Context: an optimization exercise on an open-source flow, tuned for small area. The choices shown serve that exercise and are no tape-out recipe. At most, simulation tests tie the RTL to the original design; equivalence was not proved. The series may have gaps, and a smaller design here may also do less where the tests do not look. For run 10, only the layout was checked, not whether the RTL still works. No activity file was given, so power comes from the tool's default toggle rates.

### flow/constraint.sdc
create_clock -name core_clock -period 9.0 [get_ports {clk}]
set_input_delay 1.8000 -clock core_clock [delete_from_list [all_inputs] [get_ports {clk}]]
set_output_delay 1.8000 -clock core_clock [all_outputs]
set_load 0.01 [all_outputs]
### flow/standard.sh
#!/bin/bash
# synth_recipe.tcl (not shown) runs the flow's synth.tcl, then flattens the netlist and writes it again
# the make line also repeats each setting of config.mk as NAME=value (left out here)
make -C /OpenROAD-flow-scripts/flow DESIGN_CONFIG=/design/flow/config.mk WORK_HOME=/design/flow/orfs CLKGATE_MAP_FILE= SYNTH_SCRIPT=/design/flow/synth_recipe.tcl "${@:-finish}"
### flow/design.v
module FA (
	input wire a, b, c,
	output wire s, co
);
	assign s = a ^ b ^ c;
	assign co = (a & b) | (a & c) | (b & c);
endmodule
module HA (
	input wire a, b,
	output wire s, co
);
	assign s = a ^ b;
	assign co = a & b;
endmodule
module Multiplier (
	input wire [29:0] x,
	output wire [18:0] lo,
	output wire [11:0] hi,
	output wire ck
);
	wire [29:0] un = ~x;
	wire u0 = un[0];
	wire u1 = un[1];
	wire u2 = un[2];
	wire u3 = un[3];
	wire u4 = un[4];
	wire u5 = un[5];
	wire u6 = un[6];
	wire u7 = un[7];
	wire u8 = un[8];
	wire u9 = un[9];
	wire u10 = un[10];
	wire u11 = un[11];
	wire u12 = un[12];
	wire u13 = un[13];
	wire u14 = un[14];
	wire u15 = un[15];
	wire u16 = un[16];
	wire u17 = un[17];
	wire u18 = un[18];
	wire u19 = un[19];
	wire u20 = un[20];
	wire u21 = un[21];
	wire u22 = un[22];
	wire u23 = un[23];
	wire u24 = un[24];
	wire u25 = un[25];
	wire u26 = un[26];
	wire u27 = un[27];
	wire u28 = un[28];
	wire u29 = un[29];
	wire p1 = u1 & ~u0;
	wire p2 = u0 & u1;
	wire p3 = u2 & ~u1;
	wire p4 = u1 & u2;
	wire p5 = u3 & ~u2;
	wire p6 = u2 & u3;
	wire p7 = u4 & ~u3;
	wire p8 = u3 & u4;
	wire p9 = u5 & ~u4;
	wire p10 = u4 & u5;
	wire p11 = u6 & ~u5;
	wire p12 = u5 & u6;
	wire p13 = u7 & ~u6;
	wire p14 = u6 & u7;
	wire p15 = u8 & ~u7;
	wire p16 = u7 & u8;
	wire p17 = u9 & ~u8;
	wire p18 = u8 & u9;
	wire p19 = u10 & ~u9;
	wire p20 = u9 & u10;
	wire p21 = u11 & ~u10;
	wire p22 = u10 & u11;
	wire p23 = u12 & ~u11;
	wire p24 = u11 & u12;
	wire p25 = u13 & ~u12;
	wire p26 = u12 & u13;
	wire p27 = u14 & ~u13;
	wire p28 = u13 & u14;
	wire p29 = u15 & ~u14;
	wire p30 = u0 & u2;
	wire p31 = u0 & u3;
	wire p32 = u0 & u4;
	wire p33 = u0 & u5;
	wire p34 = u0 & u6;
	wire p35 = u0 & u7;
	wire p36 = u0 & u8;
	wire p37 = u0 & u9;
	wire p38 = u0 & u10;
	wire p39 = u0 & u11;
	wire p40 = u0 & u12;
	wire p41 = u0 & u13;
	wire p42 = u0 & u14;
	wire p43 = u0 & u15;
	wire p44 = u0 & u16;
	wire p45 = u0 & u17;
	wire p46 = u0 & u18;
	wire p47 = u0 & u19;
	wire p48 = u0 & u20;
	wire p49 = u0 & u21;
	wire p50 = u0 & u22;
	wire p51 = u0 & u23;
	wire p52 = u0 & u24;
	wire p53 = u0 & u25;
	wire p54 = u0 & u26;
	wire p55 = u0 & u27;
	wire p56 = u0 & u28;
	wire p57 = u0 & u29;
	wire p58 = u1 & u3;
	wire p59 = u1 & u4;
	wire p60 = u1 & u5;
	wire p61 = u1 & u6;
	wire p62 = u1 & u7;
	wire p63 = u1 & u8;
	wire p64 = u1 & u9;
	wire p65 = u1 & u10;
	wire p66 = u1 & u11;
	wire p67 = u1 & u12;
	wire p68 = u1 & u13;
	wire p69 = u1 & u14;
	wire p70 = u1 & u15;
	wire p71 = u1 & u16;
	wire p72 = u1 & u17;
	wire p73 = u1 & u18;
	wire p74 = u1 & u19;
	wire p75 = u1 & u20;
	wire p76 = u1 & u21;
	wire p77 = u1 & u22;
	wire p78 = u1 & u23;
	wire p79 = u1 & u24;
	wire p80 = u1 & u25;
	wire p81 = u1 & u26;
	wire p82 = u1 & u27;
	wire p83 = u1 & u28;
	wire p84 = u2 & u4;
	wire p85 = u2 & u5;
	wire p86 = u2 & u6;
	wire p87 = u2 & u7;
	wire p88 = u2 & u8;
	wire p89 = u2 & u9;
	wire p90 = u2 & u10;
	wire p91 = u2 & u11;
	wire p92 = u2 & u12;
	wire p93 = u2 & u13;
	wire p94 = u2 & u14;
	wire p95 = u2 & u15;
	wire p96 = u2 & u16;
	wire p97 = u2 & u17;
	wire p98 = u2 & u18;
	wire p99 = u2 & u19;
	wire p100 = u2 & u20;
	wire p101 = u2 & u21;
	wire p102 = u2 & u22;
	wire p103 = u2 & u23;
	wire p104 = u2 & u24;
	wire p105 = u2 & u25;
	wire p106 = u2 & u26;
	wire p107 = u2 & u27;
	wire p108 = u3 & u5;
	wire p109 = u3 & u6;
	wire p110 = u3 & u7;
	wire p111 = u3 & u8;
	wire p112 = u3 & u9;
	wire p113 = u3 & u10;
	wire p114 = u3 & u11;
	wire p115 = u3 & u12;
	wire p116 = u3 & u13;
	wire p117 = u3 & u14;
	wire p118 = u3 & u15;
	wire p119 = u3 & u16;
	wire p120 = u3 & u17;
	wire p121 = u3 & u18;
	wire p122 = u3 & u19;
	wire p123 = u3 & u20;
	wire p124 = u3 & u21;
	wire p125 = u3 & u22;
	wire p126 = u3 & u23;
	wire p127 = u3 & u24;
	wire p128 = u3 & u25;
	wire p129 = u3 & u26;
	wire p130 = u4 & u6;
	wire p131 = u4 & u7;
	wire p132 = u4 & u8;
	wire p133 = u4 & u9;
	wire p134 = u4 & u10;
	wire p135 = u4 & u11;
	wire p136 = u4 & u12;
	wire p137 = u4 & u13;
	wire p138 = u4 & u14;
	wire p139 = u4 & u15;
	wire p140 = u4 & u16;
	wire p141 = u4 & u17;
	wire p142 = u4 & u18;
	wire p143 = u4 & u19;
	wire p144 = u4 & u20;
	wire p145 = u4 & u21;
	wire p146 = u4 & u22;
	wire p147 = u4 & u23;
	wire p148 = u4 & u24;
	wire p149 = u4 & u25;
	wire p150 = u5 & u7;
	wire p151 = u5 & u8;
	wire p152 = u5 & u9;
	wire p153 = u5 & u10;
	wire p154 = u5 & u11;
	wire p155 = u5 & u12;
	wire p156 = u5 & u13;
	wire p157 = u5 & u14;
	wire p158 = u5 & u15;
	wire p159 = u5 & u16;
	wire p160 = u5 & u17;
	wire p161 = u5 & u18;
	wire p162 = u5 & u19;
	wire p163 = u5 & u20;
	wire p164 = u5 & u21;
	wire p165 = u5 & u22;
	wire p166 = u5 & u23;
	wire p167 = u5 & u24;
	wire p168 = u6 & u8;
	wire p169 = u6 & u9;
	wire p170 = u6 & u10;
	wire p171 = u6 & u11;
	wire p172 = u6 & u12;
	wire p173 = u6 & u13;
	wire p174 = u6 & u14;
	wire p175 = u6 & u15;
	wire p176 = u6 & u16;
	wire p177 = u6 & u17;
	wire p178 = u6 & u18;
	wire p179 = u6 & u19;
	wire p180 = u6 & u20;
	wire p181 = u6 & u21;
	wire p182 = u6 & u22;
	wire p183 = u6 & u23;
	wire p184 = u7 & u9;
	wire p185 = u7 & u10;
	wire p186 = u7 & u11;
	wire p187 = u7 & u12;
	wire p188 = u7 & u13;
	wire p189 = u7 & u14;
	wire p190 = u7 & u15;
	wire p191 = u7 & u16;
	wire p192 = u7 & u17;
	wire p193 = u7 & u18;
	wire p194 = u7 & u19;
	wire p195 = u7 & u20;
	wire p196 = u7 & u21;
	wire p197 = u7 & u22;
	wire p198 = u8 & u10;
	wire p199 = u8 & u11;
	wire p200 = u8 & u12;
	wire p201 = u8 & u13;
	wire p202 = u8 & u14;
	wire p203 = u8 & u15;
	wire p204 = u8 & u16;
	wire p205 = u8 & u17;
	wire p206 = u8 & u18;
	wire p207 = u8 & u19;
	wire p208 = u8 & u20;
	wire p209 = u8 & u21;
	wire p210 = u9 & u11;
	wire p211 = u9 & u12;
	wire p212 = u9 & u13;
	wire p213 = u9 & u14;
	wire p214 = u9 & u15;
	wire p215 = u9 & u16;
	wire p216 = u9 & u17;
	wire p217 = u9 & u18;
	wire p218 = u9 & u19;
	wire p219 = u9 & u20;
	wire p220 = u10 & u12;
	wire p221 = u10 & u13;
	wire p222 = u10 & u14;
	wire p223 = u10 & u15;
	wire p224 = u10 & u16;
	wire p225 = u10 & u17;
	wire p226 = u10 & u18;
	wire p227 = u10 & u19;
	wire p228 = u11 & u13;
	wire p229 = u11 & u14;
	wire p230 = u11 & u15;
	wire p231 = u11 & u16;
	wire p232 = u11 & u17;
	wire p233 = u11 & u18;
	wire p234 = u12 & u14;
	wire p235 = u12 & u15;
	wire p236 = u12 & u16;
	wire p237 = u12 & u17;
	wire p238 = u13 & u15;
	wire p239 = u13 & u16;
	wire s240, c241;
	HA hs240 (.a(p26), .b(p54), .s(s240), .co(c241));
	wire s242, c243;
	FA fs242 (.a(p27), .b(p55), .c(p81), .s(s242), .co(c243));
	wire s244, c245;
	FA fs244 (.a(p28), .b(p56), .c(p82), .s(s244), .co(c245));
	wire s246, c247;
	HA hs246 (.a(p106), .b(p128), .s(s246), .co(c247));
	wire s248 = p29 ^ p57 ^ p83;
	wire s249 = p107 ^ p129 ^ p149;
	wire s250, c251;
	HA hs250 (.a(p18), .b(p46), .s(s250), .co(c251));
	wire s252, c253;
	FA fs252 (.a(p19), .b(p47), .c(p73), .s(s252), .co(c253));
	wire s254, c255;
	FA fs254 (.a(p20), .b(p48), .c(p74), .s(s254), .co(c255));
	wire s256, c257;
	HA hs256 (.a(p98), .b(p120), .s(s256), .co(c257));
	wire s258, c259;
	FA fs258 (.a(p21), .b(p49), .c(p75), .s(s258), .co(c259));
	wire s260, c261;
	FA fs260 (.a(p99), .b(p121), .c(p141), .s(s260), .co(c261));
	wire s262, c263;
	FA fs262 (.a(p22), .b(p50), .c(p76), .s(s262), .co(c263));
	wire s264, c265;
	FA fs264 (.a(p100), .b(p122), .c(p142), .s(s264), .co(c265));
	wire s266, c267;
	HA hs266 (.a(p160), .b(p176), .s(s266), .co(c267));
	wire s268, c269;
	FA fs268 (.a(p23), .b(p51), .c(p77), .s(s268), .co(c269));
	wire s270, c271;
	FA fs270 (.a(p101), .b(p123), .c(p143), .s(s270), .co(c271));
	wire s272, c273;
	FA fs272 (.a(p161), .b(p177), .c(p191), .s(s272), .co(c273));
	wire s274, c275;
	FA fs274 (.a(p24), .b(p52), .c(p78), .s(s274), .co(c275));
	wire s276, c277;
	FA fs276 (.a(p102), .b(p124), .c(p144), .s(s276), .co(c277));
	wire s278, c279;
	FA fs278 (.a(p162), .b(p178), .c(p192), .s(s278), .co(c279));
	wire s280, c281;
	HA hs280 (.a(p204), .b(p214), .s(s280), .co(c281));
	wire s282, c283;
	FA fs282 (.a(p25), .b(p53), .c(p79), .s(s282), .co(c283));
	wire s284, c285;
	FA fs284 (.a(p103), .b(p125), .c(p145), .s(s284), .co(c285));
	wire s286, c287;
	FA fs286 (.a(p163), .b(p179), .c(p193), .s(s286), .co(c287));
	wire s288, c289;
	FA fs288 (.a(p205), .b(p215), .c(p223), .s(s288), .co(c289));
	wire s290, c291;
	FA fs290 (.a(p80), .b(p104), .c(p126), .s(s290), .co(c291));
	wire s292, c293;
	FA fs292 (.a(p146), .b(p164), .c(p180), .s(s292), .co(c293));
	wire s294, c295;
	FA fs294 (.a(p194), .b(p206), .c(p216), .s(s294), .co(c295));
	wire s296, c297;
	FA fs296 (.a(p224), .b(p230), .c(p234), .s(s296), .co(c297));
	wire s298, c299;
	FA fs298 (.a(p105), .b(p127), .c(p147), .s(s298), .co(c299));
	wire s300, c301;
	FA fs300 (.a(p165), .b(p181), .c(p195), .s(s300), .co(c301));
	wire s302, c303;
	FA fs302 (.a(p207), .b(p217), .c(p225), .s(s302), .co(c303));
	wire s304, c305;
	FA fs304 (.a(p231), .b(p235), .c(c241), .s(s304), .co(c305));
	wire s306, c307;
	FA fs306 (.a(p148), .b(p166), .c(p182), .s(s306), .co(c307));
	wire s308, c309;
	FA fs308 (.a(p196), .b(p208), .c(p218), .s(s308), .co(c309));
	wire s310, c311;
	FA fs310 (.a(p226), .b(p232), .c(p236), .s(s310), .co(c311));
	wire s312, c313;
	FA fs312 (.a(p238), .b(c243), .c(s244), .s(s312), .co(c313));
	wire s314 = p167 ^ p183 ^ p197;
	wire s315 = p209 ^ p219 ^ p227;
	wire s316 = p233 ^ p237 ^ p239;
	wire s317 = c245 ^ c247 ^ s248;
	wire s318, c319;
	HA hs318 (.a(p12), .b(p40), .s(s318), .co(c319));
	wire s320, c321;
	FA fs320 (.a(p13), .b(p41), .c(p67), .s(s320), .co(c321));
	wire s322, c323;
	FA fs322 (.a(p14), .b(p42), .c(p68), .s(s322), .co(c323));
	wire s324, c325;
	HA hs324 (.a(p92), .b(p114), .s(s324), .co(c325));
	wire s326, c327;
	FA fs326 (.a(p15), .b(p43), .c(p69), .s(s326), .co(c327));
	wire s328, c329;
	FA fs328 (.a(p93), .b(p115), .c(p135), .s(s328), .co(c329));
	wire s330, c331;
	FA fs330 (.a(p16), .b(p44), .c(p70), .s(s330), .co(c331));
	wire s332, c333;
	FA fs332 (.a(p94), .b(p116), .c(p136), .s(s332), .co(c333));
	wire s334, c335;
	HA hs334 (.a(p154), .b(p170), .s(s334), .co(c335));
	wire s336, c337;
	FA fs336 (.a(p17), .b(p45), .c(p71), .s(s336), .co(c337));
	wire s338, c339;
	FA fs338 (.a(p95), .b(p117), .c(p137), .s(s338), .co(c339));
	wire s340, c341;
	FA fs340 (.a(p155), .b(p171), .c(p185), .s(s340), .co(c341));
	wire s342, c343;
	FA fs342 (.a(p72), .b(p96), .c(p118), .s(s342), .co(c343));
	wire s344, c345;
	FA fs344 (.a(p138), .b(p156), .c(p172), .s(s344), .co(c345));
	wire s346, c347;
	FA fs346 (.a(p186), .b(p198), .c(s250), .s(s346), .co(c347));
	wire s348, c349;
	FA fs348 (.a(p97), .b(p119), .c(p139), .s(s348), .co(c349));
	wire s350, c351;
	FA fs350 (.a(p157), .b(p173), .c(p187), .s(s350), .co(c351));
	wire s352, c353;
	FA fs352 (.a(p199), .b(c251), .c(s252), .s(s352), .co(c353));
	wire s354, c355;
	FA fs354 (.a(p140), .b(p158), .c(p174), .s(s354), .co(c355));
	wire s356, c357;
	FA fs356 (.a(p188), .b(p200), .c(p210), .s(s356), .co(c357));
	wire s358, c359;
	FA fs358 (.a(c253), .b(s254), .c(s256), .s(s358), .co(c359));
	wire s360, c361;
	FA fs360 (.a(p159), .b(p175), .c(p189), .s(s360), .co(c361));
	wire s362, c363;
	FA fs362 (.a(p201), .b(p211), .c(c255), .s(s362), .co(c363));
	wire s364, c365;
	FA fs364 (.a(c257), .b(s258), .c(s260), .s(s364), .co(c365));
	wire s366, c367;
	FA fs366 (.a(p190), .b(p202), .c(p212), .s(s366), .co(c367));
	wire s368, c369;
	FA fs368 (.a(p220), .b(c259), .c(c261), .s(s368), .co(c369));
	wire s370, c371;
	FA fs370 (.a(s262), .b(s264), .c(s266), .s(s370), .co(c371));
	wire s372, c373;
	FA fs372 (.a(p203), .b(p213), .c(p221), .s(s372), .co(c373));
	wire s374, c375;
	FA fs374 (.a(c263), .b(c265), .c(c267), .s(s374), .co(c375));
	wire s376, c377;
	FA fs376 (.a(s268), .b(s270), .c(s272), .s(s376), .co(c377));
	wire s378, c379;
	FA fs378 (.a(p222), .b(p228), .c(c269), .s(s378), .co(c379));
	wire s380, c381;
	FA fs380 (.a(c271), .b(c273), .c(s274), .s(s380), .co(c381));
	wire s382, c383;
	FA fs382 (.a(s276), .b(s278), .c(s280), .s(s382), .co(c383));
	wire s384, c385;
	FA fs384 (.a(p229), .b(c275), .c(c277), .s(s384), .co(c385));
	wire s386, c387;
	FA fs386 (.a(c279), .b(c281), .c(s282), .s(s386), .co(c387));
	wire s388, c389;
	FA fs388 (.a(s284), .b(s286), .c(s288), .s(s388), .co(c389));
	wire s390, c391;
	FA fs390 (.a(s240), .b(c283), .c(c285), .s(s390), .co(c391));
	wire s392, c393;
	FA fs392 (.a(c287), .b(c289), .c(s290), .s(s392), .co(c393));
	wire s394, c395;
	FA fs394 (.a(s292), .b(s294), .c(s296), .s(s394), .co(c395));
	wire s396, c397;
	FA fs396 (.a(s242), .b(c291), .c(c293), .s(s396), .co(c397));
	wire s398, c399;
	FA fs398 (.a(c295), .b(c297), .c(s298), .s(s398), .co(c399));
	wire s400, c401;
	FA fs400 (.a(s300), .b(s302), .c(s304), .s(s400), .co(c401));
	wire s402, c403;
	FA fs402 (.a(s246), .b(c299), .c(c301), .s(s402), .co(c403));
	wire s404, c405;
	FA fs404 (.a(c303), .b(c305), .c(s306), .s(s404), .co(c405));
	wire s406, c407;
	FA fs406 (.a(s308), .b(s310), .c(s312), .s(s406), .co(c407));
	wire s408 = s249 ^ c307 ^ c309;
	wire s409 = c311 ^ c313 ^ s314;
	wire s410 = s315 ^ s316 ^ s317;
	wire s411, c412;
	HA hs411 (.a(p8), .b(p36), .s(s411), .co(c412));
	wire s413, c414;
	FA fs413 (.a(p9), .b(p37), .c(p63), .s(s413), .co(c414));
	wire s415, c416;
	FA fs415 (.a(p10), .b(p38), .c(p64), .s(s415), .co(c416));
	wire s417, c418;
	HA hs417 (.a(p88), .b(p110), .s(s417), .co(c418));
	wire s419, c420;
	FA fs419 (.a(p11), .b(p39), .c(p65), .s(s419), .co(c420));
	wire s421, c422;
	FA fs421 (.a(p89), .b(p111), .c(p131), .s(s421), .co(c422));
	wire s423, c424;
	FA fs423 (.a(p66), .b(p90), .c(p112), .s(s423), .co(c424));
	wire s425, c426;
	FA fs425 (.a(p132), .b(p150), .c(s318), .s(s425), .co(c426));
	wire s427, c428;
	FA fs427 (.a(p91), .b(p113), .c(p133), .s(s427), .co(c428));
	wire s429, c430;
	FA fs429 (.a(p151), .b(c319), .c(s320), .s(s429), .co(c430));
	wire s431, c432;
	FA fs431 (.a(p134), .b(p152), .c(p168), .s(s431), .co(c432));
	wire s433, c434;
	FA fs433 (.a(c321), .b(s322), .c(s324), .s(s433), .co(c434));
	wire s435, c436;
	FA fs435 (.a(p153), .b(p169), .c(c323), .s(s435), .co(c436));
	wire s437, c438;
	FA fs437 (.a(c325), .b(s326), .c(s328), .s(s437), .co(c438));
	wire s439, c440;
	FA fs439 (.a(p184), .b(c327), .c(c329), .s(s439), .co(c440));
	wire s441, c442;
	FA fs441 (.a(s330), .b(s332), .c(s334), .s(s441), .co(c442));
	wire s443, c444;
	FA fs443 (.a(c331), .b(c333), .c(c335), .s(s443), .co(c444));
	wire s445, c446;
	FA fs445 (.a(s336), .b(s338), .c(s340), .s(s445), .co(c446));
	wire s447, c448;
	FA fs447 (.a(c337), .b(c339), .c(c341), .s(s447), .co(c448));
	wire s449, c450;
	FA fs449 (.a(s342), .b(s344), .c(s346), .s(s449), .co(c450));
	wire s451, c452;
	FA fs451 (.a(c343), .b(c345), .c(c347), .s(s451), .co(c452));
	wire s453, c454;
	FA fs453 (.a(s348), .b(s350), .c(s352), .s(s453), .co(c454));
	wire s455, c456;
	FA fs455 (.a(c349), .b(c351), .c(c353), .s(s455), .co(c456));
	wire s457, c458;
	FA fs457 (.a(s354), .b(s356), .c(s358), .s(s457), .co(c458));
	wire s459, c460;
	FA fs459 (.a(c355), .b(c357), .c(c359), .s(s459), .co(c460));
	wire s461, c462;
	FA fs461 (.a(s360), .b(s362), .c(s364), .s(s461), .co(c462));
	wire s463, c464;
	FA fs463 (.a(c361), .b(c363), .c(c365), .s(s463), .co(c464));
	wire s465, c466;
	FA fs465 (.a(s366), .b(s368), .c(s370), .s(s465), .co(c466));
	wire s467, c468;
	FA fs467 (.a(c367), .b(c369), .c(c371), .s(s467), .co(c468));
	wire s469, c470;
	FA fs469 (.a(s372), .b(s374), .c(s376), .s(s469), .co(c470));
	wire s471, c472;
	FA fs471 (.a(c373), .b(c375), .c(c377), .s(s471), .co(c472));
	wire s473, c474;
	FA fs473 (.a(s378), .b(s380), .c(s382), .s(s473), .co(c474));
	wire s475, c476;
	FA fs475 (.a(c379), .b(c381), .c(c383), .s(s475), .co(c476));
	wire s477, c478;
	FA fs477 (.a(s384), .b(s386), .c(s388), .s(s477), .co(c478));
	wire s479, c480;
	FA fs479 (.a(c385), .b(c387), .c(c389), .s(s479), .co(c480));
	wire s481, c482;
	FA fs481 (.a(s390), .b(s392), .c(s394), .s(s481), .co(c482));
	wire s483, c484;
	FA fs483 (.a(c391), .b(c393), .c(c395), .s(s483), .co(c484));
	wire s485, c486;
	FA fs485 (.a(s396), .b(s398), .c(s400), .s(s485), .co(c486));
	wire s487, c488;
	FA fs487 (.a(c397), .b(c399), .c(c401), .s(s487), .co(c488));
	wire s489, c490;
	FA fs489 (.a(s402), .b(s404), .c(s406), .s(s489), .co(c490));
	wire s491 = c403 ^ c405 ^ c407;
	wire s492 = s408 ^ s409 ^ s410;
	wire s493, c494;
	HA hs493 (.a(p6), .b(p34), .s(s493), .co(c494));
	wire s495, c496;
	FA fs495 (.a(p7), .b(p35), .c(p61), .s(s495), .co(c496));
	wire s497, c498;
	FA fs497 (.a(p62), .b(p86), .c(p108), .s(s497), .co(c498));
	wire s499, c500;
	FA fs499 (.a(p87), .b(p109), .c(c412), .s(s499), .co(c500));
	wire s501, c502;
	FA fs501 (.a(p130), .b(c414), .c(s415), .s(s501), .co(c502));
	wire s503, c504;
	FA fs503 (.a(c416), .b(c418), .c(s419), .s(s503), .co(c504));
	wire s505, c506;
	FA fs505 (.a(c420), .b(c422), .c(s423), .s(s505), .co(c506));
	wire s507, c508;
	FA fs507 (.a(c424), .b(c426), .c(s427), .s(s507), .co(c508));
	wire s509, c510;
	FA fs509 (.a(c428), .b(c430), .c(s431), .s(s509), .co(c510));
	wire s511, c512;
	FA fs511 (.a(c432), .b(c434), .c(s435), .s(s511), .co(c512));
	wire s513, c514;
	FA fs513 (.a(c436), .b(c438), .c(s439), .s(s513), .co(c514));
	wire s515, c516;
	FA fs515 (.a(c440), .b(c442), .c(s443), .s(s515), .co(c516));
	wire s517, c518;
	FA fs517 (.a(c444), .b(c446), .c(s447), .s(s517), .co(c518));
	wire s519, c520;
	FA fs519 (.a(c448), .b(c450), .c(s451), .s(s519), .co(c520));
	wire s521, c522;
	FA fs521 (.a(c452), .b(c454), .c(s455), .s(s521), .co(c522));
	wire s523, c524;
	FA fs523 (.a(c456), .b(c458), .c(s459), .s(s523), .co(c524));
	wire s525, c526;
	FA fs525 (.a(c460), .b(c462), .c(s463), .s(s525), .co(c526));
	wire s527, c528;
	FA fs527 (.a(c464), .b(c466), .c(s467), .s(s527), .co(c528));
	wire s529, c530;
	FA fs529 (.a(c468), .b(c470), .c(s471), .s(s529), .co(c530));
	wire s531, c532;
	FA fs531 (.a(c472), .b(c474), .c(s475), .s(s531), .co(c532));
	wire s533, c534;
	FA fs533 (.a(c476), .b(c478), .c(s479), .s(s533), .co(c534));
	wire s535, c536;
	FA fs535 (.a(c480), .b(c482), .c(s483), .s(s535), .co(c536));
	wire s537, c538;
	FA fs537 (.a(c484), .b(c486), .c(s487), .s(s537), .co(c538));
	wire s539 = c488 ^ c490 ^ s491;
	wire s540, c541;
	HA hs540 (.a(p4), .b(p32), .s(s540), .co(c541));
	wire s542, c543;
	FA fs542 (.a(p5), .b(p33), .c(p59), .s(s542), .co(c543));
	wire s544, c545;
	FA fs544 (.a(p60), .b(p84), .c(s493), .s(s544), .co(c545));
	wire s546, c547;
	FA fs546 (.a(p85), .b(c494), .c(s495), .s(s546), .co(c547));
	wire s548, c549;
	FA fs548 (.a(s411), .b(c496), .c(s497), .s(s548), .co(c549));
	wire s550, c551;
	FA fs550 (.a(s413), .b(c498), .c(s499), .s(s550), .co(c551));
	wire s552, c553;
	FA fs552 (.a(s417), .b(c500), .c(s501), .s(s552), .co(c553));
	wire s554, c555;
	FA fs554 (.a(s421), .b(c502), .c(s503), .s(s554), .co(c555));
	wire s556, c557;
	FA fs556 (.a(s425), .b(c504), .c(s505), .s(s556), .co(c557));
	wire s558, c559;
	FA fs558 (.a(s429), .b(c506), .c(s507), .s(s558), .co(c559));
	wire s560, c561;
	FA fs560 (.a(s433), .b(c508), .c(s509), .s(s560), .co(c561));
	wire s562, c563;
	FA fs562 (.a(s437), .b(c510), .c(s511), .s(s562), .co(c563));
	wire s564, c565;
	FA fs564 (.a(s441), .b(c512), .c(s513), .s(s564), .co(c565));
	wire s566, c567;
	FA fs566 (.a(s445), .b(c514), .c(s515), .s(s566), .co(c567));
	wire s568, c569;
	FA fs568 (.a(s449), .b(c516), .c(s517), .s(s568), .co(c569));
	wire s570, c571;
	FA fs570 (.a(s453), .b(c518), .c(s519), .s(s570), .co(c571));
	wire s572, c573;
	FA fs572 (.a(s457), .b(c520), .c(s521), .s(s572), .co(c573));
	wire s574, c575;
	FA fs574 (.a(s461), .b(c522), .c(s523), .s(s574), .co(c575));
	wire s576, c577;
	FA fs576 (.a(s465), .b(c524), .c(s525), .s(s576), .co(c577));
	wire s578, c579;
	FA fs578 (.a(s469), .b(c526), .c(s527), .s(s578), .co(c579));
	wire s580, c581;
	FA fs580 (.a(s473), .b(c528), .c(s529), .s(s580), .co(c581));
	wire s582, c583;
	FA fs582 (.a(s477), .b(c530), .c(s531), .s(s582), .co(c583));
	wire s584, c585;
	FA fs584 (.a(s481), .b(c532), .c(s533), .s(s584), .co(c585));
	wire s586, c587;
	FA fs586 (.a(s485), .b(c534), .c(s535), .s(s586), .co(c587));
	wire s588, c589;
	FA fs588 (.a(s489), .b(c536), .c(s537), .s(s588), .co(c589));
	wire s590 = s492 ^ c538 ^ s539;
	wire s591, c592;
	HA hs591 (.a(p2), .b(p30), .s(s591), .co(c592));
	wire s593, c594;
	FA fs593 (.a(p3), .b(p31), .c(c592), .s(s593), .co(c594));
	wire s595, c596;
	FA fs595 (.a(p58), .b(s540), .c(c594), .s(s595), .co(c596));
	wire s597, c598;
	FA fs597 (.a(c541), .b(s542), .c(c596), .s(s597), .co(c598));
	wire s599, c600;
	FA fs599 (.a(c543), .b(s544), .c(c598), .s(s599), .co(c600));
	wire s601, c602;
	FA fs601 (.a(c545), .b(s546), .c(c600), .s(s601), .co(c602));
	wire s603, c604;
	FA fs603 (.a(c547), .b(s548), .c(c602), .s(s603), .co(c604));
	wire s605, c606;
	FA fs605 (.a(c549), .b(s550), .c(c604), .s(s605), .co(c606));
	wire s607, c608;
	FA fs607 (.a(c551), .b(s552), .c(c606), .s(s607), .co(c608));
	wire s609, c610;
	FA fs609 (.a(c553), .b(s554), .c(c608), .s(s609), .co(c610));
	wire s611, c612;
	FA fs611 (.a(c555), .b(s556), .c(c610), .s(s611), .co(c612));
	wire s613, c614;
	FA fs613 (.a(c557), .b(s558), .c(c612), .s(s613), .co(c614));
	wire s615, c616;
	FA fs615 (.a(c559), .b(s560), .c(c614), .s(s615), .co(c616));
	wire s617, c618;
	FA fs617 (.a(c561), .b(s562), .c(c616), .s(s617), .co(c618));
	wire s619, c620;
	FA fs619 (.a(c563), .b(s564), .c(c618), .s(s619), .co(c620));
	wire s621, c622;
	FA fs621 (.a(c565), .b(s566), .c(c620), .s(s621), .co(c622));
	wire s623, c624;
	HA hs623 (.a(c567), .b(s568), .s(s623), .co(c624));
	wire s625, c626;
	FA fs625 (.a(c569), .b(s570), .c(c624), .s(s625), .co(c626));
	wire s627, c628;
	FA fs627 (.a(c571), .b(s572), .c(c626), .s(s627), .co(c628));
	wire s629, c630;
	FA fs629 (.a(c573), .b(s574), .c(c628), .s(s629), .co(c630));
	wire s631, c632;
	FA fs631 (.a(c575), .b(s576), .c(c630), .s(s631), .co(c632));
	wire s633, c634;
	FA fs633 (.a(c577), .b(s578), .c(c632), .s(s633), .co(c634));
	wire s635, c636;
	FA fs635 (.a(c579), .b(s580), .c(c634), .s(s635), .co(c636));
	wire s637, c638;
	FA fs637 (.a(c581), .b(s582), .c(c636), .s(s637), .co(c638));
	wire s639, c640;
	FA fs639 (.a(c583), .b(s584), .c(c638), .s(s639), .co(c640));
	wire s641, c642;
	FA fs641 (.a(c585), .b(s586), .c(c640), .s(s641), .co(c642));
	wire s643, c644;
	FA fs643 (.a(c587), .b(s588), .c(c642), .s(s643), .co(c644));
	wire s645 = c589 ^ s590 ^ c644;
	assign lo = {s621, s619, s617, s615, s613, s611, s609, s607, s605, s603, s601, s599, s597, s595, s593, s591, p1, 1'b0, u0};
	assign hi = {s645, s643, s641, s639, s637, s635, s633, s631, s629, s627, s625, s623};
	assign ck = c622;
endmodule
module poly_top #(
	parameter a = 2,
	parameter b = 4,
	parameter c = 6,
	parameter data_width = 32
)
(
	input wire clk,rst,
	input wire [data_width-1:0] x,
	input wire in_valid,
	output wire [data_width-1:0] y,
	output wire out_valid,
	output wire [1:0] state
);
	localparam K = 19;
	reg [1:0] q;
	always @(posedge clk) begin
		if (rst | ~in_valid) q <= 2'b00;
		else q <= {q[1] | q[0], q[1] | ~q[0]};
	end
	assign state = {q[1], q[0] & ~q[1]};
	assign out_valid = q[1] & q[0];
	reg [29:0] x0, x1;
	reg [K-1:0] rlo;
	reg [30-K:0] rhi;
	reg rck;
	wire [K-1:0] lo;
	wire [30-K:0] hi;
	wire ck;
	Multiplier sqr (.x(x1), .lo(lo), .hi(hi), .ck(ck));
	always @(posedge clk) begin
		x0 <= x[29:0];
		x1 <= x0;
		rlo <= lo;
		rhi <= hi;
		rck <= ck;
	end
	wire [30-K:0] shi;
	wire [31-K:0] inc;
	assign inc[0] = rck;
	genvar i;
	generate
		for (i = 0; i < 30 - K; i = i + 1) begin : incr
			HA h (.a(rhi[i]), .b(inc[i]), .s(shi[i]), .co(inc[i+1]));
		end
	endgenerate
	assign shi[30-K] = rhi[30-K] ^ inc[30-K];
	assign y = {shi, rlo[K-1:2], 1'b1, rlo[0], 1'b0};
endmodule
### flow/flow/run.sh
#!/bin/bash
# The standard layout (standard.sh, with the standard synthesis) with two changes:
# the port buffers use the smallest buffer cell, and clock tree synthesis adds no
# dummy loads.  Each make run's full output goes to its own log file here.
set -euo pipefail
bash standard.sh synth > synth.log 2>&1
bash standard.sh \
	"BUFFER_PORTS_ARGS=-buffer_cell sky130_fd_sc_hd__buf_1" \
	"CTS_ARGS=-sink_clustering_enable -repair_clock_nets -sink_clustering_size 20 -buf_list sky130_fd_sc_hd__clkbuf_8 -dont_use_dummy_load" \
	finish > layout.log 2>&1
### flow/config.mk
export PLATFORM = sky130hd
export DESIGN_NAME = poly_top
export DESIGN_NICKNAME = poly_top
export VERILOG_FILES = /design/flow/design.v
export SDC_FILE = /design/flow/constraint.sdc
export NUM_CORES = 4
export LEC_CHECK = 0
export CAP_MARGIN = 0
export CORE_MARGIN = 2
export CORE_UTILIZATION = 60
export CTS_BUF_LIST = sky130_fd_sc_hd__clkbuf_8
export CTS_CLUSTER_SIZE = 20
export SLEW_MARGIN = 0
export SYNTH_HIERARCHICAL = 1
export SYNTH_MINIMUM_KEEP_SIZE = 0
Figure 1. Where the registers sit (run 1).
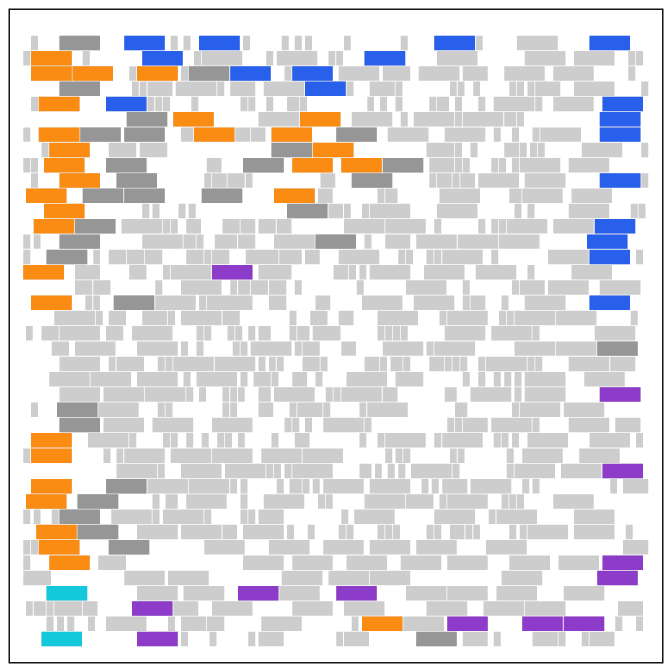
| name in the netlist | colour | sequential cells |
|---|---|---|
| rhi | purple | 12 |
| rlo | blue | 18 |
| x0 | orange | 30 |
| q | cyan | 2 |
not coloured: 31

Figure 2. Ports around the boundary (run 1).
Pins as bars across the die edge, other pins in grey.
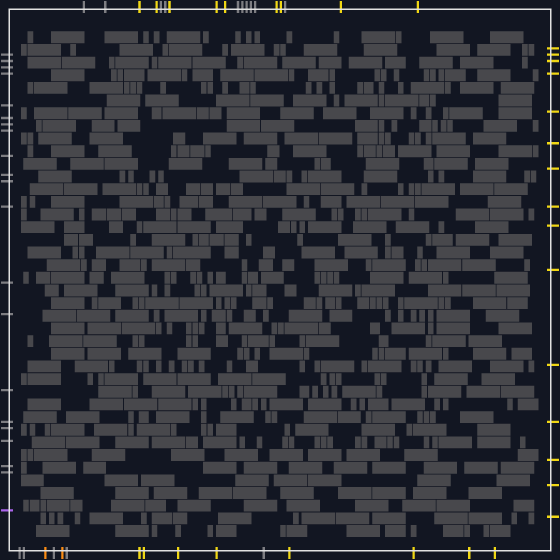
| port | colour | pins | direction | edge |
|---|---|---|---|---|
| y | yellow | 32 | output | 15 right, 9 top, 8 bottom |
| rst | purple | 1 | input | left |
| state | orange | 2 | output | bottom |
all pins by edge: 21 left, 19 top, 15 bottom, 15 right

==> metrics.yaml, run 1 <==
drc_errors: 0
drtPass1Iterations: 4
drtIter0Drc: 308
final_layout_size_suffix_gt1_share_pct: 6.942
crit_fanout: 14
track_usage_pct: 25.72
portBuffers: 65
hold_path.class: "reg -> reg"
die_w_um: 116.0
timing.critical_path.max_delay_family: "adder cells"
wl_per_cell_um: 18.10
place_congestion: 0.8923
path_depth: 21
worstPathArrival_ns: 8.45
hold_path_depth: 0
outcome: "complete, no violations"
crit_type: "reg -> reg"
ant_nets: 0
endpoint_kind: "flop"
syn_area_per_cell_um2: 11.55
tritoncts: "done"
maxSlewHeadroom_pct: 56.63
overflow: 0
grt_start_max_net_pins: 23
ys_warn_count: 7
final_max_slew_viol_count: 0
finalCritPeriodShare_pct: 91.12
clockRootBuffer: "clkbuf_8"
worstRegToRegCells: 21
slowest_stage: "dfxtp_1"
Figure 3. Path with the least slack (run 1).
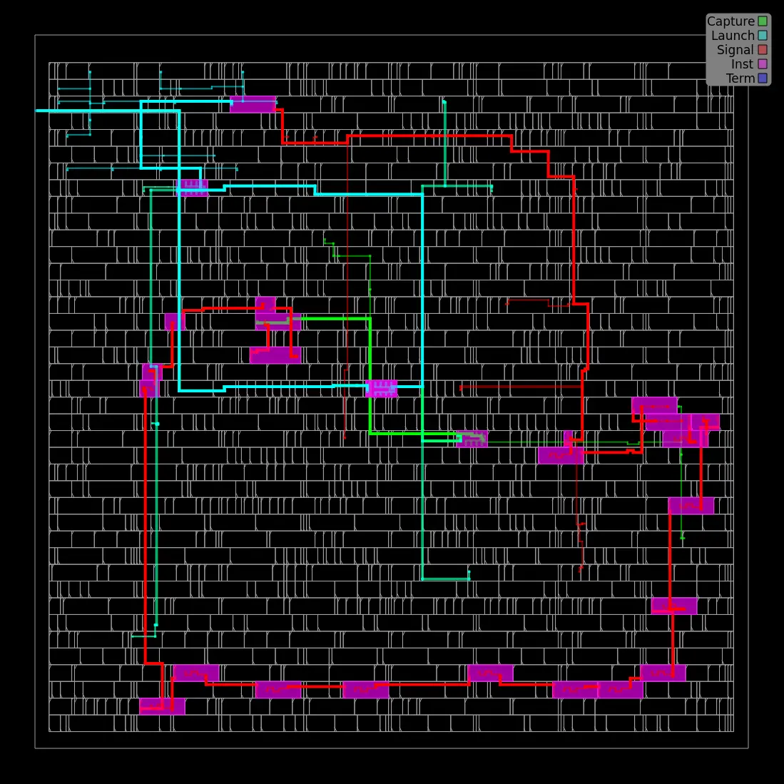
Core Util, Final: 65.06%
Cell Count, Final, Fillers Out: 845
final setup margin: 0.7992 ns

run 1: registers in the layout (all words and copies together) (netlist names):
signal / flops
rlo: 18
rck: 1
rhi: 12
q: 2
x0: 30
x1: 30
run 1: where the power goes:
group          switching (mW)  internal [mW]
sequential             0.0401          0.517
clock                   0.133         0.0898
combinational           0.565          0.566
run 1: stage by stage:
| step | setup slack (ns) | instances |
|---|---|---|
| 5_1_grt | 0.4731 | 845 |
| 2_1_floorplan | 0.9868 | 652 |
| 3_3_place_gp | 0.8565 | 836 |
| 4_1_cts | 0.7316 | 845 |
| 3_5_place_dp | 0.7780 | 836 |
| 6_report | 0.7992 | 845 |
run 1: final timing paths:
path	end	slack (ns)	start
min	x1[17]$_DFF_P_	0.33	x0[17]$_DFF_P_
max	rhi[11]$_DFF_P_	0.80	x1[4]$_DFF_P_
max reg2reg	rhi[11]$_DFF_P_	0.80	x1[4]$_DFF_P_
min reg2reg	x1[17]$_DFF_P_	0.33	x0[17]$_DFF_P_
run 1: placed cells by master, fill, tap and decap left out, drive strengths merged:
cell type,count
nor2,228
fa,181
dfxtp,93
buf,92
ha,26
xnor2,21
nor2b,15
clkbuf,9
xor2,6
conb,2
nand2b,1
and2,1
inv,1
xnor3,1
run 1: cell type report:
cell class | count | share of cell area [%]
clock buffer | 9 | 1.572
inverter | 1 | 0.04763
sequential | 93 | 23.63
tap | 168 | 2.668
multi-input combinational | 482 | 66.42
timing repair buffer | 92 | 5.668
run 1: routing by layer:
layer,global-route usage (%),vias to the layer above,wire (µm)
li1,-,1954,-
met1,36.00,2296,6393
met2,40.78,189,7428
met3,4.184,29,1047
met4,10.40,0,422
met5,0,-,0
--- run 2 (diff from run 1) ---
==> flow/flow/run.sh (replaced) <==
#!/bin/bash
# The standard layout (standard.sh, with the standard synthesis) with three changes:
# the port buffers use the smallest buffer cell, clock tree synthesis adds no
# dummy loads, and the flip-flops of x1 get a stronger drive before placement.
# Each make run's full output goes to its own log file here.
set -euo pipefail
bash standard.sh synth > synth.log 2>&1
bash standard.sh \
	"POST_FLOORPLAN_TCL=$PWD/flow/upsize.tcl" \
	"BUFFER_PORTS_ARGS=-buffer_cell sky130_fd_sc_hd__buf_1" \
	"CTS_ARGS=-sink_clustering_enable -repair_clock_nets -sink_clustering_size 20 -buf_list sky130_fd_sc_hd__clkbuf_8 -dont_use_dummy_load" \
	finish > layout.log 2>&1
==> flow/flow/upsize.tcl (new file) <==
foreach inst [get_cells {x1*}] {
  replace_cell $inst sky130_fd_sc_hd__dfxtp_2
}
Figure 4. Where the registers sit (run 2).
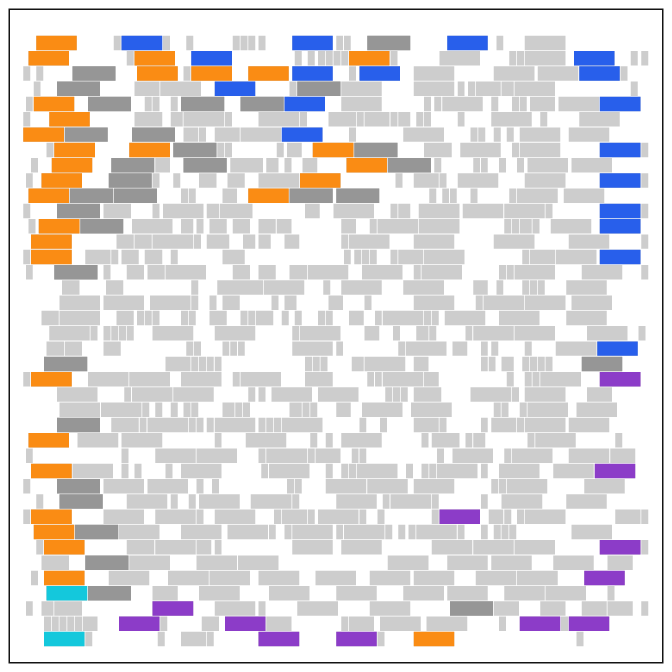
| name in the netlist | colour | sequential cells |
|---|---|---|
| x0 | orange | 30 |
| rhi | purple | 12 |
| rlo | blue | 18 |
| q | cyan | 2 |

Figure 5. Ports around the boundary (run 2).
Pins as bars across the die edge, other pins in grey.
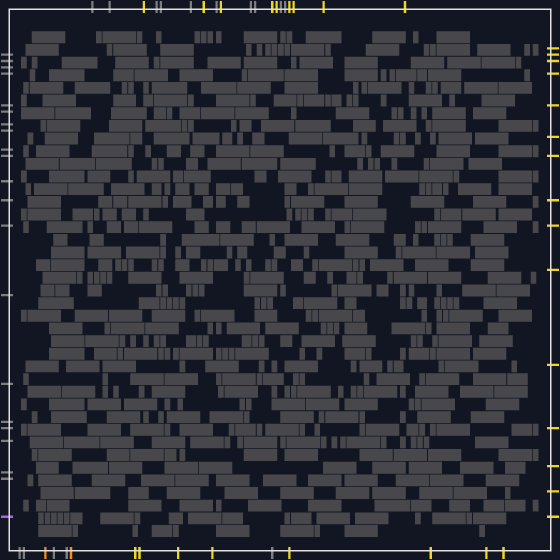
| port | colour | pins | direction | edge |
|---|---|---|---|---|
| state | orange | 2 | output | bottom |
| y | yellow | 32 | output | 15 right, 9 top, 8 bottom |
| rst | purple | 1 | input | left |
all pins by edge: 21 left, 19 top, 15 bottom, 15 right

==> metrics.yaml, run 2 <==
outcome: "complete, no violations"  # unchanged
final_common_cell: "nor2_1"  # unchanged
worstPathArrival_ns: 8.36  # was 8.45 ns
die_w_um: 116.0  # unchanged
netSwitchingFraction_pct: 39.09  # was 38.62%
crit_fanout: 16  # was 14
portBuffers: 65  # unchanged
dieHeight_um: 116.0  # unchanged
cpPeakStageDelay_ns: 0.59  # was 0.75 ns
grt_start_max_net_pins: 23  # unchanged
hold_path.class: "reg -> reg"  # unchanged
power_density_mw_per_mm2: 247.8  # was 242.6 mW/mm²
power.share.sequential_pct: 28.8  # was 29.2%
wl_met1_um: 6070  # was 6393 µm
slowest_stage: "dfxtp_2"  # was dfxtp_1
ant_nets: 0  # unchanged
cellLeakagePower_nw: 3.484  # was 3.522 nW
clockRootBuffer: "clkbuf_8"  # unchanged
reg.largest.list: "x0 x30, x1 x30, rlo x18"  # unchanged
io_pins: 70  # unchanged
p_int_mw: 1.186  # was 1.174 mW
layout_common_cells: "222 x nor2_1, 181 x fa_1, 65 x buf_1"  # was 222 x nor2_1, 181 x fa_1, 93 x dfxtp_1
drtPass1Iterations: 5  # was 4
final_max_slew_viol_count: 0  # unchanged
clockPowerShare_pct: 11.4  # was 11.7%
crit_type: "reg -> reg"  # unchanged
comb_power_share_pct: 59.8  # was 59.2%
place_congestion: 0.8906  # was 0.8923
overflow: 0  # unchanged
drc_errors: 0  # unchanged
endpoint_kind: "flop"  # unchanged
tritoncts: "done"  # unchanged
drtIter0Drc: 248  # was 308
dr.max_layer_used: "met4"  # unchanged
post_cts_resized: 0  # unchanged
ys_warn_count: 7  # unchanged
critical_path_buf_inv_count: 0  # unchanged
track_usage_pct: 25.83  # was 25.72%
final_layout_size_suffix_gt1_share_pct: 10.31  # was 6.942%
syn_area_per_cell_um2: 11.55  # unchanged
finalCritPeriodShare_pct: 90.37  # was 91.12%
p_sw_uw: 761.1  # was 738.4 µW
timing.critical_path.max_delay_family: "adder cells"  # unchanged
Figure 6. Clock nets (run 2).
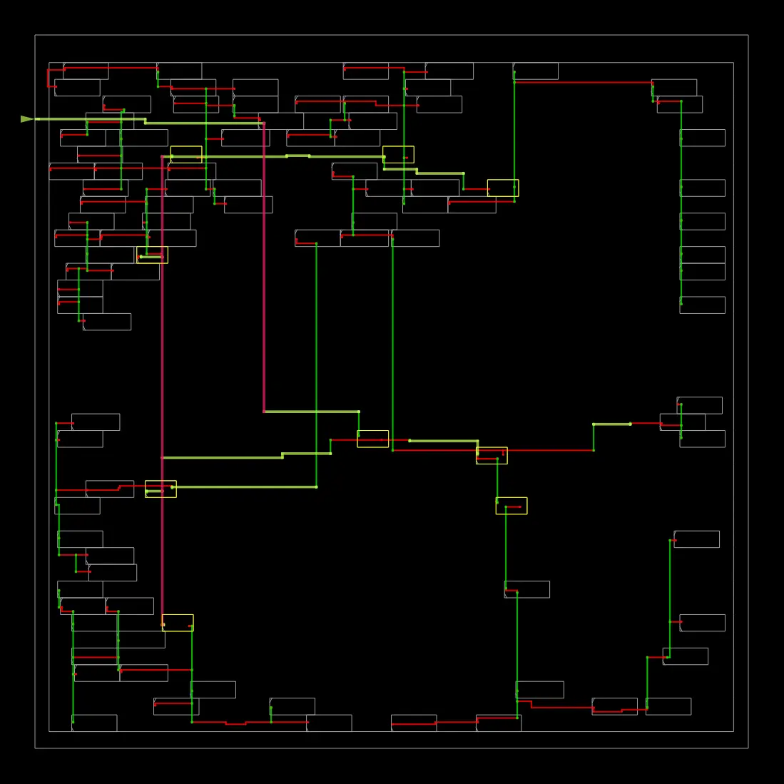
sequential cell count: 93
Worst Clk Skew: 0.03091 ns
CTS Buf Count: 9
clock sink count: 93

==> run 2: area by class of cell <==
class / instances / area, µm²
fill: 970 / 4254
timing repair buffer: 84 / 386.6
multi-input combinational: 482 / 5234
inverter: 1 / 3.754
clock buffer: 9 / 123.9
tap: 168 / 210.2
sequential: 93 / 1899
==> run 2: worst register-to-register path, delay by kind of cell, from the launching register on <==
| family | cells | cell delay, ns |
|---|---|---|
| adders and majority gates | 15 | 5.99 |
| xor gates and xnor gates | 5 | 1.14 |
| DFF | 1 | 0.59 |
| and+or+nand+nor | 1 | 0.27 |
==> run 2: final timing paths <==
kind	from	endpoint	slack (ns)	cells after the start
hold / removal	x0[3]$_DFF_P_	x1[3]$_DFF_P_	0.30	0
hold reg to reg	x0[3]$_DFF_P_	x1[3]$_DFF_P_	0.30	0
setup reg to reg	x1[8]$_DFF_P_	rhi[11]$_DFF_P_	0.87	21
setup / recovery	x1[8]$_DFF_P_	rhi[11]$_DFF_P_	0.87	21
==> run 2: through the flow <==
step	hold WS, ns	utilization, %	setup WS, ns	instances	total power, mW
global route	0.3115	64.88	0.5659	837	2.182
floorplan	0.3096	-	0.9868	652	1.889
global placement	0.3094	63.85	0.8296	828	1.727
detailed placement	0.3120	63.85	0.7878	828	1.780
CTS	0.3035	64.88	0.7855	837	2.010
finish	0.2990	64.88	0.8663	837	1.947
==> run 2: power by group through the flow <==
stage / logic [mW] / clock network, mW / registers (mW)
2_1_floorplan: 1.32 / 0 / 0.566
3_3_place_gp: 1.16 / 0 / 0.570
3_5_place_dp: 1.21 / 0 / 0.572
4_1_cts: 1.22 / 0.231 / 0.562
5_1_grt: 1.37 / 0.245 / 0.571
6_report: 1.16 / 0.222 / 0.562
==> run 2: metal layers <==
metal	vias up	GRT usage, %
met3	21	4.812
met1	2292	34.27
met5	-	0
li1	1940	-
met4	0	9.048
met2	201	43.27
Figure 7. Signal wires on met3 (run 2).
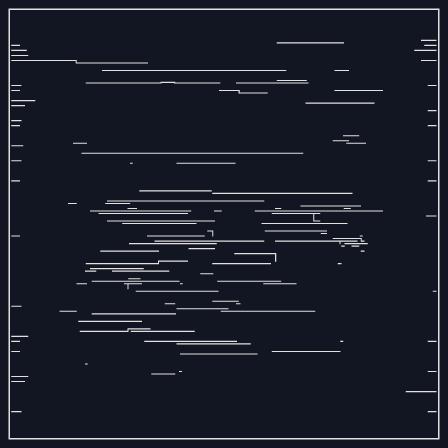

--- run 3 (diff from run 2) ---
--- a/flow/flow/run.sh
+++ b/flow/flow/run.sh
@@ -7,5 +7,5 @@
 bash standard.sh synth > synth.log 2>&1
 bash standard.sh \
-	"POST_FLOORPLAN_TCL=$PWD/flow/upsize.tcl" \
+	"POST_FLOORPLAN_TCL=$PWD/flow/upsize.tcl" "GPL_KEEP_OVERFLOW=0" "RECOVER_POWER=100" \
 	"BUFFER_PORTS_ARGS=-buffer_cell sky130_fd_sc_hd__buf_1" \
 	"CTS_ARGS=-sink_clustering_enable -repair_clock_nets -sink_clustering_size 20 -buf_list sky130_fd_sc_hd__clkbuf_8 -dont_use_dummy_load" \
Figure 8. Signal wires on met3 (run 3).
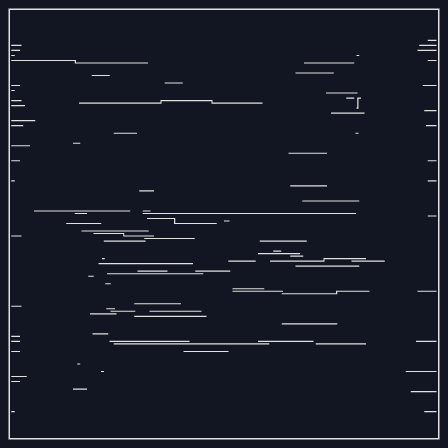
longest straight run: 57.5 µm
main direction: horizontal
nets with wire on the layer: 68

Figure 9. Where the registers sit (run 3).
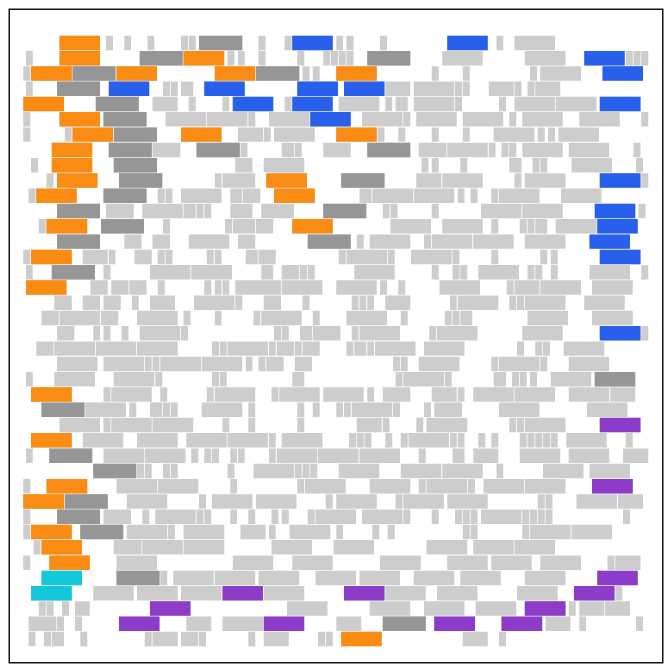
| name in the netlist | colour | sequential cells |
|---|---|---|
| rlo | blue | 18 |
| rhi | purple | 12 |
| x0 | orange | 30 |
| q | cyan | 2 |
not coloured: 31

==> metrics.yaml, run 3 <==
nets: 894  # was 913
power_density_mw_per_mm2: 248.6  # was 247.8 mW/mm²
reg.largest.list: "x0 x30, x1 x30, rlo x18"  # unchanged
final_common_cell: "nor2_1"  # unchanged
crit_type: "reg -> reg"  # unchanged
drv_cap: 0  # unchanged
core_mm2: 0.01211  # unchanged
place_congestion: 0.8366  # was 0.8906
clockBufferDepth: 2  # unchanged
finalCritPeriodShare_pct: 92.60  # was 90.37%
power_mw: 1.916  # was 1.947 mW
overflow: 0  # unchanged
cellLeakagePower_nw: 3.390  # was 3.484 nW
cts_buffers: 9  # unchanged
clk_latency_ns: 0.38  # about the same
fmax_mhz: 120.0  # was 122.9 MHz
syn_inst: 652  # unchanged
clockRootBuffer: "clkbuf_8"  # unchanged
die_w_um: 116.0  # unchanged
worstPathArrival_ns: 8.54  # was 8.36 ns
track_usage_pct: 25.04  # was 25.83%
placed_cells: 809  # was 828
drtIter0Drc: 239  # was 248
ys_warn_count: 7  # unchanged
drc_errors: 0  # unchanged
layout_common_cells: "223 x nor2_1, 181 x fa_1, 65 x buf_1"  # was 222 x nor2_1, 181 x fa_1, 65 x buf_1
tritoncts: "done"  # unchanged
holdBufCountCts: 0  # unchanged
start_util_pct: 62.16  # unchanged
fin_util_pct: 63.62  # was 64.88%
crit_fanout: 29  # was 16
dieHeight_um: 116.0  # unchanged
wl_per_cell_um: 17.99  # was 18.44 µm
grt_pass1_vias: 4913  # was 5055
syn_area_per_cell_um2: 11.55  # unchanged
drtPass1Iterations: 4  # was 5
hpwl_um: 10450  # was 11950 µm
die_area_mm2: 0.01346  # unchanged
max-vdd-ir-drop_mv: 0.2993  # was 0.1986 mV
numClockSinks: 93  # unchanged
final_layout_size_suffix_gt1_share_pct: 7.385  # was 10.31%
setup_viol: 0  # unchanged
num-fill-cells: 1004  # was 970
num_vias: 4389  # was 4454
io_pins: 70  # unchanged
final_max_slew_viol_count: 0  # unchanged
htree_levels: 3  # unchanged
diodes: 0  # unchanged
portBuffers: 65  # unchanged
synth_area_mm2: 0.007528  # unchanged
grt_start_max_net_pins: 31  # was 23
hold_path.class: "reg -> reg"  # unchanged
ant_nets: 0  # unchanged
post_cts_resized: 0  # unchanged
finClkSkew_ns: 0.03279  # was 0.03091 ns
maxSlewHeadroom_pct: 53.18
path_clk_slew_ns: 0.11  # about the same
wirelength_um: 14710  # was 15440 µm
outcome: "complete, no violations"  # unchanged
endpoint_kind: "flop"  # unchanged
Figure 10. Path with the least slack (run 3).
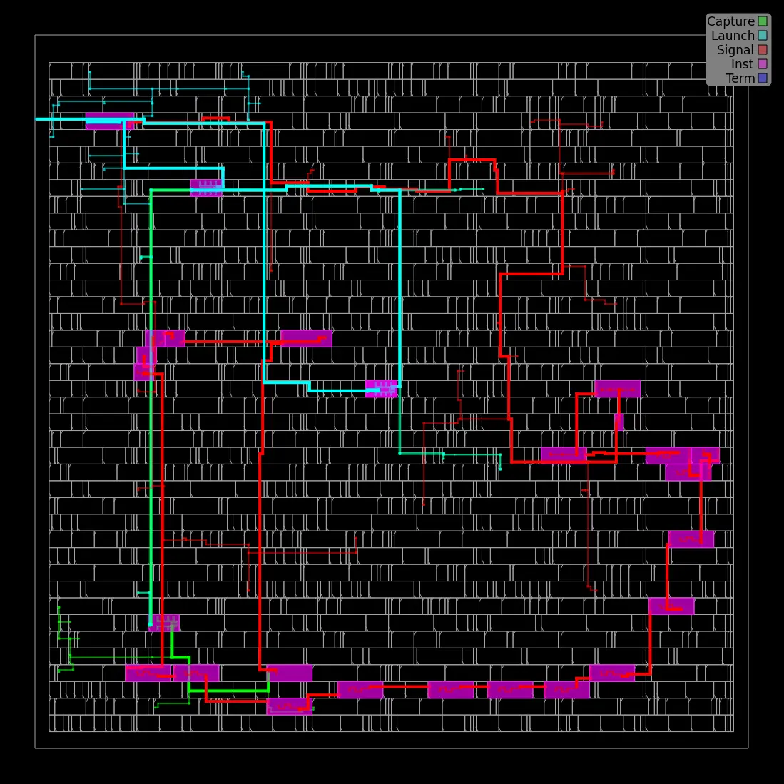
setup tns final: 0 ns
Tmin final: 8.334 ns
Cell Count, Final, Fillers Out: 818
final setup margin: 0.6664 ns

[run 3: cell count changes in the layout (fill, tap and decap cells not counted), sizes merged]
cell,delta
buf,-19
[run 3: report_power, final]
| group | internal (mW) | switching (mW) |
|---|---|---|
| sequential | 0.519 | 0.0613 |
| clock | 0.0897 | 0.124 |
| combinational | 0.564 | 0.557 |
| total | 1.17 | 0.743 |
[run 3: metrics by stage]
stage,area [µm²],hold slack (ns),setup WS [ns]
6_report,7705,0.3266,0.6664
5_1_grt,7705,0.3321,0.3798
4_1_cts,7715,0.3266,0.5889
3_5_place_dp,7591,0.3120,0.6472
3_3_place_gp,7591,0.3096,0.6755
2_1_floorplan,7528,0.3096,0.9868
[run 3: per-layer routing]
layer  share of wire [%]  up-vias  routed length (µm)  track usage [%]
met5                   0        -                   0                0
met4                 2.4        0                 349            10.16
met3                 5.9       21                 863            3.870
met2                  51      158                7461            41.75
met1                  41     2312                6038            33.31
li1                    -     1898                   -                -
[run 3: final timing paths]
check,slack (ns),end,startpoint,depth (start not counted)
worst max register to register,0.67,rhi[11]$_DFF_P_,x1[2]$_DFF_P_,21
worst min-delay path,0.33,x1[21]$_DFF_P_,x0[21]$_DFF_P_,0
worst min register to register,0.33,x1[21]$_DFF_P_,x0[21]$_DFF_P_,0
worst max-delay path,0.67,rhi[11]$_DFF_P_,x1[2]$_DFF_P_,21
[run 3: worst max-delay path: stages (launching register included)]
cell     delay (ns)
dfxtp_2        0.79
nor2_1         0.14
fa_1           0.48
fa_1           0.50
fa_1           0.51
fa_1           0.41
ha_1           0.21
fa_1           0.38
fa_1           0.40
fa_1           0.39
fa_1           0.38
fa_1           0.38
fa_1           0.39
fa_1           0.39
fa_1           0.40
fa_1           0.39
fa_1           0.44
xnor2_1        0.16
xnor2_1        0.18
xnor2_1        0.10
xnor2_1        0.21
xnor3_1        0.48
[run 3: layout make-up]
type	instances	area (µm²)	share of cell area [%]
repair buffers	65	244.0	3.167
clock buffers	9	123.9	1.608
well taps	168	210.2	2.728
multi-input cells	482	5224	67.80
inverters	1	3.754	0.04872
flip-flops and latches	93	1899	24.65
Figure 11. Clock nets (run 3).
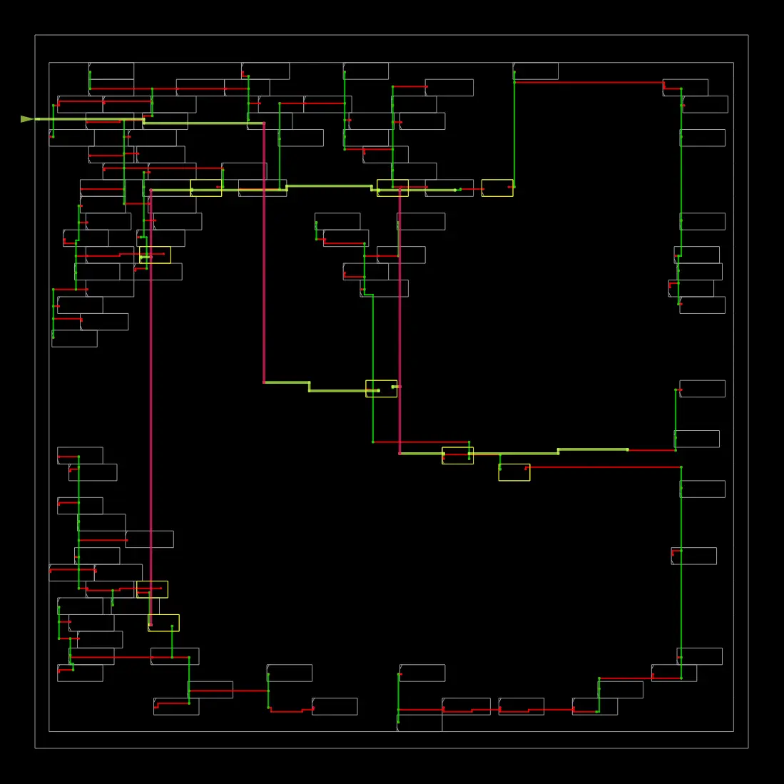

--- run 4 (diff from run 3) ---
--- a/flow/flow/run.sh
+++ b/flow/flow/run.sh
@@ -7,5 +7,5 @@
 bash standard.sh synth > synth.log 2>&1
 bash standard.sh \
-	"POST_FLOORPLAN_TCL=$PWD/flow/upsize.tcl" "GPL_KEEP_OVERFLOW=0" "RECOVER_POWER=100" \
+	"GPL_KEEP_OVERFLOW=0" "RECOVER_POWER=100" \
 	"BUFFER_PORTS_ARGS=-buffer_cell sky130_fd_sc_hd__buf_1" \
 	"CTS_ARGS=-sink_clustering_enable -repair_clock_nets -sink_clustering_size 20 -buf_list sky130_fd_sc_hd__clkbuf_8 -dont_use_dummy_load" \
removed: flow/flow/upsize.tcl
Figure 12. Clock nets (run 4).
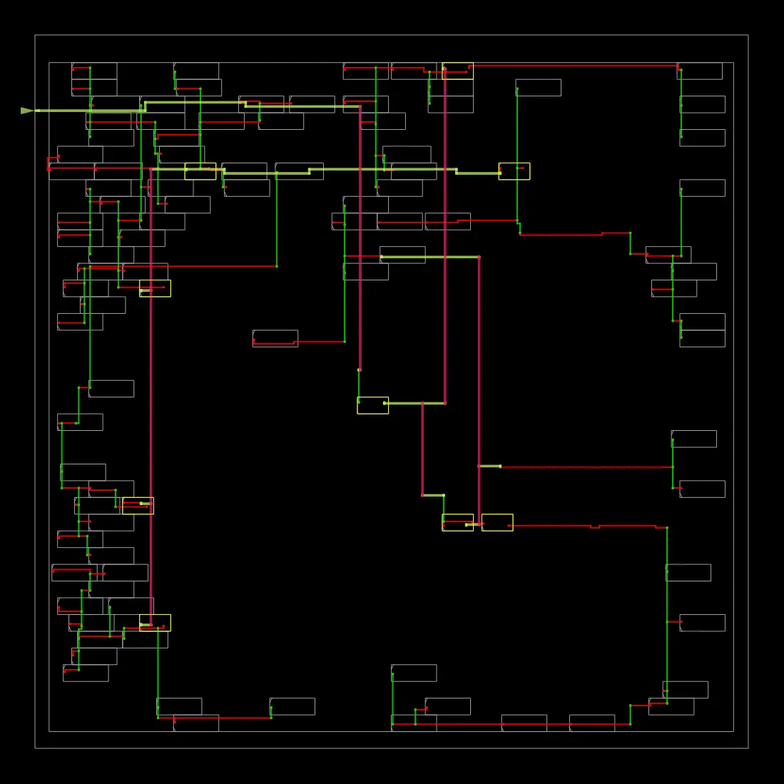
Worst Clk Skew: 0.02856 ns
Layout clock buffers: 9

Figure 13. Ports around the boundary (run 4).
Pins as bars across the die edge, other pins in grey.
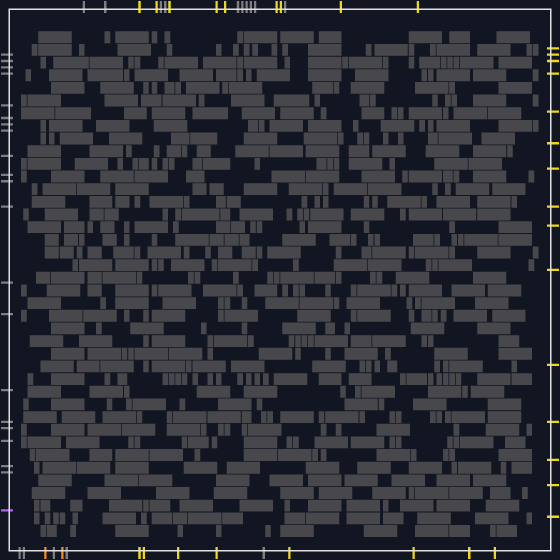
| port | colour | pins | direction | edge |
|---|---|---|---|---|
| y | yellow | 32 | output | 15 right, 9 top, 8 bottom |
| state | orange | 2 | output | bottom |
| rst | purple | 1 | input | left |
all pins by edge: 21 left, 19 top, 15 bottom, 15 right

==> metrics.yaml, run 4 <==
numClockSinks: 93  # unchanged
dr.max_layer_used: "met4"  # unchanged
reg.largest.list: "x0 x30, x1 x30, rlo x18"  # unchanged
crit_fanout: 27  # was 29
endpoint_kind: "flop"  # unchanged
clk_latency_ns: 0.39  # was 0.38 ns
track_usage_pct: 26.81  # was 25.04%
drtIter0Drc: 273  # was 239
hold_path.class: "reg -> reg"  # unchanged
ys_warn_count: 7  # unchanged
grt_pass1_vias: 5175  # was 4913
io_pins: 70  # unchanged
wirelength_um: 15710  # was 14710 µm
drtPass1Iterations: 4  # unchanged
overflow: 0  # unchanged
diodes: 0  # unchanged
nets: 894  # unchanged
power_density_mw_per_mm2: 251.4  # was 248.6 mW/mm²
place_congestion: 0.8563  # was 0.8366
power_mw: 1.927  # was 1.916 mW
critPathLaunch: "x1[4]$_DFF_P_"  # was x1[2]$_DFF_P_
outcome: "complete, no violations"  # unchanged
num-fill-cells: 1008  # was 1004
ant_nets: 0  # unchanged
syn_area_per_cell_um2: 11.55  # unchanged
max-vdd-ir-drop_mv: 0.2334  # was 0.2993 mV
synth_area_mm2: 0.007528  # unchanged
final_cells: 818  # unchanged
dieHeight_um: 116.0  # unchanged
path_clk_slew_ns: 0.10  # was 0.11 ns
regArea_mm2: 0.001868  # was 0.001899 mm²
num_vias: 4415  # was 4389
cellLeakagePower_nw: 3.384  # was 3.390 nW
worstPathArrival_ns: 8.91  # was 8.54 ns
hp-start: "x0[28]$_DFF_P_"  # was x0[21]$_DFF_P_
final_common_cell: "nor2_1"  # unchanged
grt_start_max_net_pins: 31  # unchanged
hpwl_um: 10940  # was 10450 µm
final_max_slew_viol_count: 0  # unchanged
die_w_um: 116.0  # unchanged
Figure 14. Path with the least slack (run 4).
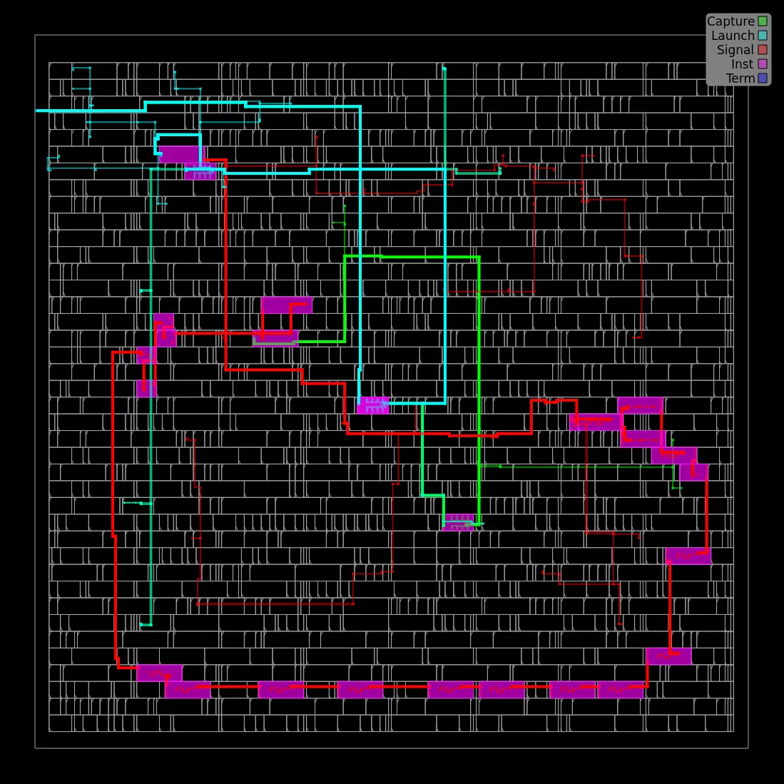
Core Util, Final: 63.30%
Tmin final: 8.649 ns
final setup margin: 0.3509 ns

-- run 4: path summary, 6_finish.rpt --
path / to / depth (start not counted)
setup / recovery: rhi[11]$_DFF_P_ / 21
hold / removal: x1[28]$_DFF_P_ / 0
setup reg to reg: rhi[11]$_DFF_P_ / 21
hold reg to reg: x1[28]$_DFF_P_ / 0
-- run 4: power breakdown --
part           switching, mW  total (mW)  leakage, nW  internal [mW]
logic                  0.551        1.12         2.54          0.569
clock network          0.136       0.226       0.0647         0.0898
registers             0.0638       0.581        0.784          0.517
-- run 4: layout make-up --
cell class              instances  area share, %
multi-input cells             482          68.04
clock buffers                   9          1.616
flip-flops and latches         93          24.37
inverters                       1        0.04896
well taps                     168          2.742
repair buffers                 65          3.183
-- run 4: per-layer routing --
metal	global-route usage, %	up-vias
met3	3.766	29
met1	34.96	2314
met5	0	-
met2	45.30	172
met4	11.83	0
li1	-	1900
-- run 4: worst max-delay path, stage by stage, from the launching register on --
cell     delay [ns]
dfxtp_1        1.20
nor2_1         0.17
fa_1           0.50
fa_1           0.43
fa_1           0.53
fa_1           0.41
ha_1           0.21
fa_1           0.39
fa_1           0.39
fa_1           0.38
fa_1           0.39
fa_1           0.38
fa_1           0.39
fa_1           0.39
fa_1           0.39
fa_1           0.38
fa_1           0.43
xnor2_1        0.16
xnor2_1        0.21
xnor2_1        0.11
xnor2_1        0.23
xnor3_1        0.42
-- run 4: what timing repair did --
item / CTS / global route
endpoints found under the setup margin: 0 / 1
gates resized for setup: 0 / 5
hold endpoints to repair: 0 / 0
--- run 5 (diff from run 4) ---
--- a/flow/flow/run.sh
+++ b/flow/flow/run.sh
@@ -9,4 +9,4 @@
 	"GPL_KEEP_OVERFLOW=0" "RECOVER_POWER=100" \
 	"BUFFER_PORTS_ARGS=-buffer_cell sky130_fd_sc_hd__buf_1" \
-	"CTS_ARGS=-sink_clustering_enable -repair_clock_nets -sink_clustering_size 20 -buf_list sky130_fd_sc_hd__clkbuf_8 -dont_use_dummy_load" \
+	"CTS_ARGS=-sink_clustering_enable -repair_clock_nets -sink_clustering_size 60 -sink_clustering_max_diameter 300 -buf_list sky130_fd_sc_hd__clkbuf_8 -dont_use_dummy_load" \
 	finish > layout.log 2>&1
==> metrics.yaml, run 5 <==
outcome: "complete, no violations"  # unchanged
clk_latency_ns: 0.39  # about the same
netSwitchingFraction_pct: 38.96  # unchanged
io_pins: 70  # unchanged
fmax_mhz: 115.6  # unchanged
grt_pass1_vias: 5175  # unchanged
track_usage_pct: 26.81  # unchanged
p_sw_uw: 750.8  # unchanged
hpwl_um: 10940  # unchanged
diodes: 0  # unchanged
final_max_slew_viol_count: 0  # unchanged
layout_common_cells: "223 x nor2_1, 181 x fa_1, 88 x dfxtp_1"  # unchanged
maxSlewHeadroom_pct: 13.72  # unchanged
final_common_cell: "nor2_1"  # unchanged
die_w_um: 116.0  # unchanged
drc_errors: 0  # unchanged
numClockSinks: 93  # unchanged
max-vdd-ir-drop_mv: 0.2334  # unchanged
synth_area_mm2: 0.007528  # unchanged
wl_met1_um: 6193  # unchanged
wl_met2_um: 8014  # unchanged
power_density_mw_per_mm2: 251.4  # unchanged
hold_path.class: "reg -> reg"  # unchanged
period_minus_slack_ns: 8.649  # unchanged
path_clk_slew_ns: 0.10  # about the same
cts_buffers: 9  # unchanged
-- run 5: worst max-delay path, cell delays in order, from the launching register on --
cell and delay [ns]:
dfxtp_1 1.20, nor2_1 0.17, fa_1 0.50, fa_1 0.43, fa_1 0.53, fa_1 0.41, ha_1 0.21, fa_1 0.39
fa_1 0.39, fa_1 0.38, fa_1 0.39, fa_1 0.38, fa_1 0.39, fa_1 0.39, fa_1 0.39, fa_1 0.38
fa_1 0.43, xnor2_1 0.16, xnor2_1 0.21, xnor2_1 0.11, xnor2_1 0.23, xnor3_1 0.42
-- run 5: final cells by class --
class / instances / area [µm²]
flip-flops and latches: 93 / 1868
clock buffers: 9 / 123.9
well taps: 168 / 210.2
repair buffers: 65 / 244.0
fillers: 1008 / 4446
inverters: 1 / 3.754
multi-input cells: 482 / 5216
-- run 5: worst max path at each step --
stage,start,depth (start not counted),endpoint
final,x1[4]$_DFF_P_,21,rhi[11]$_DFF_P_
after global routing,x1[4]$_DFF_P_,21,rhi[11]$_DFF_P_
after CTS,x1[0]$_DFF_P_,21,rhi[11]$_DFF_P_
after detailed placement,x1[0]$_DFF_P_,21,rhi[11]$_DFF_P_
after global placement,x1[3]$_DFF_P_,21,rhi[11]$_DFF_P_
after floorplan,x1[2]$_DFF_P_,24,rhi[11]$_DFF_P_
-- run 5: power by group through the flow --
stage          clock network (mW)  registers (mW)  logic (mW)
2_1_floorplan                   0           0.566        1.32
3_3_place_gp                    0           0.589        1.11
3_5_place_dp                    0           0.590        1.17
4_1_cts                     0.236           0.581        1.17
5_1_grt                     0.251           0.590        1.30
6_report                    0.226           0.581        1.12
-- run 5: what timing repair did --
item | in CTS | in global routing
hold buffers | 0 | 0
resized for setup | 0 | 5
endpoints found under the setup margin | 0 | 1
hold endpoints to repair | 0 | 0
-- run 5: through the flow --
stage | std cells | instance area, µm² | worst slack (ns) | power [mW] | util, %
5_1_grt | 818 | 7666 | 0.007796 | 2.141 | 63.30
6_report | 818 | 7666 | 0.3509 | 1.927 | 63.30
4_1_cts | 818 | 7677 | 0.1882 | 1.988 | 63.39
3_5_place_dp | 809 | 7553 | 0.2184 | 1.762 | 62.37
3_3_place_gp | 809 | 7553 | 0.3171 | 1.702 | 62.37
2_1_floorplan | 652 | 7528 | 0.9868 | 1.889 | -
-- run 5: per-layer routing --
metal	GRT usage (%)	up-vias
met1	34.96	2314
met3	3.766	29
met2	45.30	172
li1	-	1900
met4	11.83	0
met5	0	-
Figure 15. Signal wires on met3 (run 5).
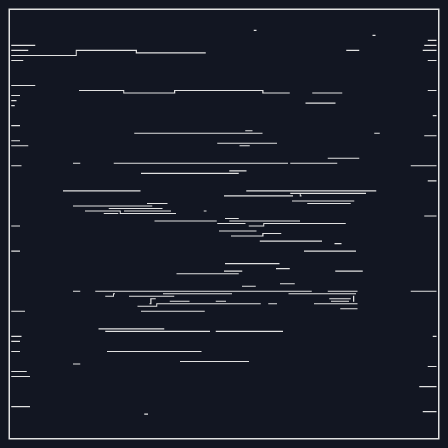
GRT met3 Usage: 3.766%
Total Wirelength: 15710 µm
routed via count: 4415

Figure 16. Where the registers sit (run 5).
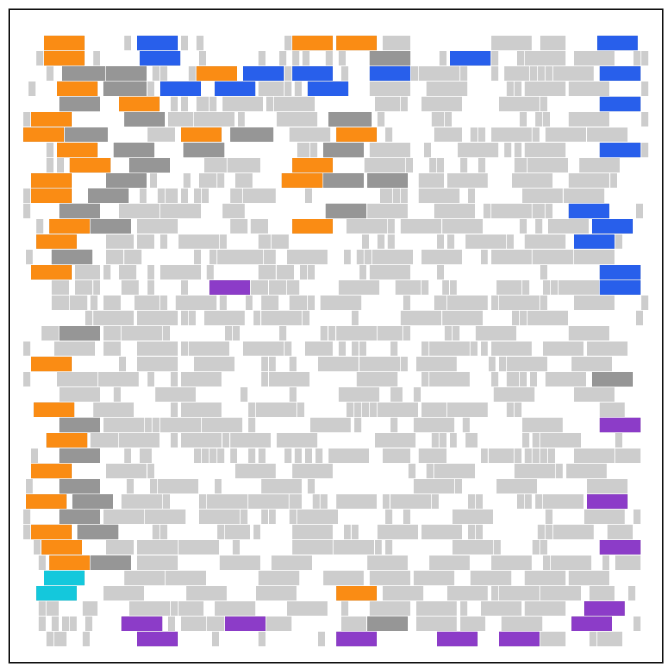
| name in the netlist | colour | sequential cells |
|---|---|---|
| x0 | orange | 30 |
| rlo | blue | 18 |
| q | cyan | 2 |
| rhi | purple | 12 |
not coloured: 31

Figure 17. Close-up of the layout (run 5).
Region (62, 62) to (112, 112) µm. Cells in grey, sequential cells in the stronger grey; small squares are vias.
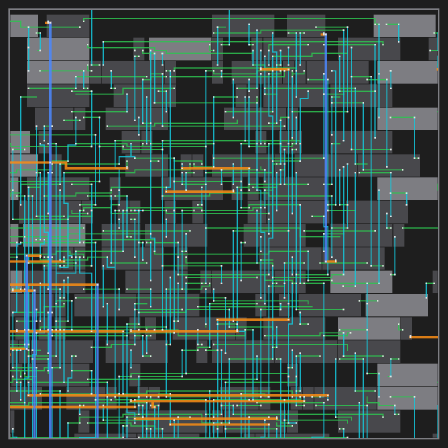
| layer | colour |
|---|---|
| M3 | orange |
| M4 | blue |
| M2 | cyan |
| M1 | green |
most frequent: nor2_1 (57), fa_1 (47), dfxtp_1 (13)
sequential cells in the window: 13
cells with their middle in the window: 135
netlist names of flops here include: rlo (11), x1 (2)

--- run 6 (diff from run 5) ---
--- a/flow/flow/run.sh
+++ b/flow/flow/run.sh
@@ -9,4 +9,4 @@
 	"GPL_KEEP_OVERFLOW=0" "RECOVER_POWER=100" \
 	"BUFFER_PORTS_ARGS=-buffer_cell sky130_fd_sc_hd__buf_1" \
-	"CTS_ARGS=-sink_clustering_enable -repair_clock_nets -sink_clustering_size 60 -sink_clustering_max_diameter 300 -buf_list sky130_fd_sc_hd__clkbuf_8 -dont_use_dummy_load" \
+	"CTS_ARGS=-sink_clustering_enable -repair_clock_nets -sink_clustering_size 100 -sink_clustering_max_diameter 500 -buf_list sky130_fd_sc_hd__clkbuf_16 -dont_use_dummy_load" \
 	finish > layout.log 2>&1
Figure 18. Clock nets (run 6).
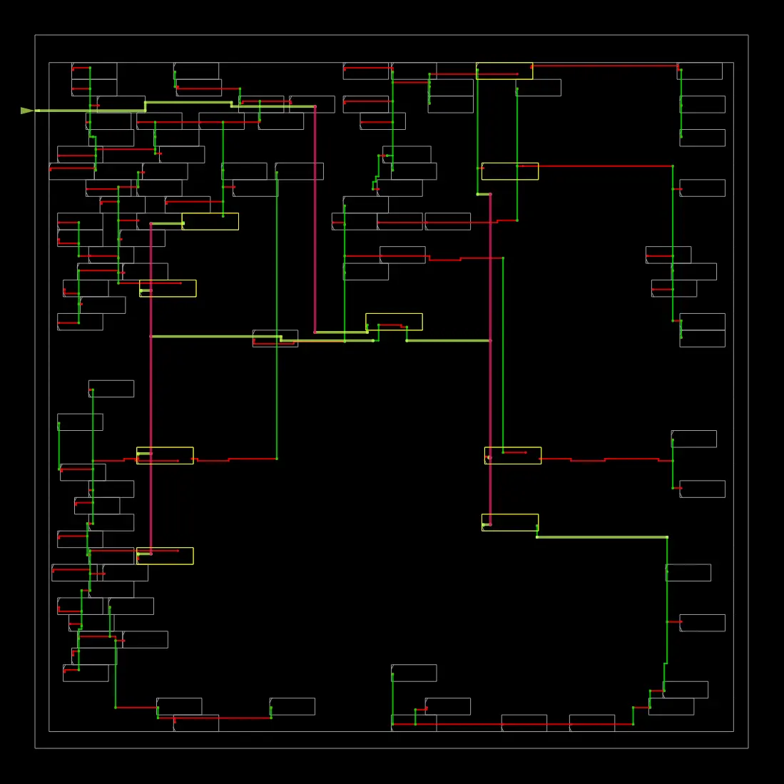
Clk. pwr: 322 µW
Worst Clk Skew: 0.01842 ns
worst skew pair latency: 0.35 ns

Figure 19. Close-up of the layout (run 6).
Region (62, 62) to (112, 112) µm. Cells in grey, sequential cells in the stronger grey; small squares are vias.
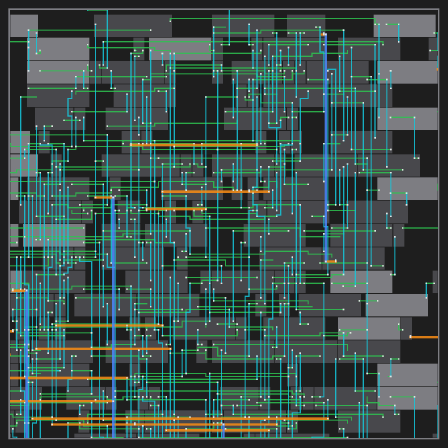
| layer | colour |
|---|---|
| M1 | green |
| M2 | cyan |
| M4 | blue |
| M3 | orange |
sequential cells in the window: 13
netlist names of flops here include: rlo (11), x1 (2)
cells with their middle in the window: 135
most frequent: nor2_1 (57), fa_1 (47), dfxtp_1 (13)

Figure 20. Signal wires on met3 (run 6).
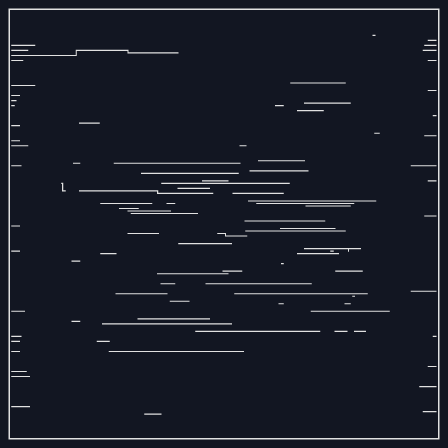
main direction: horizontal
wire length on this layer: 926 µm
share of all routed wire: 5.9%

==> metrics.yaml, run 6 <==
hp-start: "x0[28]$_DFF_P_"  # unchanged
ys_warn_count: 7  # unchanged
power_density_mw_per_mm2: 260.9  # was 251.4 mW/mm²
htree_levels: 3  # unchanged
nets: 894  # unchanged
path_clk_slew_ns: 0.07  # was 0.10 ns
synth_area_mm2: 0.007528  # unchanged
max-vdd-ir-drop_mv: 0.2344  # was 0.2334 mV
crit_fanout: 26  # was 27
diodes: 0  # unchanged
overflow: 0  # unchanged
portBuffers: 65  # unchanged
syn_inst: 652  # unchanged
track_usage_pct: 26.66  # was 26.81%
syn_area_per_cell_um2: 11.55  # unchanged
cpPeakStageDelay_ns: 1.16  # was 1.20 ns
place_area_mm2: 0.007553  # unchanged
timing.critical_path.max_delay_family: "adder cells"  # unchanged
io_pins: 70  # unchanged
wirelength_um: 15700  # was 15710 µm
numClockSinks: 93  # unchanged
num-fill-cells: 993  # was 1008
outcome: "complete, no violations"  # unchanged
period_minus_slack_ns: 8.683  # was 8.649 ns
drv_cap: 0  # unchanged
path_cells: "nor2_1, fa_1, fa_1, fa_1, fa_1, ha_1, fa_1, fa_1, fa_1, fa_1, fa_1, fa_1, fa_1, fa_1, fa_1, fa_1, xnor2_1, xnor2_1, xnor2_1, xnor2_1, xnor3_1"  # unchanged
r2r-start: "x1[5]$_DFF_P_"  # was x1[4]$_DFF_P_
[run 6: area by class of cell]
type | instances | area (µm²) | share of cell area (%)
well taps | 168 | 210.2 | 2.707
repair buffers | 65 | 244.0 | 3.142
clock buffers | 9 | 225.2 | 2.900
inverters | 1 | 3.754 | 0.04833
flip-flops and latches | 93 | 1867 | 24.04
multi-input cells | 482 | 5216 | 67.17
[run 6: what timing repair did]
item / in CTS / in global routing
hold buffers: 0 / 0
setup endpoints to repair: 0 / 1
resized for setup: 0 / 4
[run 6: worst register-to-register path, cell delays in order, from the launching register on]
cell     delay, ns
dfxtp_1       1.16
nor2_1        0.21
fa_1          0.56
fa_1          0.41
fa_1          0.54
fa_1          0.41
ha_1          0.21
fa_1          0.39
fa_1          0.39
fa_1          0.38
fa_1          0.39
fa_1          0.38
fa_1          0.39
fa_1          0.39
fa_1          0.39
fa_1          0.38
fa_1          0.43
xnor2_1       0.17
xnor2_1       0.21
xnor2_1       0.11
xnor2_1       0.23
xnor3_1       0.42
[run 6: report_power, final]
group | internal, mW | switching [mW] | total [mW]
sequential | 0.518 | 0.0639 | 0.582
combinational | 0.570 | 0.552 | 1.12
clock | 0.176 | 0.146 | 0.322
[run 6: worst max-delay path by stage]
| stage | start | end | slack, ns | cells past startpoint |
|---|---|---|---|---|
| after floorplan | x1[2]$_DFF_P_ | rhi[11]$_DFF_P_ | 0.99 | 24 |
| after global placement | x1[3]$_DFF_P_ | rhi[11]$_DFF_P_ | 0.32 | 21 |
| after detailed placement | x1[0]$_DFF_P_ | rhi[11]$_DFF_P_ | 0.22 | 21 |
| after CTS | x1[0]$_DFF_P_ | rhi[11]$_DFF_P_ | 0.19 | 21 |
| after global routing | x1[5]$_DFF_P_ | rhi[11]$_DFF_P_ | 0.008 | 21 |
| final | x1[5]$_DFF_P_ | rhi[11]$_DFF_P_ | 0.32 | 21 |
[run 6: through the flow]
stage | util, % | worst slack, ns | power, mW
after floorplan | - | 0.9868 | 1.889
after global placement | 62.37 | 0.3171 | 1.702
after detailed placement | 62.37 | 0.2184 | 1.762
final | 64.12 | 0.3168 | 2.026
after CTS | 64.23 | 0.1922 | 2.085
after global routing | 64.12 | 0.008066 | 2.236
[run 6: layer usage]
metal  GRT usage (%)  wire [µm]
met5               0          0
met4           10.71        305
met3           3.504        925
met2           45.46       8088
met1           35.03       6379
--- run 7: outline of the changes from run 6 ---
flow/design.v: 749 -> 680 lines; modules unchanged: 3
  Multiplier: edited, 686 -> 593 lines
  ONEN: new, 3 lines
  TWON: new, 3 lines
  NEG: new, 3 lines
  ZN: new, 3 lines
  BSEL: new, 3 lines
  BSEL0: new, 3 lines
  XNOR2: new, 3 lines
  OR2: new, 3 lines
==> module NEG as of run 7 <==
module NEG (input wire xa, xb, xc, output wire y);
	assign y = ~xc & (xa | xb);
endmodule
==> module XNOR2 as of run 7 <==
module XNOR2 (input wire a, b, output wire y);
	assign y = ~(a ^ b);
endmodule
==> module BSEL as of run 7 <==
module BSEL (input wire one_n, two_n, xf, xf1, neg, output wire pp);
	assign pp = ~((one_n | xf) & (two_n | xf1)) ^ neg;
endmodule
==> module TWON as of run 7 <==
module TWON (input wire xa, xb, xc, output wire y);
	assign y = ~((xa & xb & ~xc) | (~xa & ~xb & xc));
endmodule
==> module BSEL0 as of run 7 <==
module BSEL0 (input wire one_n, xf, neg, output wire pp);
	assign pp = ~(one_n | xf) ^ neg;
endmodule
==> module ZN as of run 7 <==
module ZN (input wire xa, xb, xc, output wire y);
	assign y = ~(xa & xb & ~xc);
endmodule
==> module ONEN as of run 7 <==
module ONEN (input wire xa, xb, output wire y);
	assign y = ~(xa ^ xb);
endmodule
==> module OR2 as of run 7 <==
module OR2 (input wire a, b, output wire y);
	assign y = a | b;
endmodule
--- a/flow/flow/run.sh
+++ b/flow/flow/run.sh
@@ -9,4 +9,4 @@
 	"GPL_KEEP_OVERFLOW=0" "RECOVER_POWER=100" \
 	"BUFFER_PORTS_ARGS=-buffer_cell sky130_fd_sc_hd__buf_1" \
-	"CTS_ARGS=-sink_clustering_enable -repair_clock_nets -sink_clustering_size 100 -sink_clustering_max_diameter 500 -buf_list sky130_fd_sc_hd__clkbuf_16 -dont_use_dummy_load" \
+	"CTS_ARGS=-sink_clustering_enable -repair_clock_nets -sink_clustering_size 20 -buf_list sky130_fd_sc_hd__clkbuf_8 -dont_use_dummy_load" \
 	finish > layout.log 2>&1
Figure 21. Signal wires on met3 (run 7).
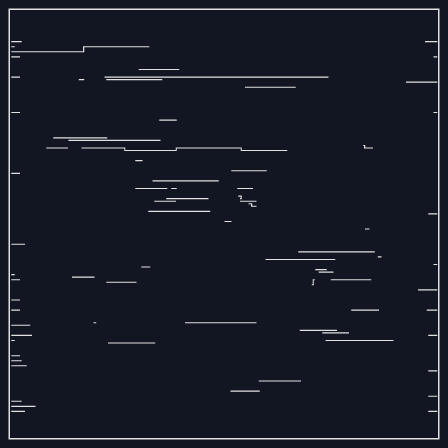
routed via count: 4461
GRT met3 Usage: 3.690%
Total Wirelength: 15120 µm

Figure 22. Path with the least slack (run 7).
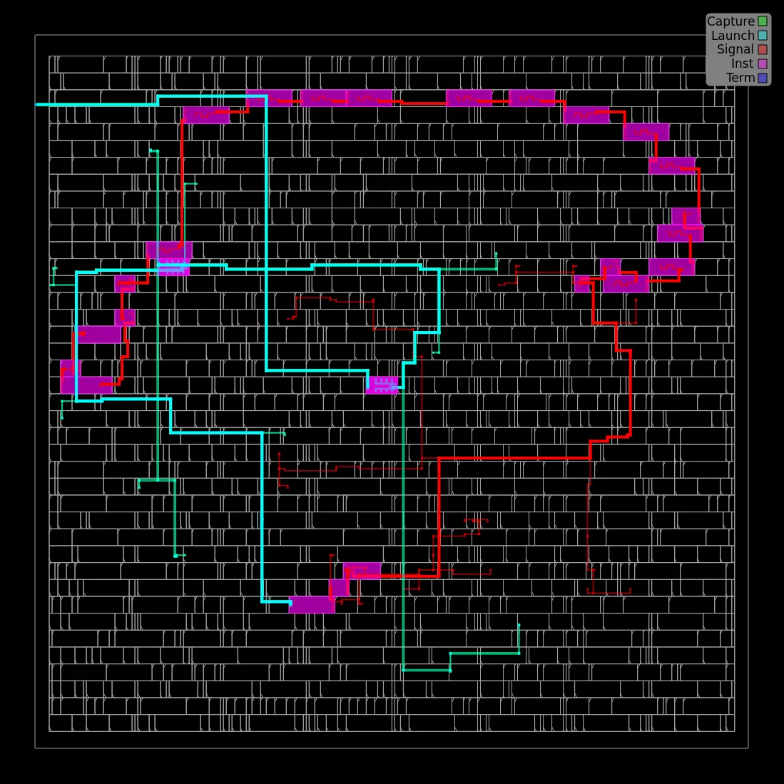
Tmin final: 8.531 ns
Core Util, Final: 65.52%
final setup margin: 0.4694 ns
Cell Count, Final, Fillers Out: 774

==> metrics.yaml, run 7 <==
tritoncts: "done"  # unchanged
clockBufferDepth: 2  # unchanged
die_area_mm2: 0.01320  # was 0.01346 mm²
start_util_pct: 61.45  # was 62.16%
track_usage_pct: 24.95  # was 26.66%
layout_common_cells: "115 x xor2_1, 103 x o22ai_2, 97 x fa_1"  # was 223 x nor2_1, 181 x fa_1, 89 x dfxtp_1
power_mw: 2.302  # was 2.026 mW
outcome: "complete, no violations"  # unchanged
final_layout_size_suffix_gt1_share_pct: 21.37  # was 3.231%
syn_inst: 578  # was 652
finalCritPeriodShare_pct: 94.78  # was 96.48%
diodes: 0  # unchanged
drc_errors: 0  # unchanged
fmax_mhz: 117.2  # was 115.2 MHz
holdBufCountCts: 0  # unchanged
ant_nets: 0  # unchanged
placed_cells: 764  # was 809
portBuffers: 65  # unchanged
power_density_mw_per_mm2: 292.5  # was 260.9 mW/mm²
hold_path_depth: 0  # unchanged
holdWs_ns: 0.3012  # was 0.3160 ns
fin_area_mm2: 0.007870  # was 0.007766 mm²
final_max_slew_viol_count: 0  # unchanged
clk_latency_ns: 0.37  # was 0.35 ns
slowest_stage: "dfxtp_1"  # unchanged
crit_fanout: 20  # was 26
timing.critical_path.max_delay_family: "adder cells"  # unchanged
drv_cap: 0  # unchanged
maxSlewHeadroom_pct: 7.213  # was 14.02%
hold_path.class: "reg -> reg"  # unchanged
hpwl_um: 10840  # was 10940 µm
Figure 23. Ports around the boundary (run 7).
Pins as bars across the die edge, other pins in grey.
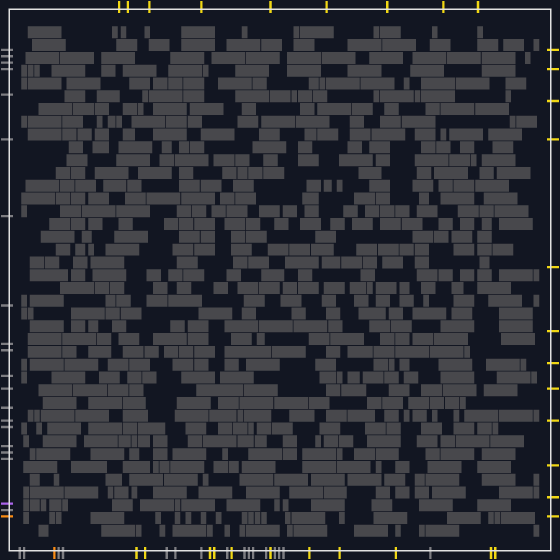
| port | colour | pins | direction | edge |
|---|---|---|---|---|
| state | orange | 2 | output | 1 left, 1 bottom |
| y | yellow | 32 | output | 12 right, 11 bottom, 9 top |
| rst | purple | 1 | input | left |
all pins by edge: 28 bottom, 21 left, 12 right, 9 top

-- run 7: cell count changes in the layout (fill, tap and decap cells not counted), sizes merged, moves of 10 or more --
cell,previous run,this run
nor2,228,16
xor2,6,115
o22ai,0,106
fa,181,97
inv,1,21
nor2b,15,1
or2,0,13
xnor2,21,31
-- run 7: where the power goes --
part	total [mW]	switching (mW)	internal [mW]	leakage (nW)
registers	0.594	0.0566	0.537	0.784
logic	1.49	0.747	0.738	2.40
clock network	0.223	0.134	0.0898	0.0647
-- run 7: final timing paths --
check	startpoint	slack [ns]	end
hold reg to reg	x0[22]$_DFF_P_	0.30	x1[22]$_DFF_P_
setup / recovery	x1[5]$_DFF_P_	0.47	rhi[11]$_DFF_P_
setup reg to reg	x1[5]$_DFF_P_	0.47	rhi[11]$_DFF_P_
hold / removal	x0[22]$_DFF_P_	0.30	x1[22]$_DFF_P_
-- run 7: routing by layer --
layer / vias up / routed length, µm / global-route usage, %
li1: 2039 / - / -
met1: 2290 / 6639 / 32.96
met2: 116 / 7668 / 42.78
met3: 16 / 580 / 3.690
met4: 0 / 226 / 7.550
met5: - / 0 / 0
-- run 7: layout make-up --
type                    count  area [µm²]  area share [%]
multi-input cells         430        5238           66.55
inverters                  22       86.33           1.097
clock buffers               9       123.9           1.574
well taps                 147       183.9           2.337
repair inverters            1       5.005         0.06359
flip-flops and latches     93        1863           23.67
repair buffers             72       370.4           4.706
-- run 7: through the flow --
step | setup TNS [ns] | util, %
global route | 0 | 65.52
detailed placement | -0.9183 | 64.53
global placement | -2.220 | 63.00
finish | 0 | 65.52
floorplan | 0 | -
CTS | 0 | 65.64
-- run 7: repair_timing --
| item | 4_1_cts | 5_1_grt |
|---|---|---|
| gates resized for setup | 2 | 1 |
| cloned | 0 | 1 |
| endpoints found under the setup margin | 3 | 3 |
| hold endpoints to repair | 0 | 0 |
--- run 8 (diff from run 7) ---
==> flow/flow/run.sh (replaced) <==
#!/bin/bash
# The standard layout (standard.sh, with the standard synthesis) with these changes:
# - after floorplan, every cell is set to its lowest drive strength (downsize.tcl);
#   timing repair upsizes the cells that need it;
# - global placement keeps none of its timing-driven buffering (GPL_KEEP_OVERFLOW=0);
# - power recovery downsizes cells with slack to spare after global routing;
# - the port buffers use the smallest buffer cell;
# - clock tree synthesis uses clkbuf_8 and adds no dummy loads.
# Each make run's full output goes to its own log file here.
set -euo pipefail
bash standard.sh synth > synth.log 2>&1
bash standard.sh \
	"POST_FLOORPLAN_TCL=$PWD/flow/downsize.tcl" \
	"GPL_KEEP_OVERFLOW=0" "RECOVER_POWER=100" \
	"BUFFER_PORTS_ARGS=-buffer_cell sky130_fd_sc_hd__buf_1" \
	"CTS_ARGS=-sink_clustering_enable -repair_clock_nets -sink_clustering_size 20 -buf_list sky130_fd_sc_hd__clkbuf_8 -dont_use_dummy_load" \
	finish > layout.log 2>&1
==> flow/flow/downsize.tcl (new file) <==
# Before placement, give every cell the lowest drive strength of its kind
# (name ending _1); timing repair later upsizes the cells that need it.
set n 0
foreach inst [get_cells *] {
  set master [get_property $inst ref_name]
  if { [regexp {^(sky130_fd_sc_hd__\w+)_([0-9]+)$} $master -> base drive] && $drive > 1 } {
    set target ${base}_1
    if { [llength [get_lib_cells -quiet $target]] > 0 } {
      replace_cell $inst $target
      incr n
    }
  }
}
puts "downsize.tcl: $n cells set to drive strength 1"
--- a/flow/config.mk
+++ b/flow/config.mk
@@ -8,5 +8,5 @@
 export CAP_MARGIN = 0
 export CORE_MARGIN = 2
-export CORE_UTILIZATION = 60
+export CORE_UTILIZATION = 72
 export CTS_BUF_LIST = sky130_fd_sc_hd__clkbuf_8
 export CTS_CLUSTER_SIZE = 20
==> metrics.yaml, run 8 <==
place_congestion: 0.9188  # was 0.8154
nets: 777  # was 780
crit_fanout: 17  # was 20
die_w_um: 105.2  # was 114.9 µm
r2r-start: "x1[9]$_DFF_P_"  # was x1[5]$_DFF_P_
holdBufCountCts: 0  # unchanged
worstPathArrival_ns: 8.97  # was 8.79 ns
core_mm2: 0.009864  # was 0.01201 mm²
grt_pass1_vias: 4657  # was 4782
power_density_mw_per_mm2: 318.6  # was 292.5 mW/mm²
rrSetupSlack_ns: 0.27  # was 0.47 ns
drc_errors: 0  # unchanged
tritoncts: "done"  # unchanged
p_sw_uw: 924.6  # was 937.4 µW
fmax_mhz: 114.6  # was 117.2 MHz
die_area_mm2: 0.01108  # was 0.01320 mm²
setup_viol: 0  # unchanged
critPathLaunch: "x1[9]$_DFF_P_"  # was x1[5]$_DFF_P_
worstReg2RegEnd: "rhi[11]$_DFF_P_"  # unchanged
io_pins: 70  # unchanged
final_cells: 757  # was 774
drtIter0Drc: 321  # was 254
cts_buffers: 9  # unchanged
clockBufferDepth: 2  # unchanged
worstRegToRegCells: 21  # was 22
grt_start_max_net_pins: 31  # unchanged
clockRootBuffer: "clkbuf_8"  # unchanged
wirelength_um: 14120  # was 15120 µm
outcome: "complete, no violations"  # unchanged
hold_path.class: "reg -> reg"  # unchanged
syn_inst: 578  # unchanged
-- run 8: worst min path at each step --
stage | slack [ns] | start | to
floorplan | 0.31 | x0[0]$_DFF_P_ | x1[0]$_DFF_P_
detailed placement | 0.31 | x0[11]$_DFF_P_ | x1[11]$_DFF_P_
global placement | 0.31 | x0[14]$_DFF_P_ | x1[14]$_DFF_P_
global route | 0.32 | x0[25]$_DFF_P_ | x1[25]$_DFF_P_
finish | 0.31 | x0[25]$_DFF_P_ | x1[25]$_DFF_P_
CTS | 0.31 | x0[25]$_DFF_P_ | x1[25]$_DFF_P_
-- run 8: repair_timing --
item / CTS / global route
buffers inserted: 0 / 0
gates cloned: 0 / 1
resized for setup: 3 / 0
setup endpoints to repair: 4 / 1
-- run 8: final cells by class --
cell class	instances	area, µm²
sequential	93	1862
inverter	22	86.33
timing repair buffer	69	296.5
multi-input combinational	430	4562
timing repair inverter	1	5.005
tap	133	166.4
clock buffer	9	123.9
fill	732	2763
-- run 8: stage by stage --
step	TNS [ns]	hold WS (ns)	area, µm²	utilization, %	setup slack (ns)
2_1_floorplan	0	0.3096	7387	-	0.1054
3_3_place_gp	-1.199	0.3099	6868	69.62	-0.6306
3_5_place_dp	-1.465	0.3121	6954	70.50	-0.7022
4_1_cts	0	0.3141	7089	71.87	0.1391
5_1_grt	0	0.3220	7102	71.99	0.03122
6_report	0	0.3066	7102	71.99	0.2713
-- run 8: per-layer routing --
layer	vias to the layer above	GRT usage (%)	routed length [µm]
met5	-	0	0
met4	0	8.857	381
met3	45	6.061	1269
met2	263	44.29	6792
met1	2150	34.35	5675
li1	2033	-	-
-- run 8: worst max-delay path, stage by stage (launching register included) --
cell     delay, ns
dfxtp_1       0.74
and3b_1       0.25
a21oi_1       1.00
inv_1         0.17
fa_1          0.45
fa_1          0.53
fa_1          0.41
ha_1          0.20
fa_1          0.37
fa_1          0.39
fa_1          0.40
fa_1          0.41
fa_1          0.44
fa_1          0.41
fa_1          0.41
fa_1          0.40
fa_1          0.38
fa_1          0.38
xnor2_1       0.14
xnor2_1       0.21
xnor3_1       0.35
xnor2_1       0.15
-- run 8: power groups by stage --
stage / Clock [mW] / Sequential, mW / Combinational [mW]
6_report: 0.219 / 0.584 / 1.46
3_3_place_gp: 0 / 0.588 / 1.40
5_1_grt: 0.242 / 0.591 / 1.69
3_5_place_dp: 0 / 0.592 / 1.49
2_1_floorplan: 0 / 0.610 / 1.76
4_1_cts: 0.224 / 0.583 / 1.50
Figure 24. Close-up of the layout (run 8).
Region (54, 54) to (104, 104) µm. Cells in grey, sequential cells in the stronger grey; small squares are vias.
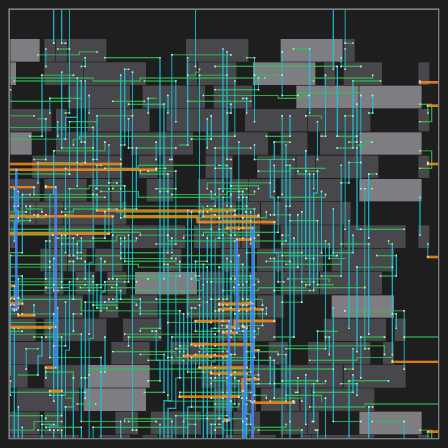

Figure 25. Clock nets (run 8).
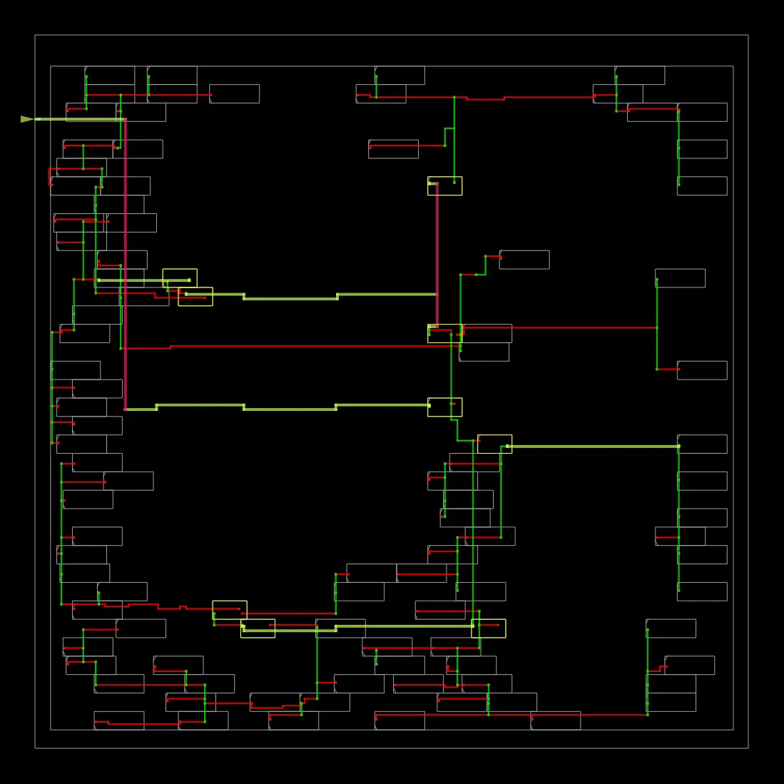
worst skew pair latency: 0.36 ns
Clk. pwr: 219 µW
Worst Clk Skew: 0.02299 ns

Figure 26. Signal wires on met3 (run 8).
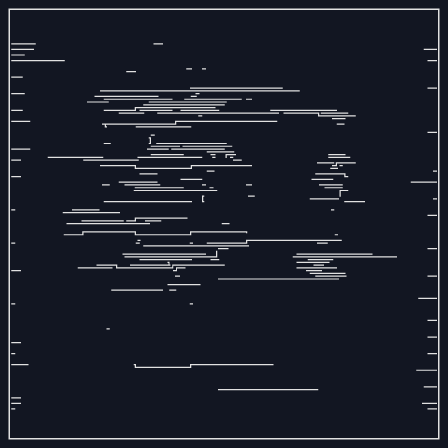
wire length on this layer: 1270 µm
longest straight run: 48.8 µm

Figure 27. Where the registers sit (run 8).
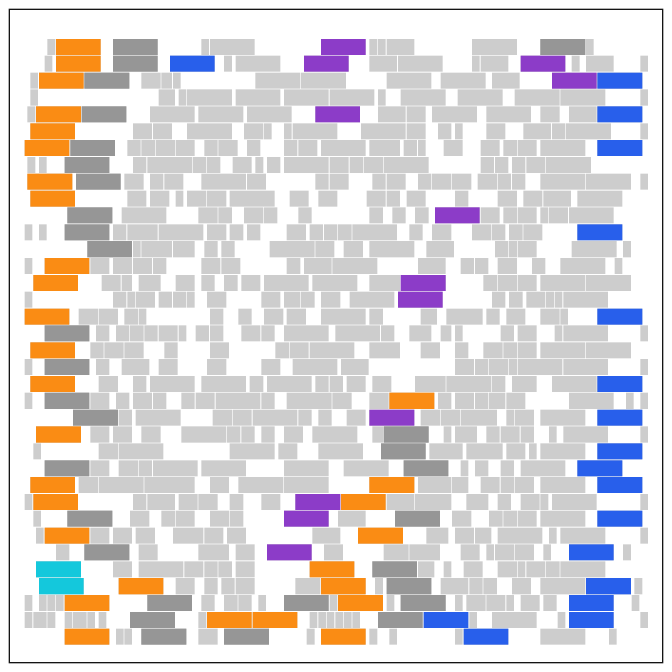

--- run 9 (diff from run 8) ---
--- a/flow/config.mk
+++ b/flow/config.mk
@@ -8,5 +8,5 @@
 export CAP_MARGIN = 0
 export CORE_MARGIN = 2
-export CORE_UTILIZATION = 72
+export CORE_UTILIZATION = 60
 export CTS_BUF_LIST = sky130_fd_sc_hd__clkbuf_8
 export CTS_CLUSTER_SIZE = 20
Figure 28. Where the registers sit (run 9).
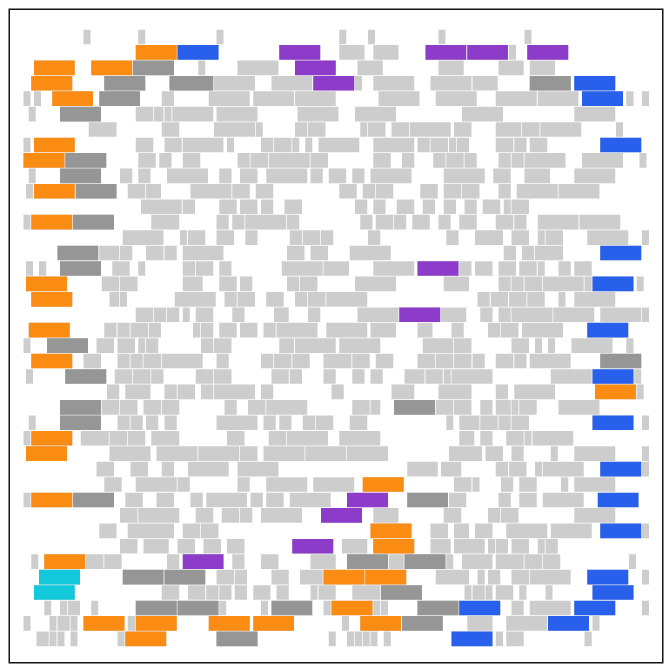
| name in the netlist | colour | sequential cells |
|---|---|---|
| rhi | purple | 12 |
| x0 | orange | 30 |
| rlo | blue | 18 |
| q | cyan | 2 |

Figure 29. Path with the least slack (run 9).
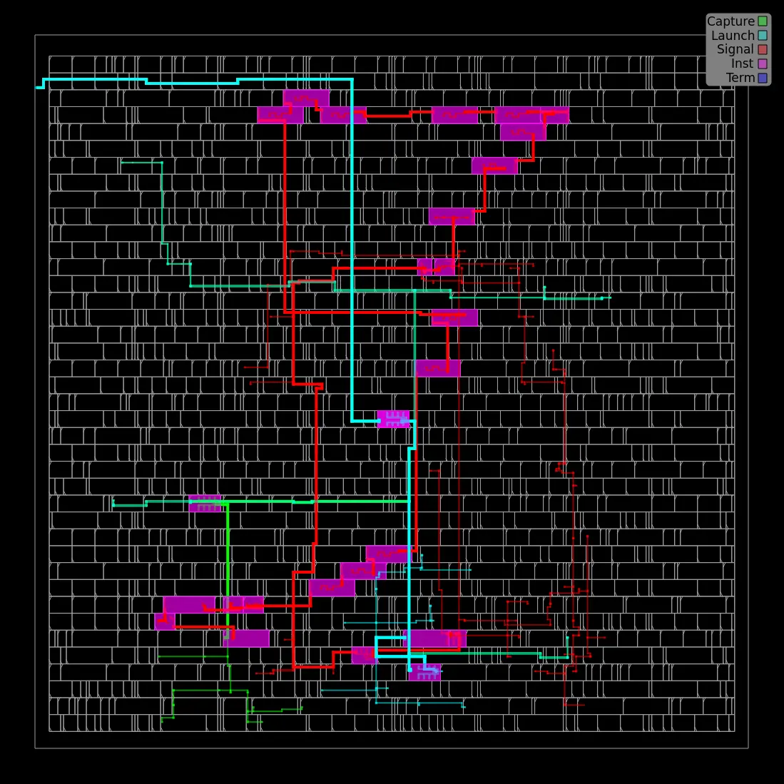
final setup margin: 0.4843 ns
Tmin final: 8.516 ns

==> metrics.yaml, run 9 <==
outcome: "complete, no violations"  # unchanged
hpwl_um: 9961  # was 9924 µm
crit_type: "reg -> reg"  # unchanged
drtIter0Drc: 224  # was 321
diodes: 0  # unchanged
path_cells: "clkinvlp_4, nand2_4, o22ai_1, xor2_1, fa_1, fa_1, fa_1, ha_1, fa_1, fa_1, fa_1, fa_1, fa_1, fa_1, fa_1, fa_1, fa_1, fa_1, xnor2_1, xnor2_1, xnor3_1, xnor2_1"  # was and3b_1, a21oi_1, inv_1, fa_1, fa_1, fa_1, ha_1, fa_1, fa_1, fa_1, fa_1, fa_1, fa_1, fa_1, fa_1, fa_1, fa_1, xnor2_1, xnor2_1, xnor3_1, xnor2_1
setup_viol: 0  # unchanged
num-fill-cells: 1025  # was 732
portBuffers: 65  # unchanged
ant_nets: 0  # unchanged
drc_errors: 0  # unchanged
io_pins: 70  # unchanged
regArea_mm2: 0.001863  # was 0.001862 mm²
grt_start_max_net_pins: 31  # unchanged
place_area_mm2: 0.006998  # was 0.006954 mm²
cellLeakagePower_nw: 2.987  # was 2.978 nW
syn_inst: 578  # unchanged
rrSetupSlack_ns: 0.48  # was 0.27 ns
endpoint_kind: "flop"  # unchanged
wl_met1_um: 5988  # was 5675 µm
cts_buffers: 9  # unchanged
power_density_mw_per_mm2: 309.0  # was 318.6 mW/mm²
finClkSkew_ns: 0.02075  # was 0.02299 ns
track_usage_pct: 22.89  # was 26.56%
fmax_mhz: 117.4  # was 114.6 MHz
hp-start: "x0[29]$_DFF_P_"  # was x0[25]$_DFF_P_
place_congestion: 0.8516  # was 0.9188
worstRegToRegCells: 22  # was 21
synth_area_mm2: 0.007381  # unchanged
final_layout_size_suffix_gt1_share_pct: 4.313  # was 3.846%
cpPeakStageDelay_ns: 0.58  # was 1.00 ns
Figure 30. Clock nets (run 9).
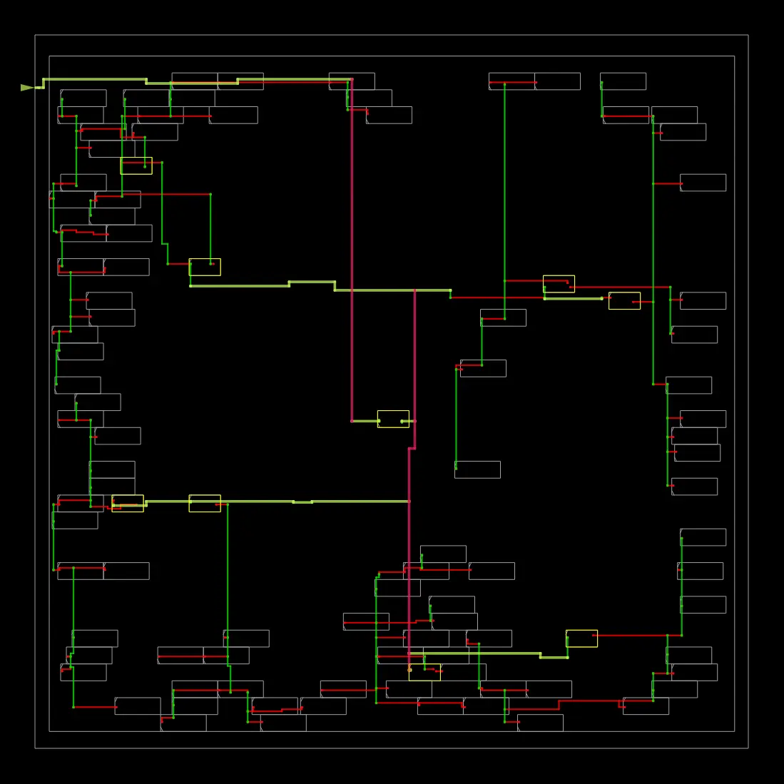
worst skew pair latency: 0.38 ns
Clk. pwr: 215 µW

-- run 9: report_power, final --
part           leakage, nW  internal, mW  switching, mW
Sequential           0.784         0.537         0.0455
Combinational         2.14         0.692          0.717
Clock               0.0647        0.0896          0.126
-- run 9: worst max-delay path: cells and delay by family (launching register included) --
family,cells,cell delay [ns]
AOI/OAI and AO/OA,1,0.14
buffers and inverters,1,0.53
and+or+nand+nor,1,0.46
adders and majority gates,14,5.65
DFF,1,0.56
xor gates and xnor gates,5,1.04
-- run 9: metrics by stage --
step / utilization (%) / hold WS (ns) / instances / worst slack (ns)
after floorplan: - / 0.3096 / 578 / 0.1054
after detailed placement: 58.26 / 0.3121 / 763 / -0.7040
after global placement: 57.32 / 0.3096 / 757 / -0.6785
final: 59.47 / 0.3146 / 773 / 0.4843
after global routing: 59.47 / 0.3320 / 773 / 0.1159
after CTS: 59.39 / 0.3169 / 772 / 0.1133
-- run 9: area by class of cell --
type	count	share of cell area (%)
timing repair buffer	71	4.519
inverter	22	1.209
sequential	93	26.08
tap	147	2.575
clock buffer	9	1.734
multi-input combinational	430	63.81
timing repair inverter	1	0.07006
-- run 9: what timing repair did --
item / CTS / global route
pin swaps: 0 / 0
hold buffers: 0 / 0
cloned: 0 / 1
endpoints found under the hold margin: 0 / 0
resized for setup: 3 / 2
setup endpoints to repair: 4 / 1
-- run 9: worst max path at each step --
stage / startpoint / endpoint / cells after the start
floorplan: x1[2]$_DFF_P_ / rhi[11]$_DFF_P_ / 22
global placement: x1[1]$_DFF_P_ / rhi[11]$_DFF_P_ / 22
detailed placement: x1[1]$_DFF_P_ / rhi[11]$_DFF_P_ / 22
CTS: x1[1]$_DFF_P_ / rhi[11]$_DFF_P_ / 22
global route: x1[3]$_DFF_P_ / rhi[11]$_DFF_P_ / 20
finish: x1[1]$_DFF_P_ / rhi[11]$_DFF_P_ / 22
-- run 9: layer usage --
layer,up-vias,global-route usage [%]
met5,-,0
met1,2208,29.03
met4,0,8.514
li1,2042,-
met3,26,6.326
met2,178,37.65
==> run 10: too many edits to list; what changed since run 9 <==
flow/design.v: 680 -> 677 lines; modules unchanged: 11
  Multiplier: edited, 593 -> 587 lines
  XOR2: new, 3 lines
==> module XOR2 as of run 10 <==
module XOR2 (input wire a, b, output wire y);
	assign y = a ^ b;
endmodule
--- a/flow/config.mk
+++ b/flow/config.mk
@@ -8,5 +8,5 @@
 export CAP_MARGIN = 0
 export CORE_MARGIN = 2
-export CORE_UTILIZATION = 60
+export CORE_UTILIZATION = 72
 export CTS_BUF_LIST = sky130_fd_sc_hd__clkbuf_8
 export CTS_CLUSTER_SIZE = 20
Figure 31. Close-up of the layout (run 10).
Region (54, 54) to (104, 104) µm. Cells in grey, sequential cells in the stronger grey; small squares are vias.
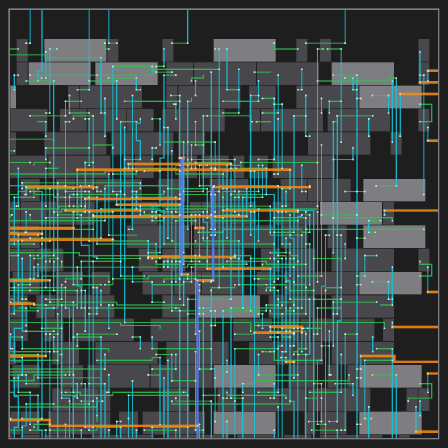
| layer | colour |
|---|---|
| M4 | blue |
| M3 | orange |
| M2 | cyan |
| M1 | green |
most frequent: fa_1 (31), xor2_1 (27), o22ai_1 (25)
sequential cells in the window: 15
netlist names of flops here include: rlo (9), rhi (4)
cells with their middle in the window: 147

Figure 32. Path with the least slack (run 10).
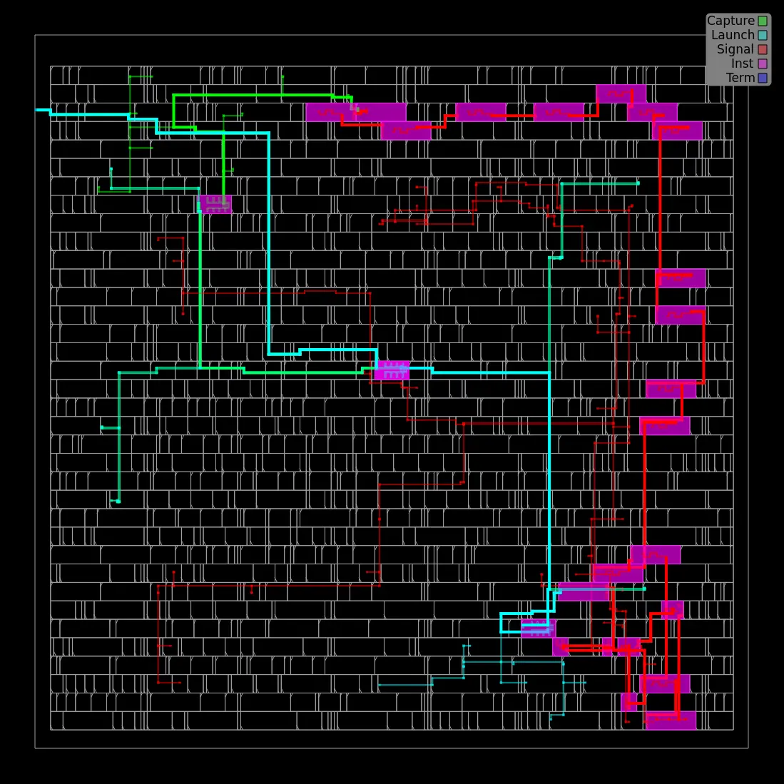
final setup margin: 0.4317 ns
Core Util, Final: 72.07%

==> metrics.yaml, run 10 <==
outcome: "complete, no violations"  # unchanged
clockRootBuffer: "clkbuf_8"  # unchanged
die_area_mm2: 0.01108  # was 0.01320 mm²
final_layout_size_suffix_gt1_share_pct: 3.686  # was 4.313%
overflow: 0  # unchanged
drv_cap: 0  # unchanged
layout_common_cells: "115 x xor2_1, 106 x o22ai_1, 97 x fa_1"  # unchanged
cts_setup_buffers: 0  # unchanged
endpoint_kind: "flop"  # unchanged
final_common_cell: "xor2_1"  # unchanged
reg.largest.list: "x0 x30, x1 x30, rlo x18"  # unchanged
diodes: 0  # unchanged
power_mw: 2.153  # was 2.207 mW
num_vias: 4600  # was 4454
die_w_um: 105.2  # was 114.9 µm
htree_levels: 3  # unchanged
grt_pass1_vias: 4914  # was 4563
crit_type: "reg -> reg"  # unchanged
clk_latency_ns: 0.38  # about the same
drtPass1Iterations: 5  # unchanged
io_pins: 70  # unchanged
holdBufCountCts: 0  # unchanged
final_max_slew_viol_count: 0  # unchanged
holdWs_ns: 0.3024  # was 0.3146 ns
num-fill-cells: 753  # was 1025
core_mm2: 0.009864  # was 0.01201 mm²
place_congestion: 0.8825  # was 0.8516
crit_fanout: 29  # unchanged
track_usage_pct: 27.41  # was 22.89%
grt_start_max_net_pins: 31  # unchanged
ant_nets: 0  # unchanged
worstPathArrival_ns: 8.82  # was 8.76 ns
cellLeakagePower_nw: 2.985  # was 2.987 nW
cts_buffers: 9  # unchanged
fin_area_mm2: 0.007109  # was 0.007143 mm²
power_density_mw_per_mm2: 302.9  # was 309.0 mW/mm²
finClkSkew_ns: 0.02816  # was 0.02075 ns
nets: 777  # was 779
drc_errors: 0  # unchanged
dieHeight_um: 105.2  # was 114.9 µm
hold_path.class: "reg -> reg"  # unchanged
tritoncts: "done"  # unchanged
fmax_mhz: 116.7  # was 117.4 MHz
drtIter0Drc: 339  # was 224
numClockSinks: 93  # unchanged
period_minus_slack_ns: 8.568  # was 8.516 ns
setup-tns-final_ns: 0  # unchanged
portBuffers: 65  # unchanged
wirelength_um: 14150  # was 14050 µm
path_clk_slew_ns: 0.09  # was 0.08 ns
Figure 33. Where the registers sit (run 10).
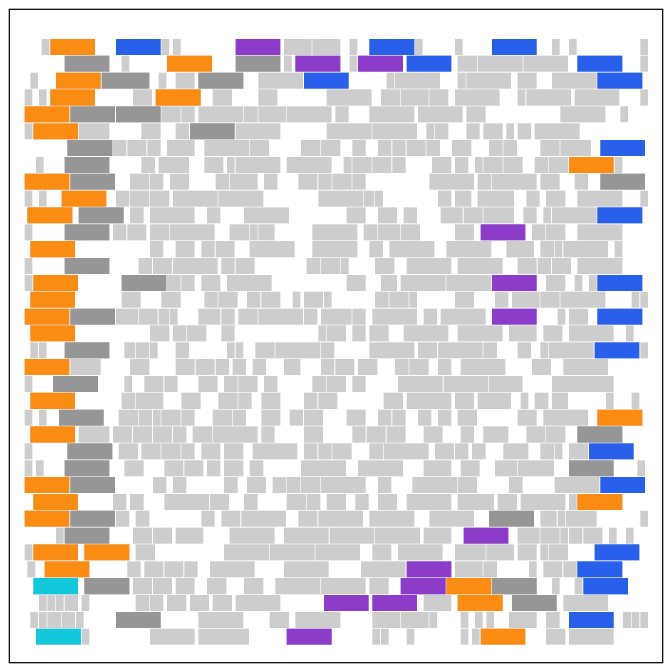
| name in the netlist | colour | sequential cells |
|---|---|---|
| q | cyan | 2 |
| rhi | purple | 12 |
| rlo | blue | 18 |
| x0 | orange | 30 |
not coloured: 31

-- run 10: worst max-delay path: stages (launching register included) --
cell and delay (ns):
dfxtp_1 0.38, inv_1 0.67, nand2_2 0.66, o22ai_1 0.36, xor2_1 0.24, xnor2_1 0.13
fa_1 0.42, fa_1 0.41, fa_1 0.39, fa_1 0.42, fa_1 0.41, fa_1 0.41
fa_1 0.40, fa_1 0.42, fa_1 0.39, fa_1 0.38, fa_1 0.39, fa_1 0.39
fa_1 0.39, fa_1 0.39, fa_1 0.42
-- run 10: where the power goes --
part | switching, mW | leakage [nW] | total (mW) | internal [mW]
clock | 0.119 | 0.0647 | 0.209 | 0.0894
combinational | 0.709 | 2.14 | 1.36 | 0.653
sequential | 0.0448 | 0.784 | 0.582 | 0.537
-- run 10: stage by stage --
stage | std cells | worst slack [ns]
final | 757 | 0.4317
after floorplan | 578 | 0.2268
after CTS | 757 | 0.2066
after detailed placement | 748 | -0.1713
after global placement | 743 | -0.4746
after global routing | 757 | 0.08113
-- run 10: routing by layer --
metal  global-route usage (%)  wire length (µm)  up-vias
li1                         -                 -     2034
met1                    33.50              5480     2282
met2                    46.04              7065      242
met3                    6.370              1155       42
met4                    12.86               446        0
met5                        0                 0        -
-- run 10: area by class of cell --
type / count / area [µm²] / area share (%)
clock buffers: 9 / 123.9 / 1.742
flip-flops and latches: 93 / 1863 / 26.21
well taps: 133 / 166.4 / 2.341
repair buffers: 70 / 324.1 / 4.558
multi-input cells: 430 / 4549 / 63.99
inverters: 22 / 82.58 / 1.162
-- run 10: path summary, 6_finish.rpt --
check,start,to
min,x0[18]$_DFF_P_,x1[18]$_DFF_P_
max,x1[1]$_DFF_P_,rlo[18]$_DFF_P_
min reg2reg,x0[18]$_DFF_P_,x1[18]$_DFF_P_
max reg2reg,x1[1]$_DFF_P_,rlo[18]$_DFF_P_
-- run 10: timing repair --
action                     4_1_cts  5_1_grt
cloned                           0        0
setup endpoints to repair        2        2
resized for setup                1        1
pin swaps                        0        0

## Gallery

Close-up of the layout.
panel A
Region (62, 62) to (112, 112) µm. Cells in grey, sequential cells in the stronger grey; small squares are vias.
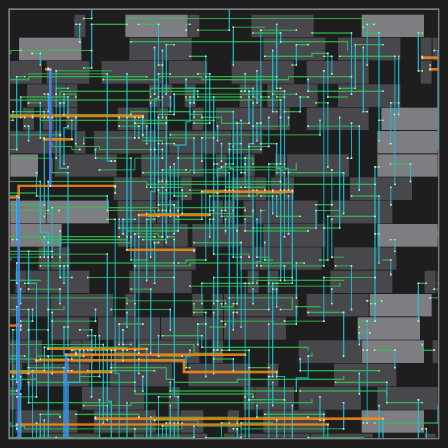
panel B
Region (61, 61) to (111, 111) µm. Cells in grey, sequential cells in the stronger grey; small squares are vias.
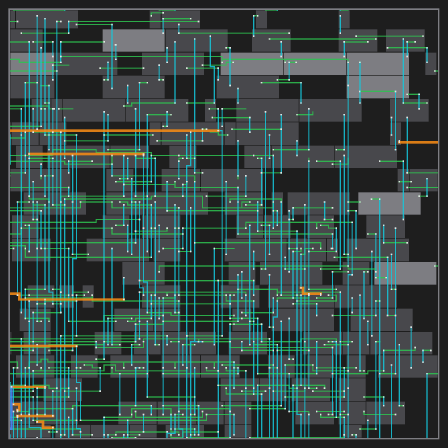
panel C
Region (62, 62) to (112, 112) µm. Cells in grey, sequential cells in the stronger grey; small squares are vias.
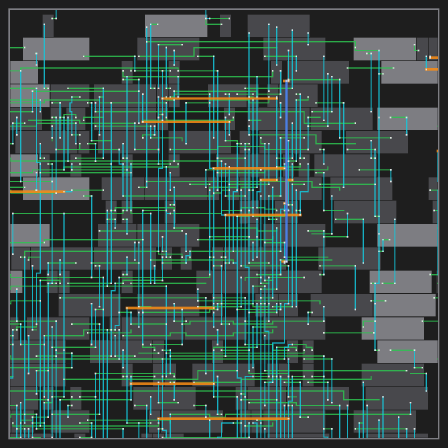
panel D
Region (61, 61) to (111, 111) µm. Cells in grey, sequential cells in the stronger grey; small squares are vias.
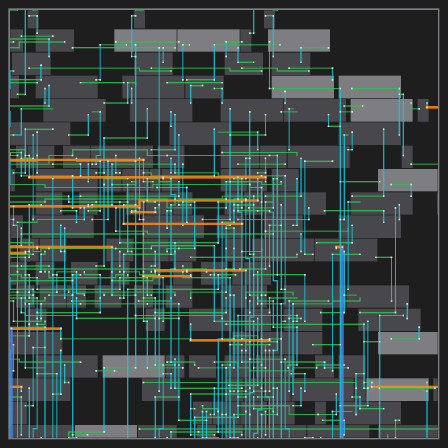
panel E
Region (62, 62) to (112, 112) µm. Cells in grey, sequential cells in the stronger grey; small squares are vias.
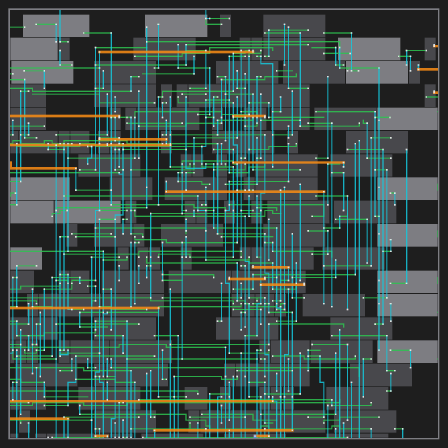
- run 1 = panel A
- run 3 = panel C
- run 2 = panel E
- run 9 = panel D
- run 7 = panel B

Key to panel E:
| layer | colour |
|---|---|
| M3 | orange |
| M2 | cyan |
| M1 | green |
| M4 | blue |
most frequent: nor2_1 (51), fa_1 (48), dfxtp_1 (12)
netlist names of flops here include: rlo (10), x1 (3), x0 (2)
cells with their middle in the window: 131
sequential cells in the window: 15


==> layout pictures side by side <==
Signal wires on met3.
image #1
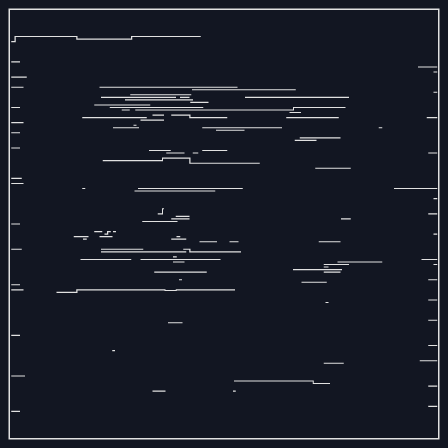
image #2
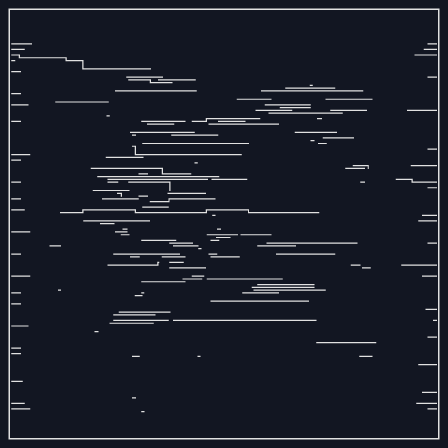
image #3
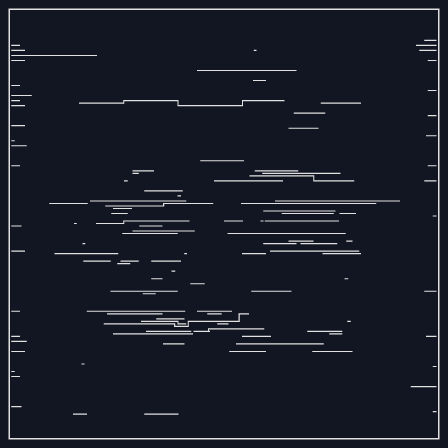
run 10: image #2
run 1: image #3
run 9: image #1

Key to image #3:
wire length on this layer: 1050 µm
longest straight run: 36.3 µm

## what the ideal ports hide
No port has a modelled driver above. Below, the same layouts with a new extraction and two added sets of constraints. Step 1 (the two cells are an assumption about what drives the block):
set clk [get_ports {clk}]
set_driving_cell -lib_cell sky130_fd_sc_hd__clkbuf_16 $clk
set_driving_cell -lib_cell sky130_fd_sc_hd__buf_2 [delete_from_list [all_inputs] $clk]
Step 2, shift: input delay + t, output delay - t, t = (earliest + latest rising clock arrival at the registers) / 2. This alone moves slack from input paths to output paths. Slacks: ideal / step 1 / step 2; pairs: ideal / step 1.
run | t, ns | setup slack, ns | clock arrival spread, ns | slew at the worst register clock pin (ns) | worst data-port slew with drivers (ns)
run 1 | 0.408 | 0.799 / 0.799 / 0.799 | 0.029 / 0.029 | 0.10 / 0.10 | 0.04
run 2 | 0.402 | 0.866 / 0.866 / 0.866 | 0.031 / 0.031 | 0.11 / 0.11 | 0.03
run 3 | 0.394 | 0.666 / 0.666 / 0.666 | 0.036 / 0.035 | 0.11 / 0.11 | 0.03
run 4 | 0.408 | 0.351 / 0.351 / 0.351 | 0.029 / 0.029 | 0.10 / 0.10 | 0.03
run 5 | 0.408 | 0.351 / 0.351 / 0.351 | 0.029 / 0.029 | 0.10 / 0.10 | 0.03
run 6 | 0.380 | 0.317 / 0.317 / 0.317 | 0.019 / 0.019 | 0.07 / 0.07 | 0.03
run 7 | 0.401 | 0.469 / 0.469 / 0.469 | 0.034 / 0.033 | 0.09 / 0.09 | 0.03
run 8 | 0.379 | 0.271 / 0.271 / 0.271 | 0.026 / 0.026 | 0.09 / 0.09 | 0.03
run 9 | 0.403 | 0.484 / 0.484 / 0.484 | 0.021 / 0.021 | 0.09 / 0.09 | 0.03
run 10 | 0.395 | 0.432 / 0.432 / 0.432 | 0.028 / 0.029 | 0.09 / 0.09 | 0.03
After both steps setup and hold are still met in every run listed.
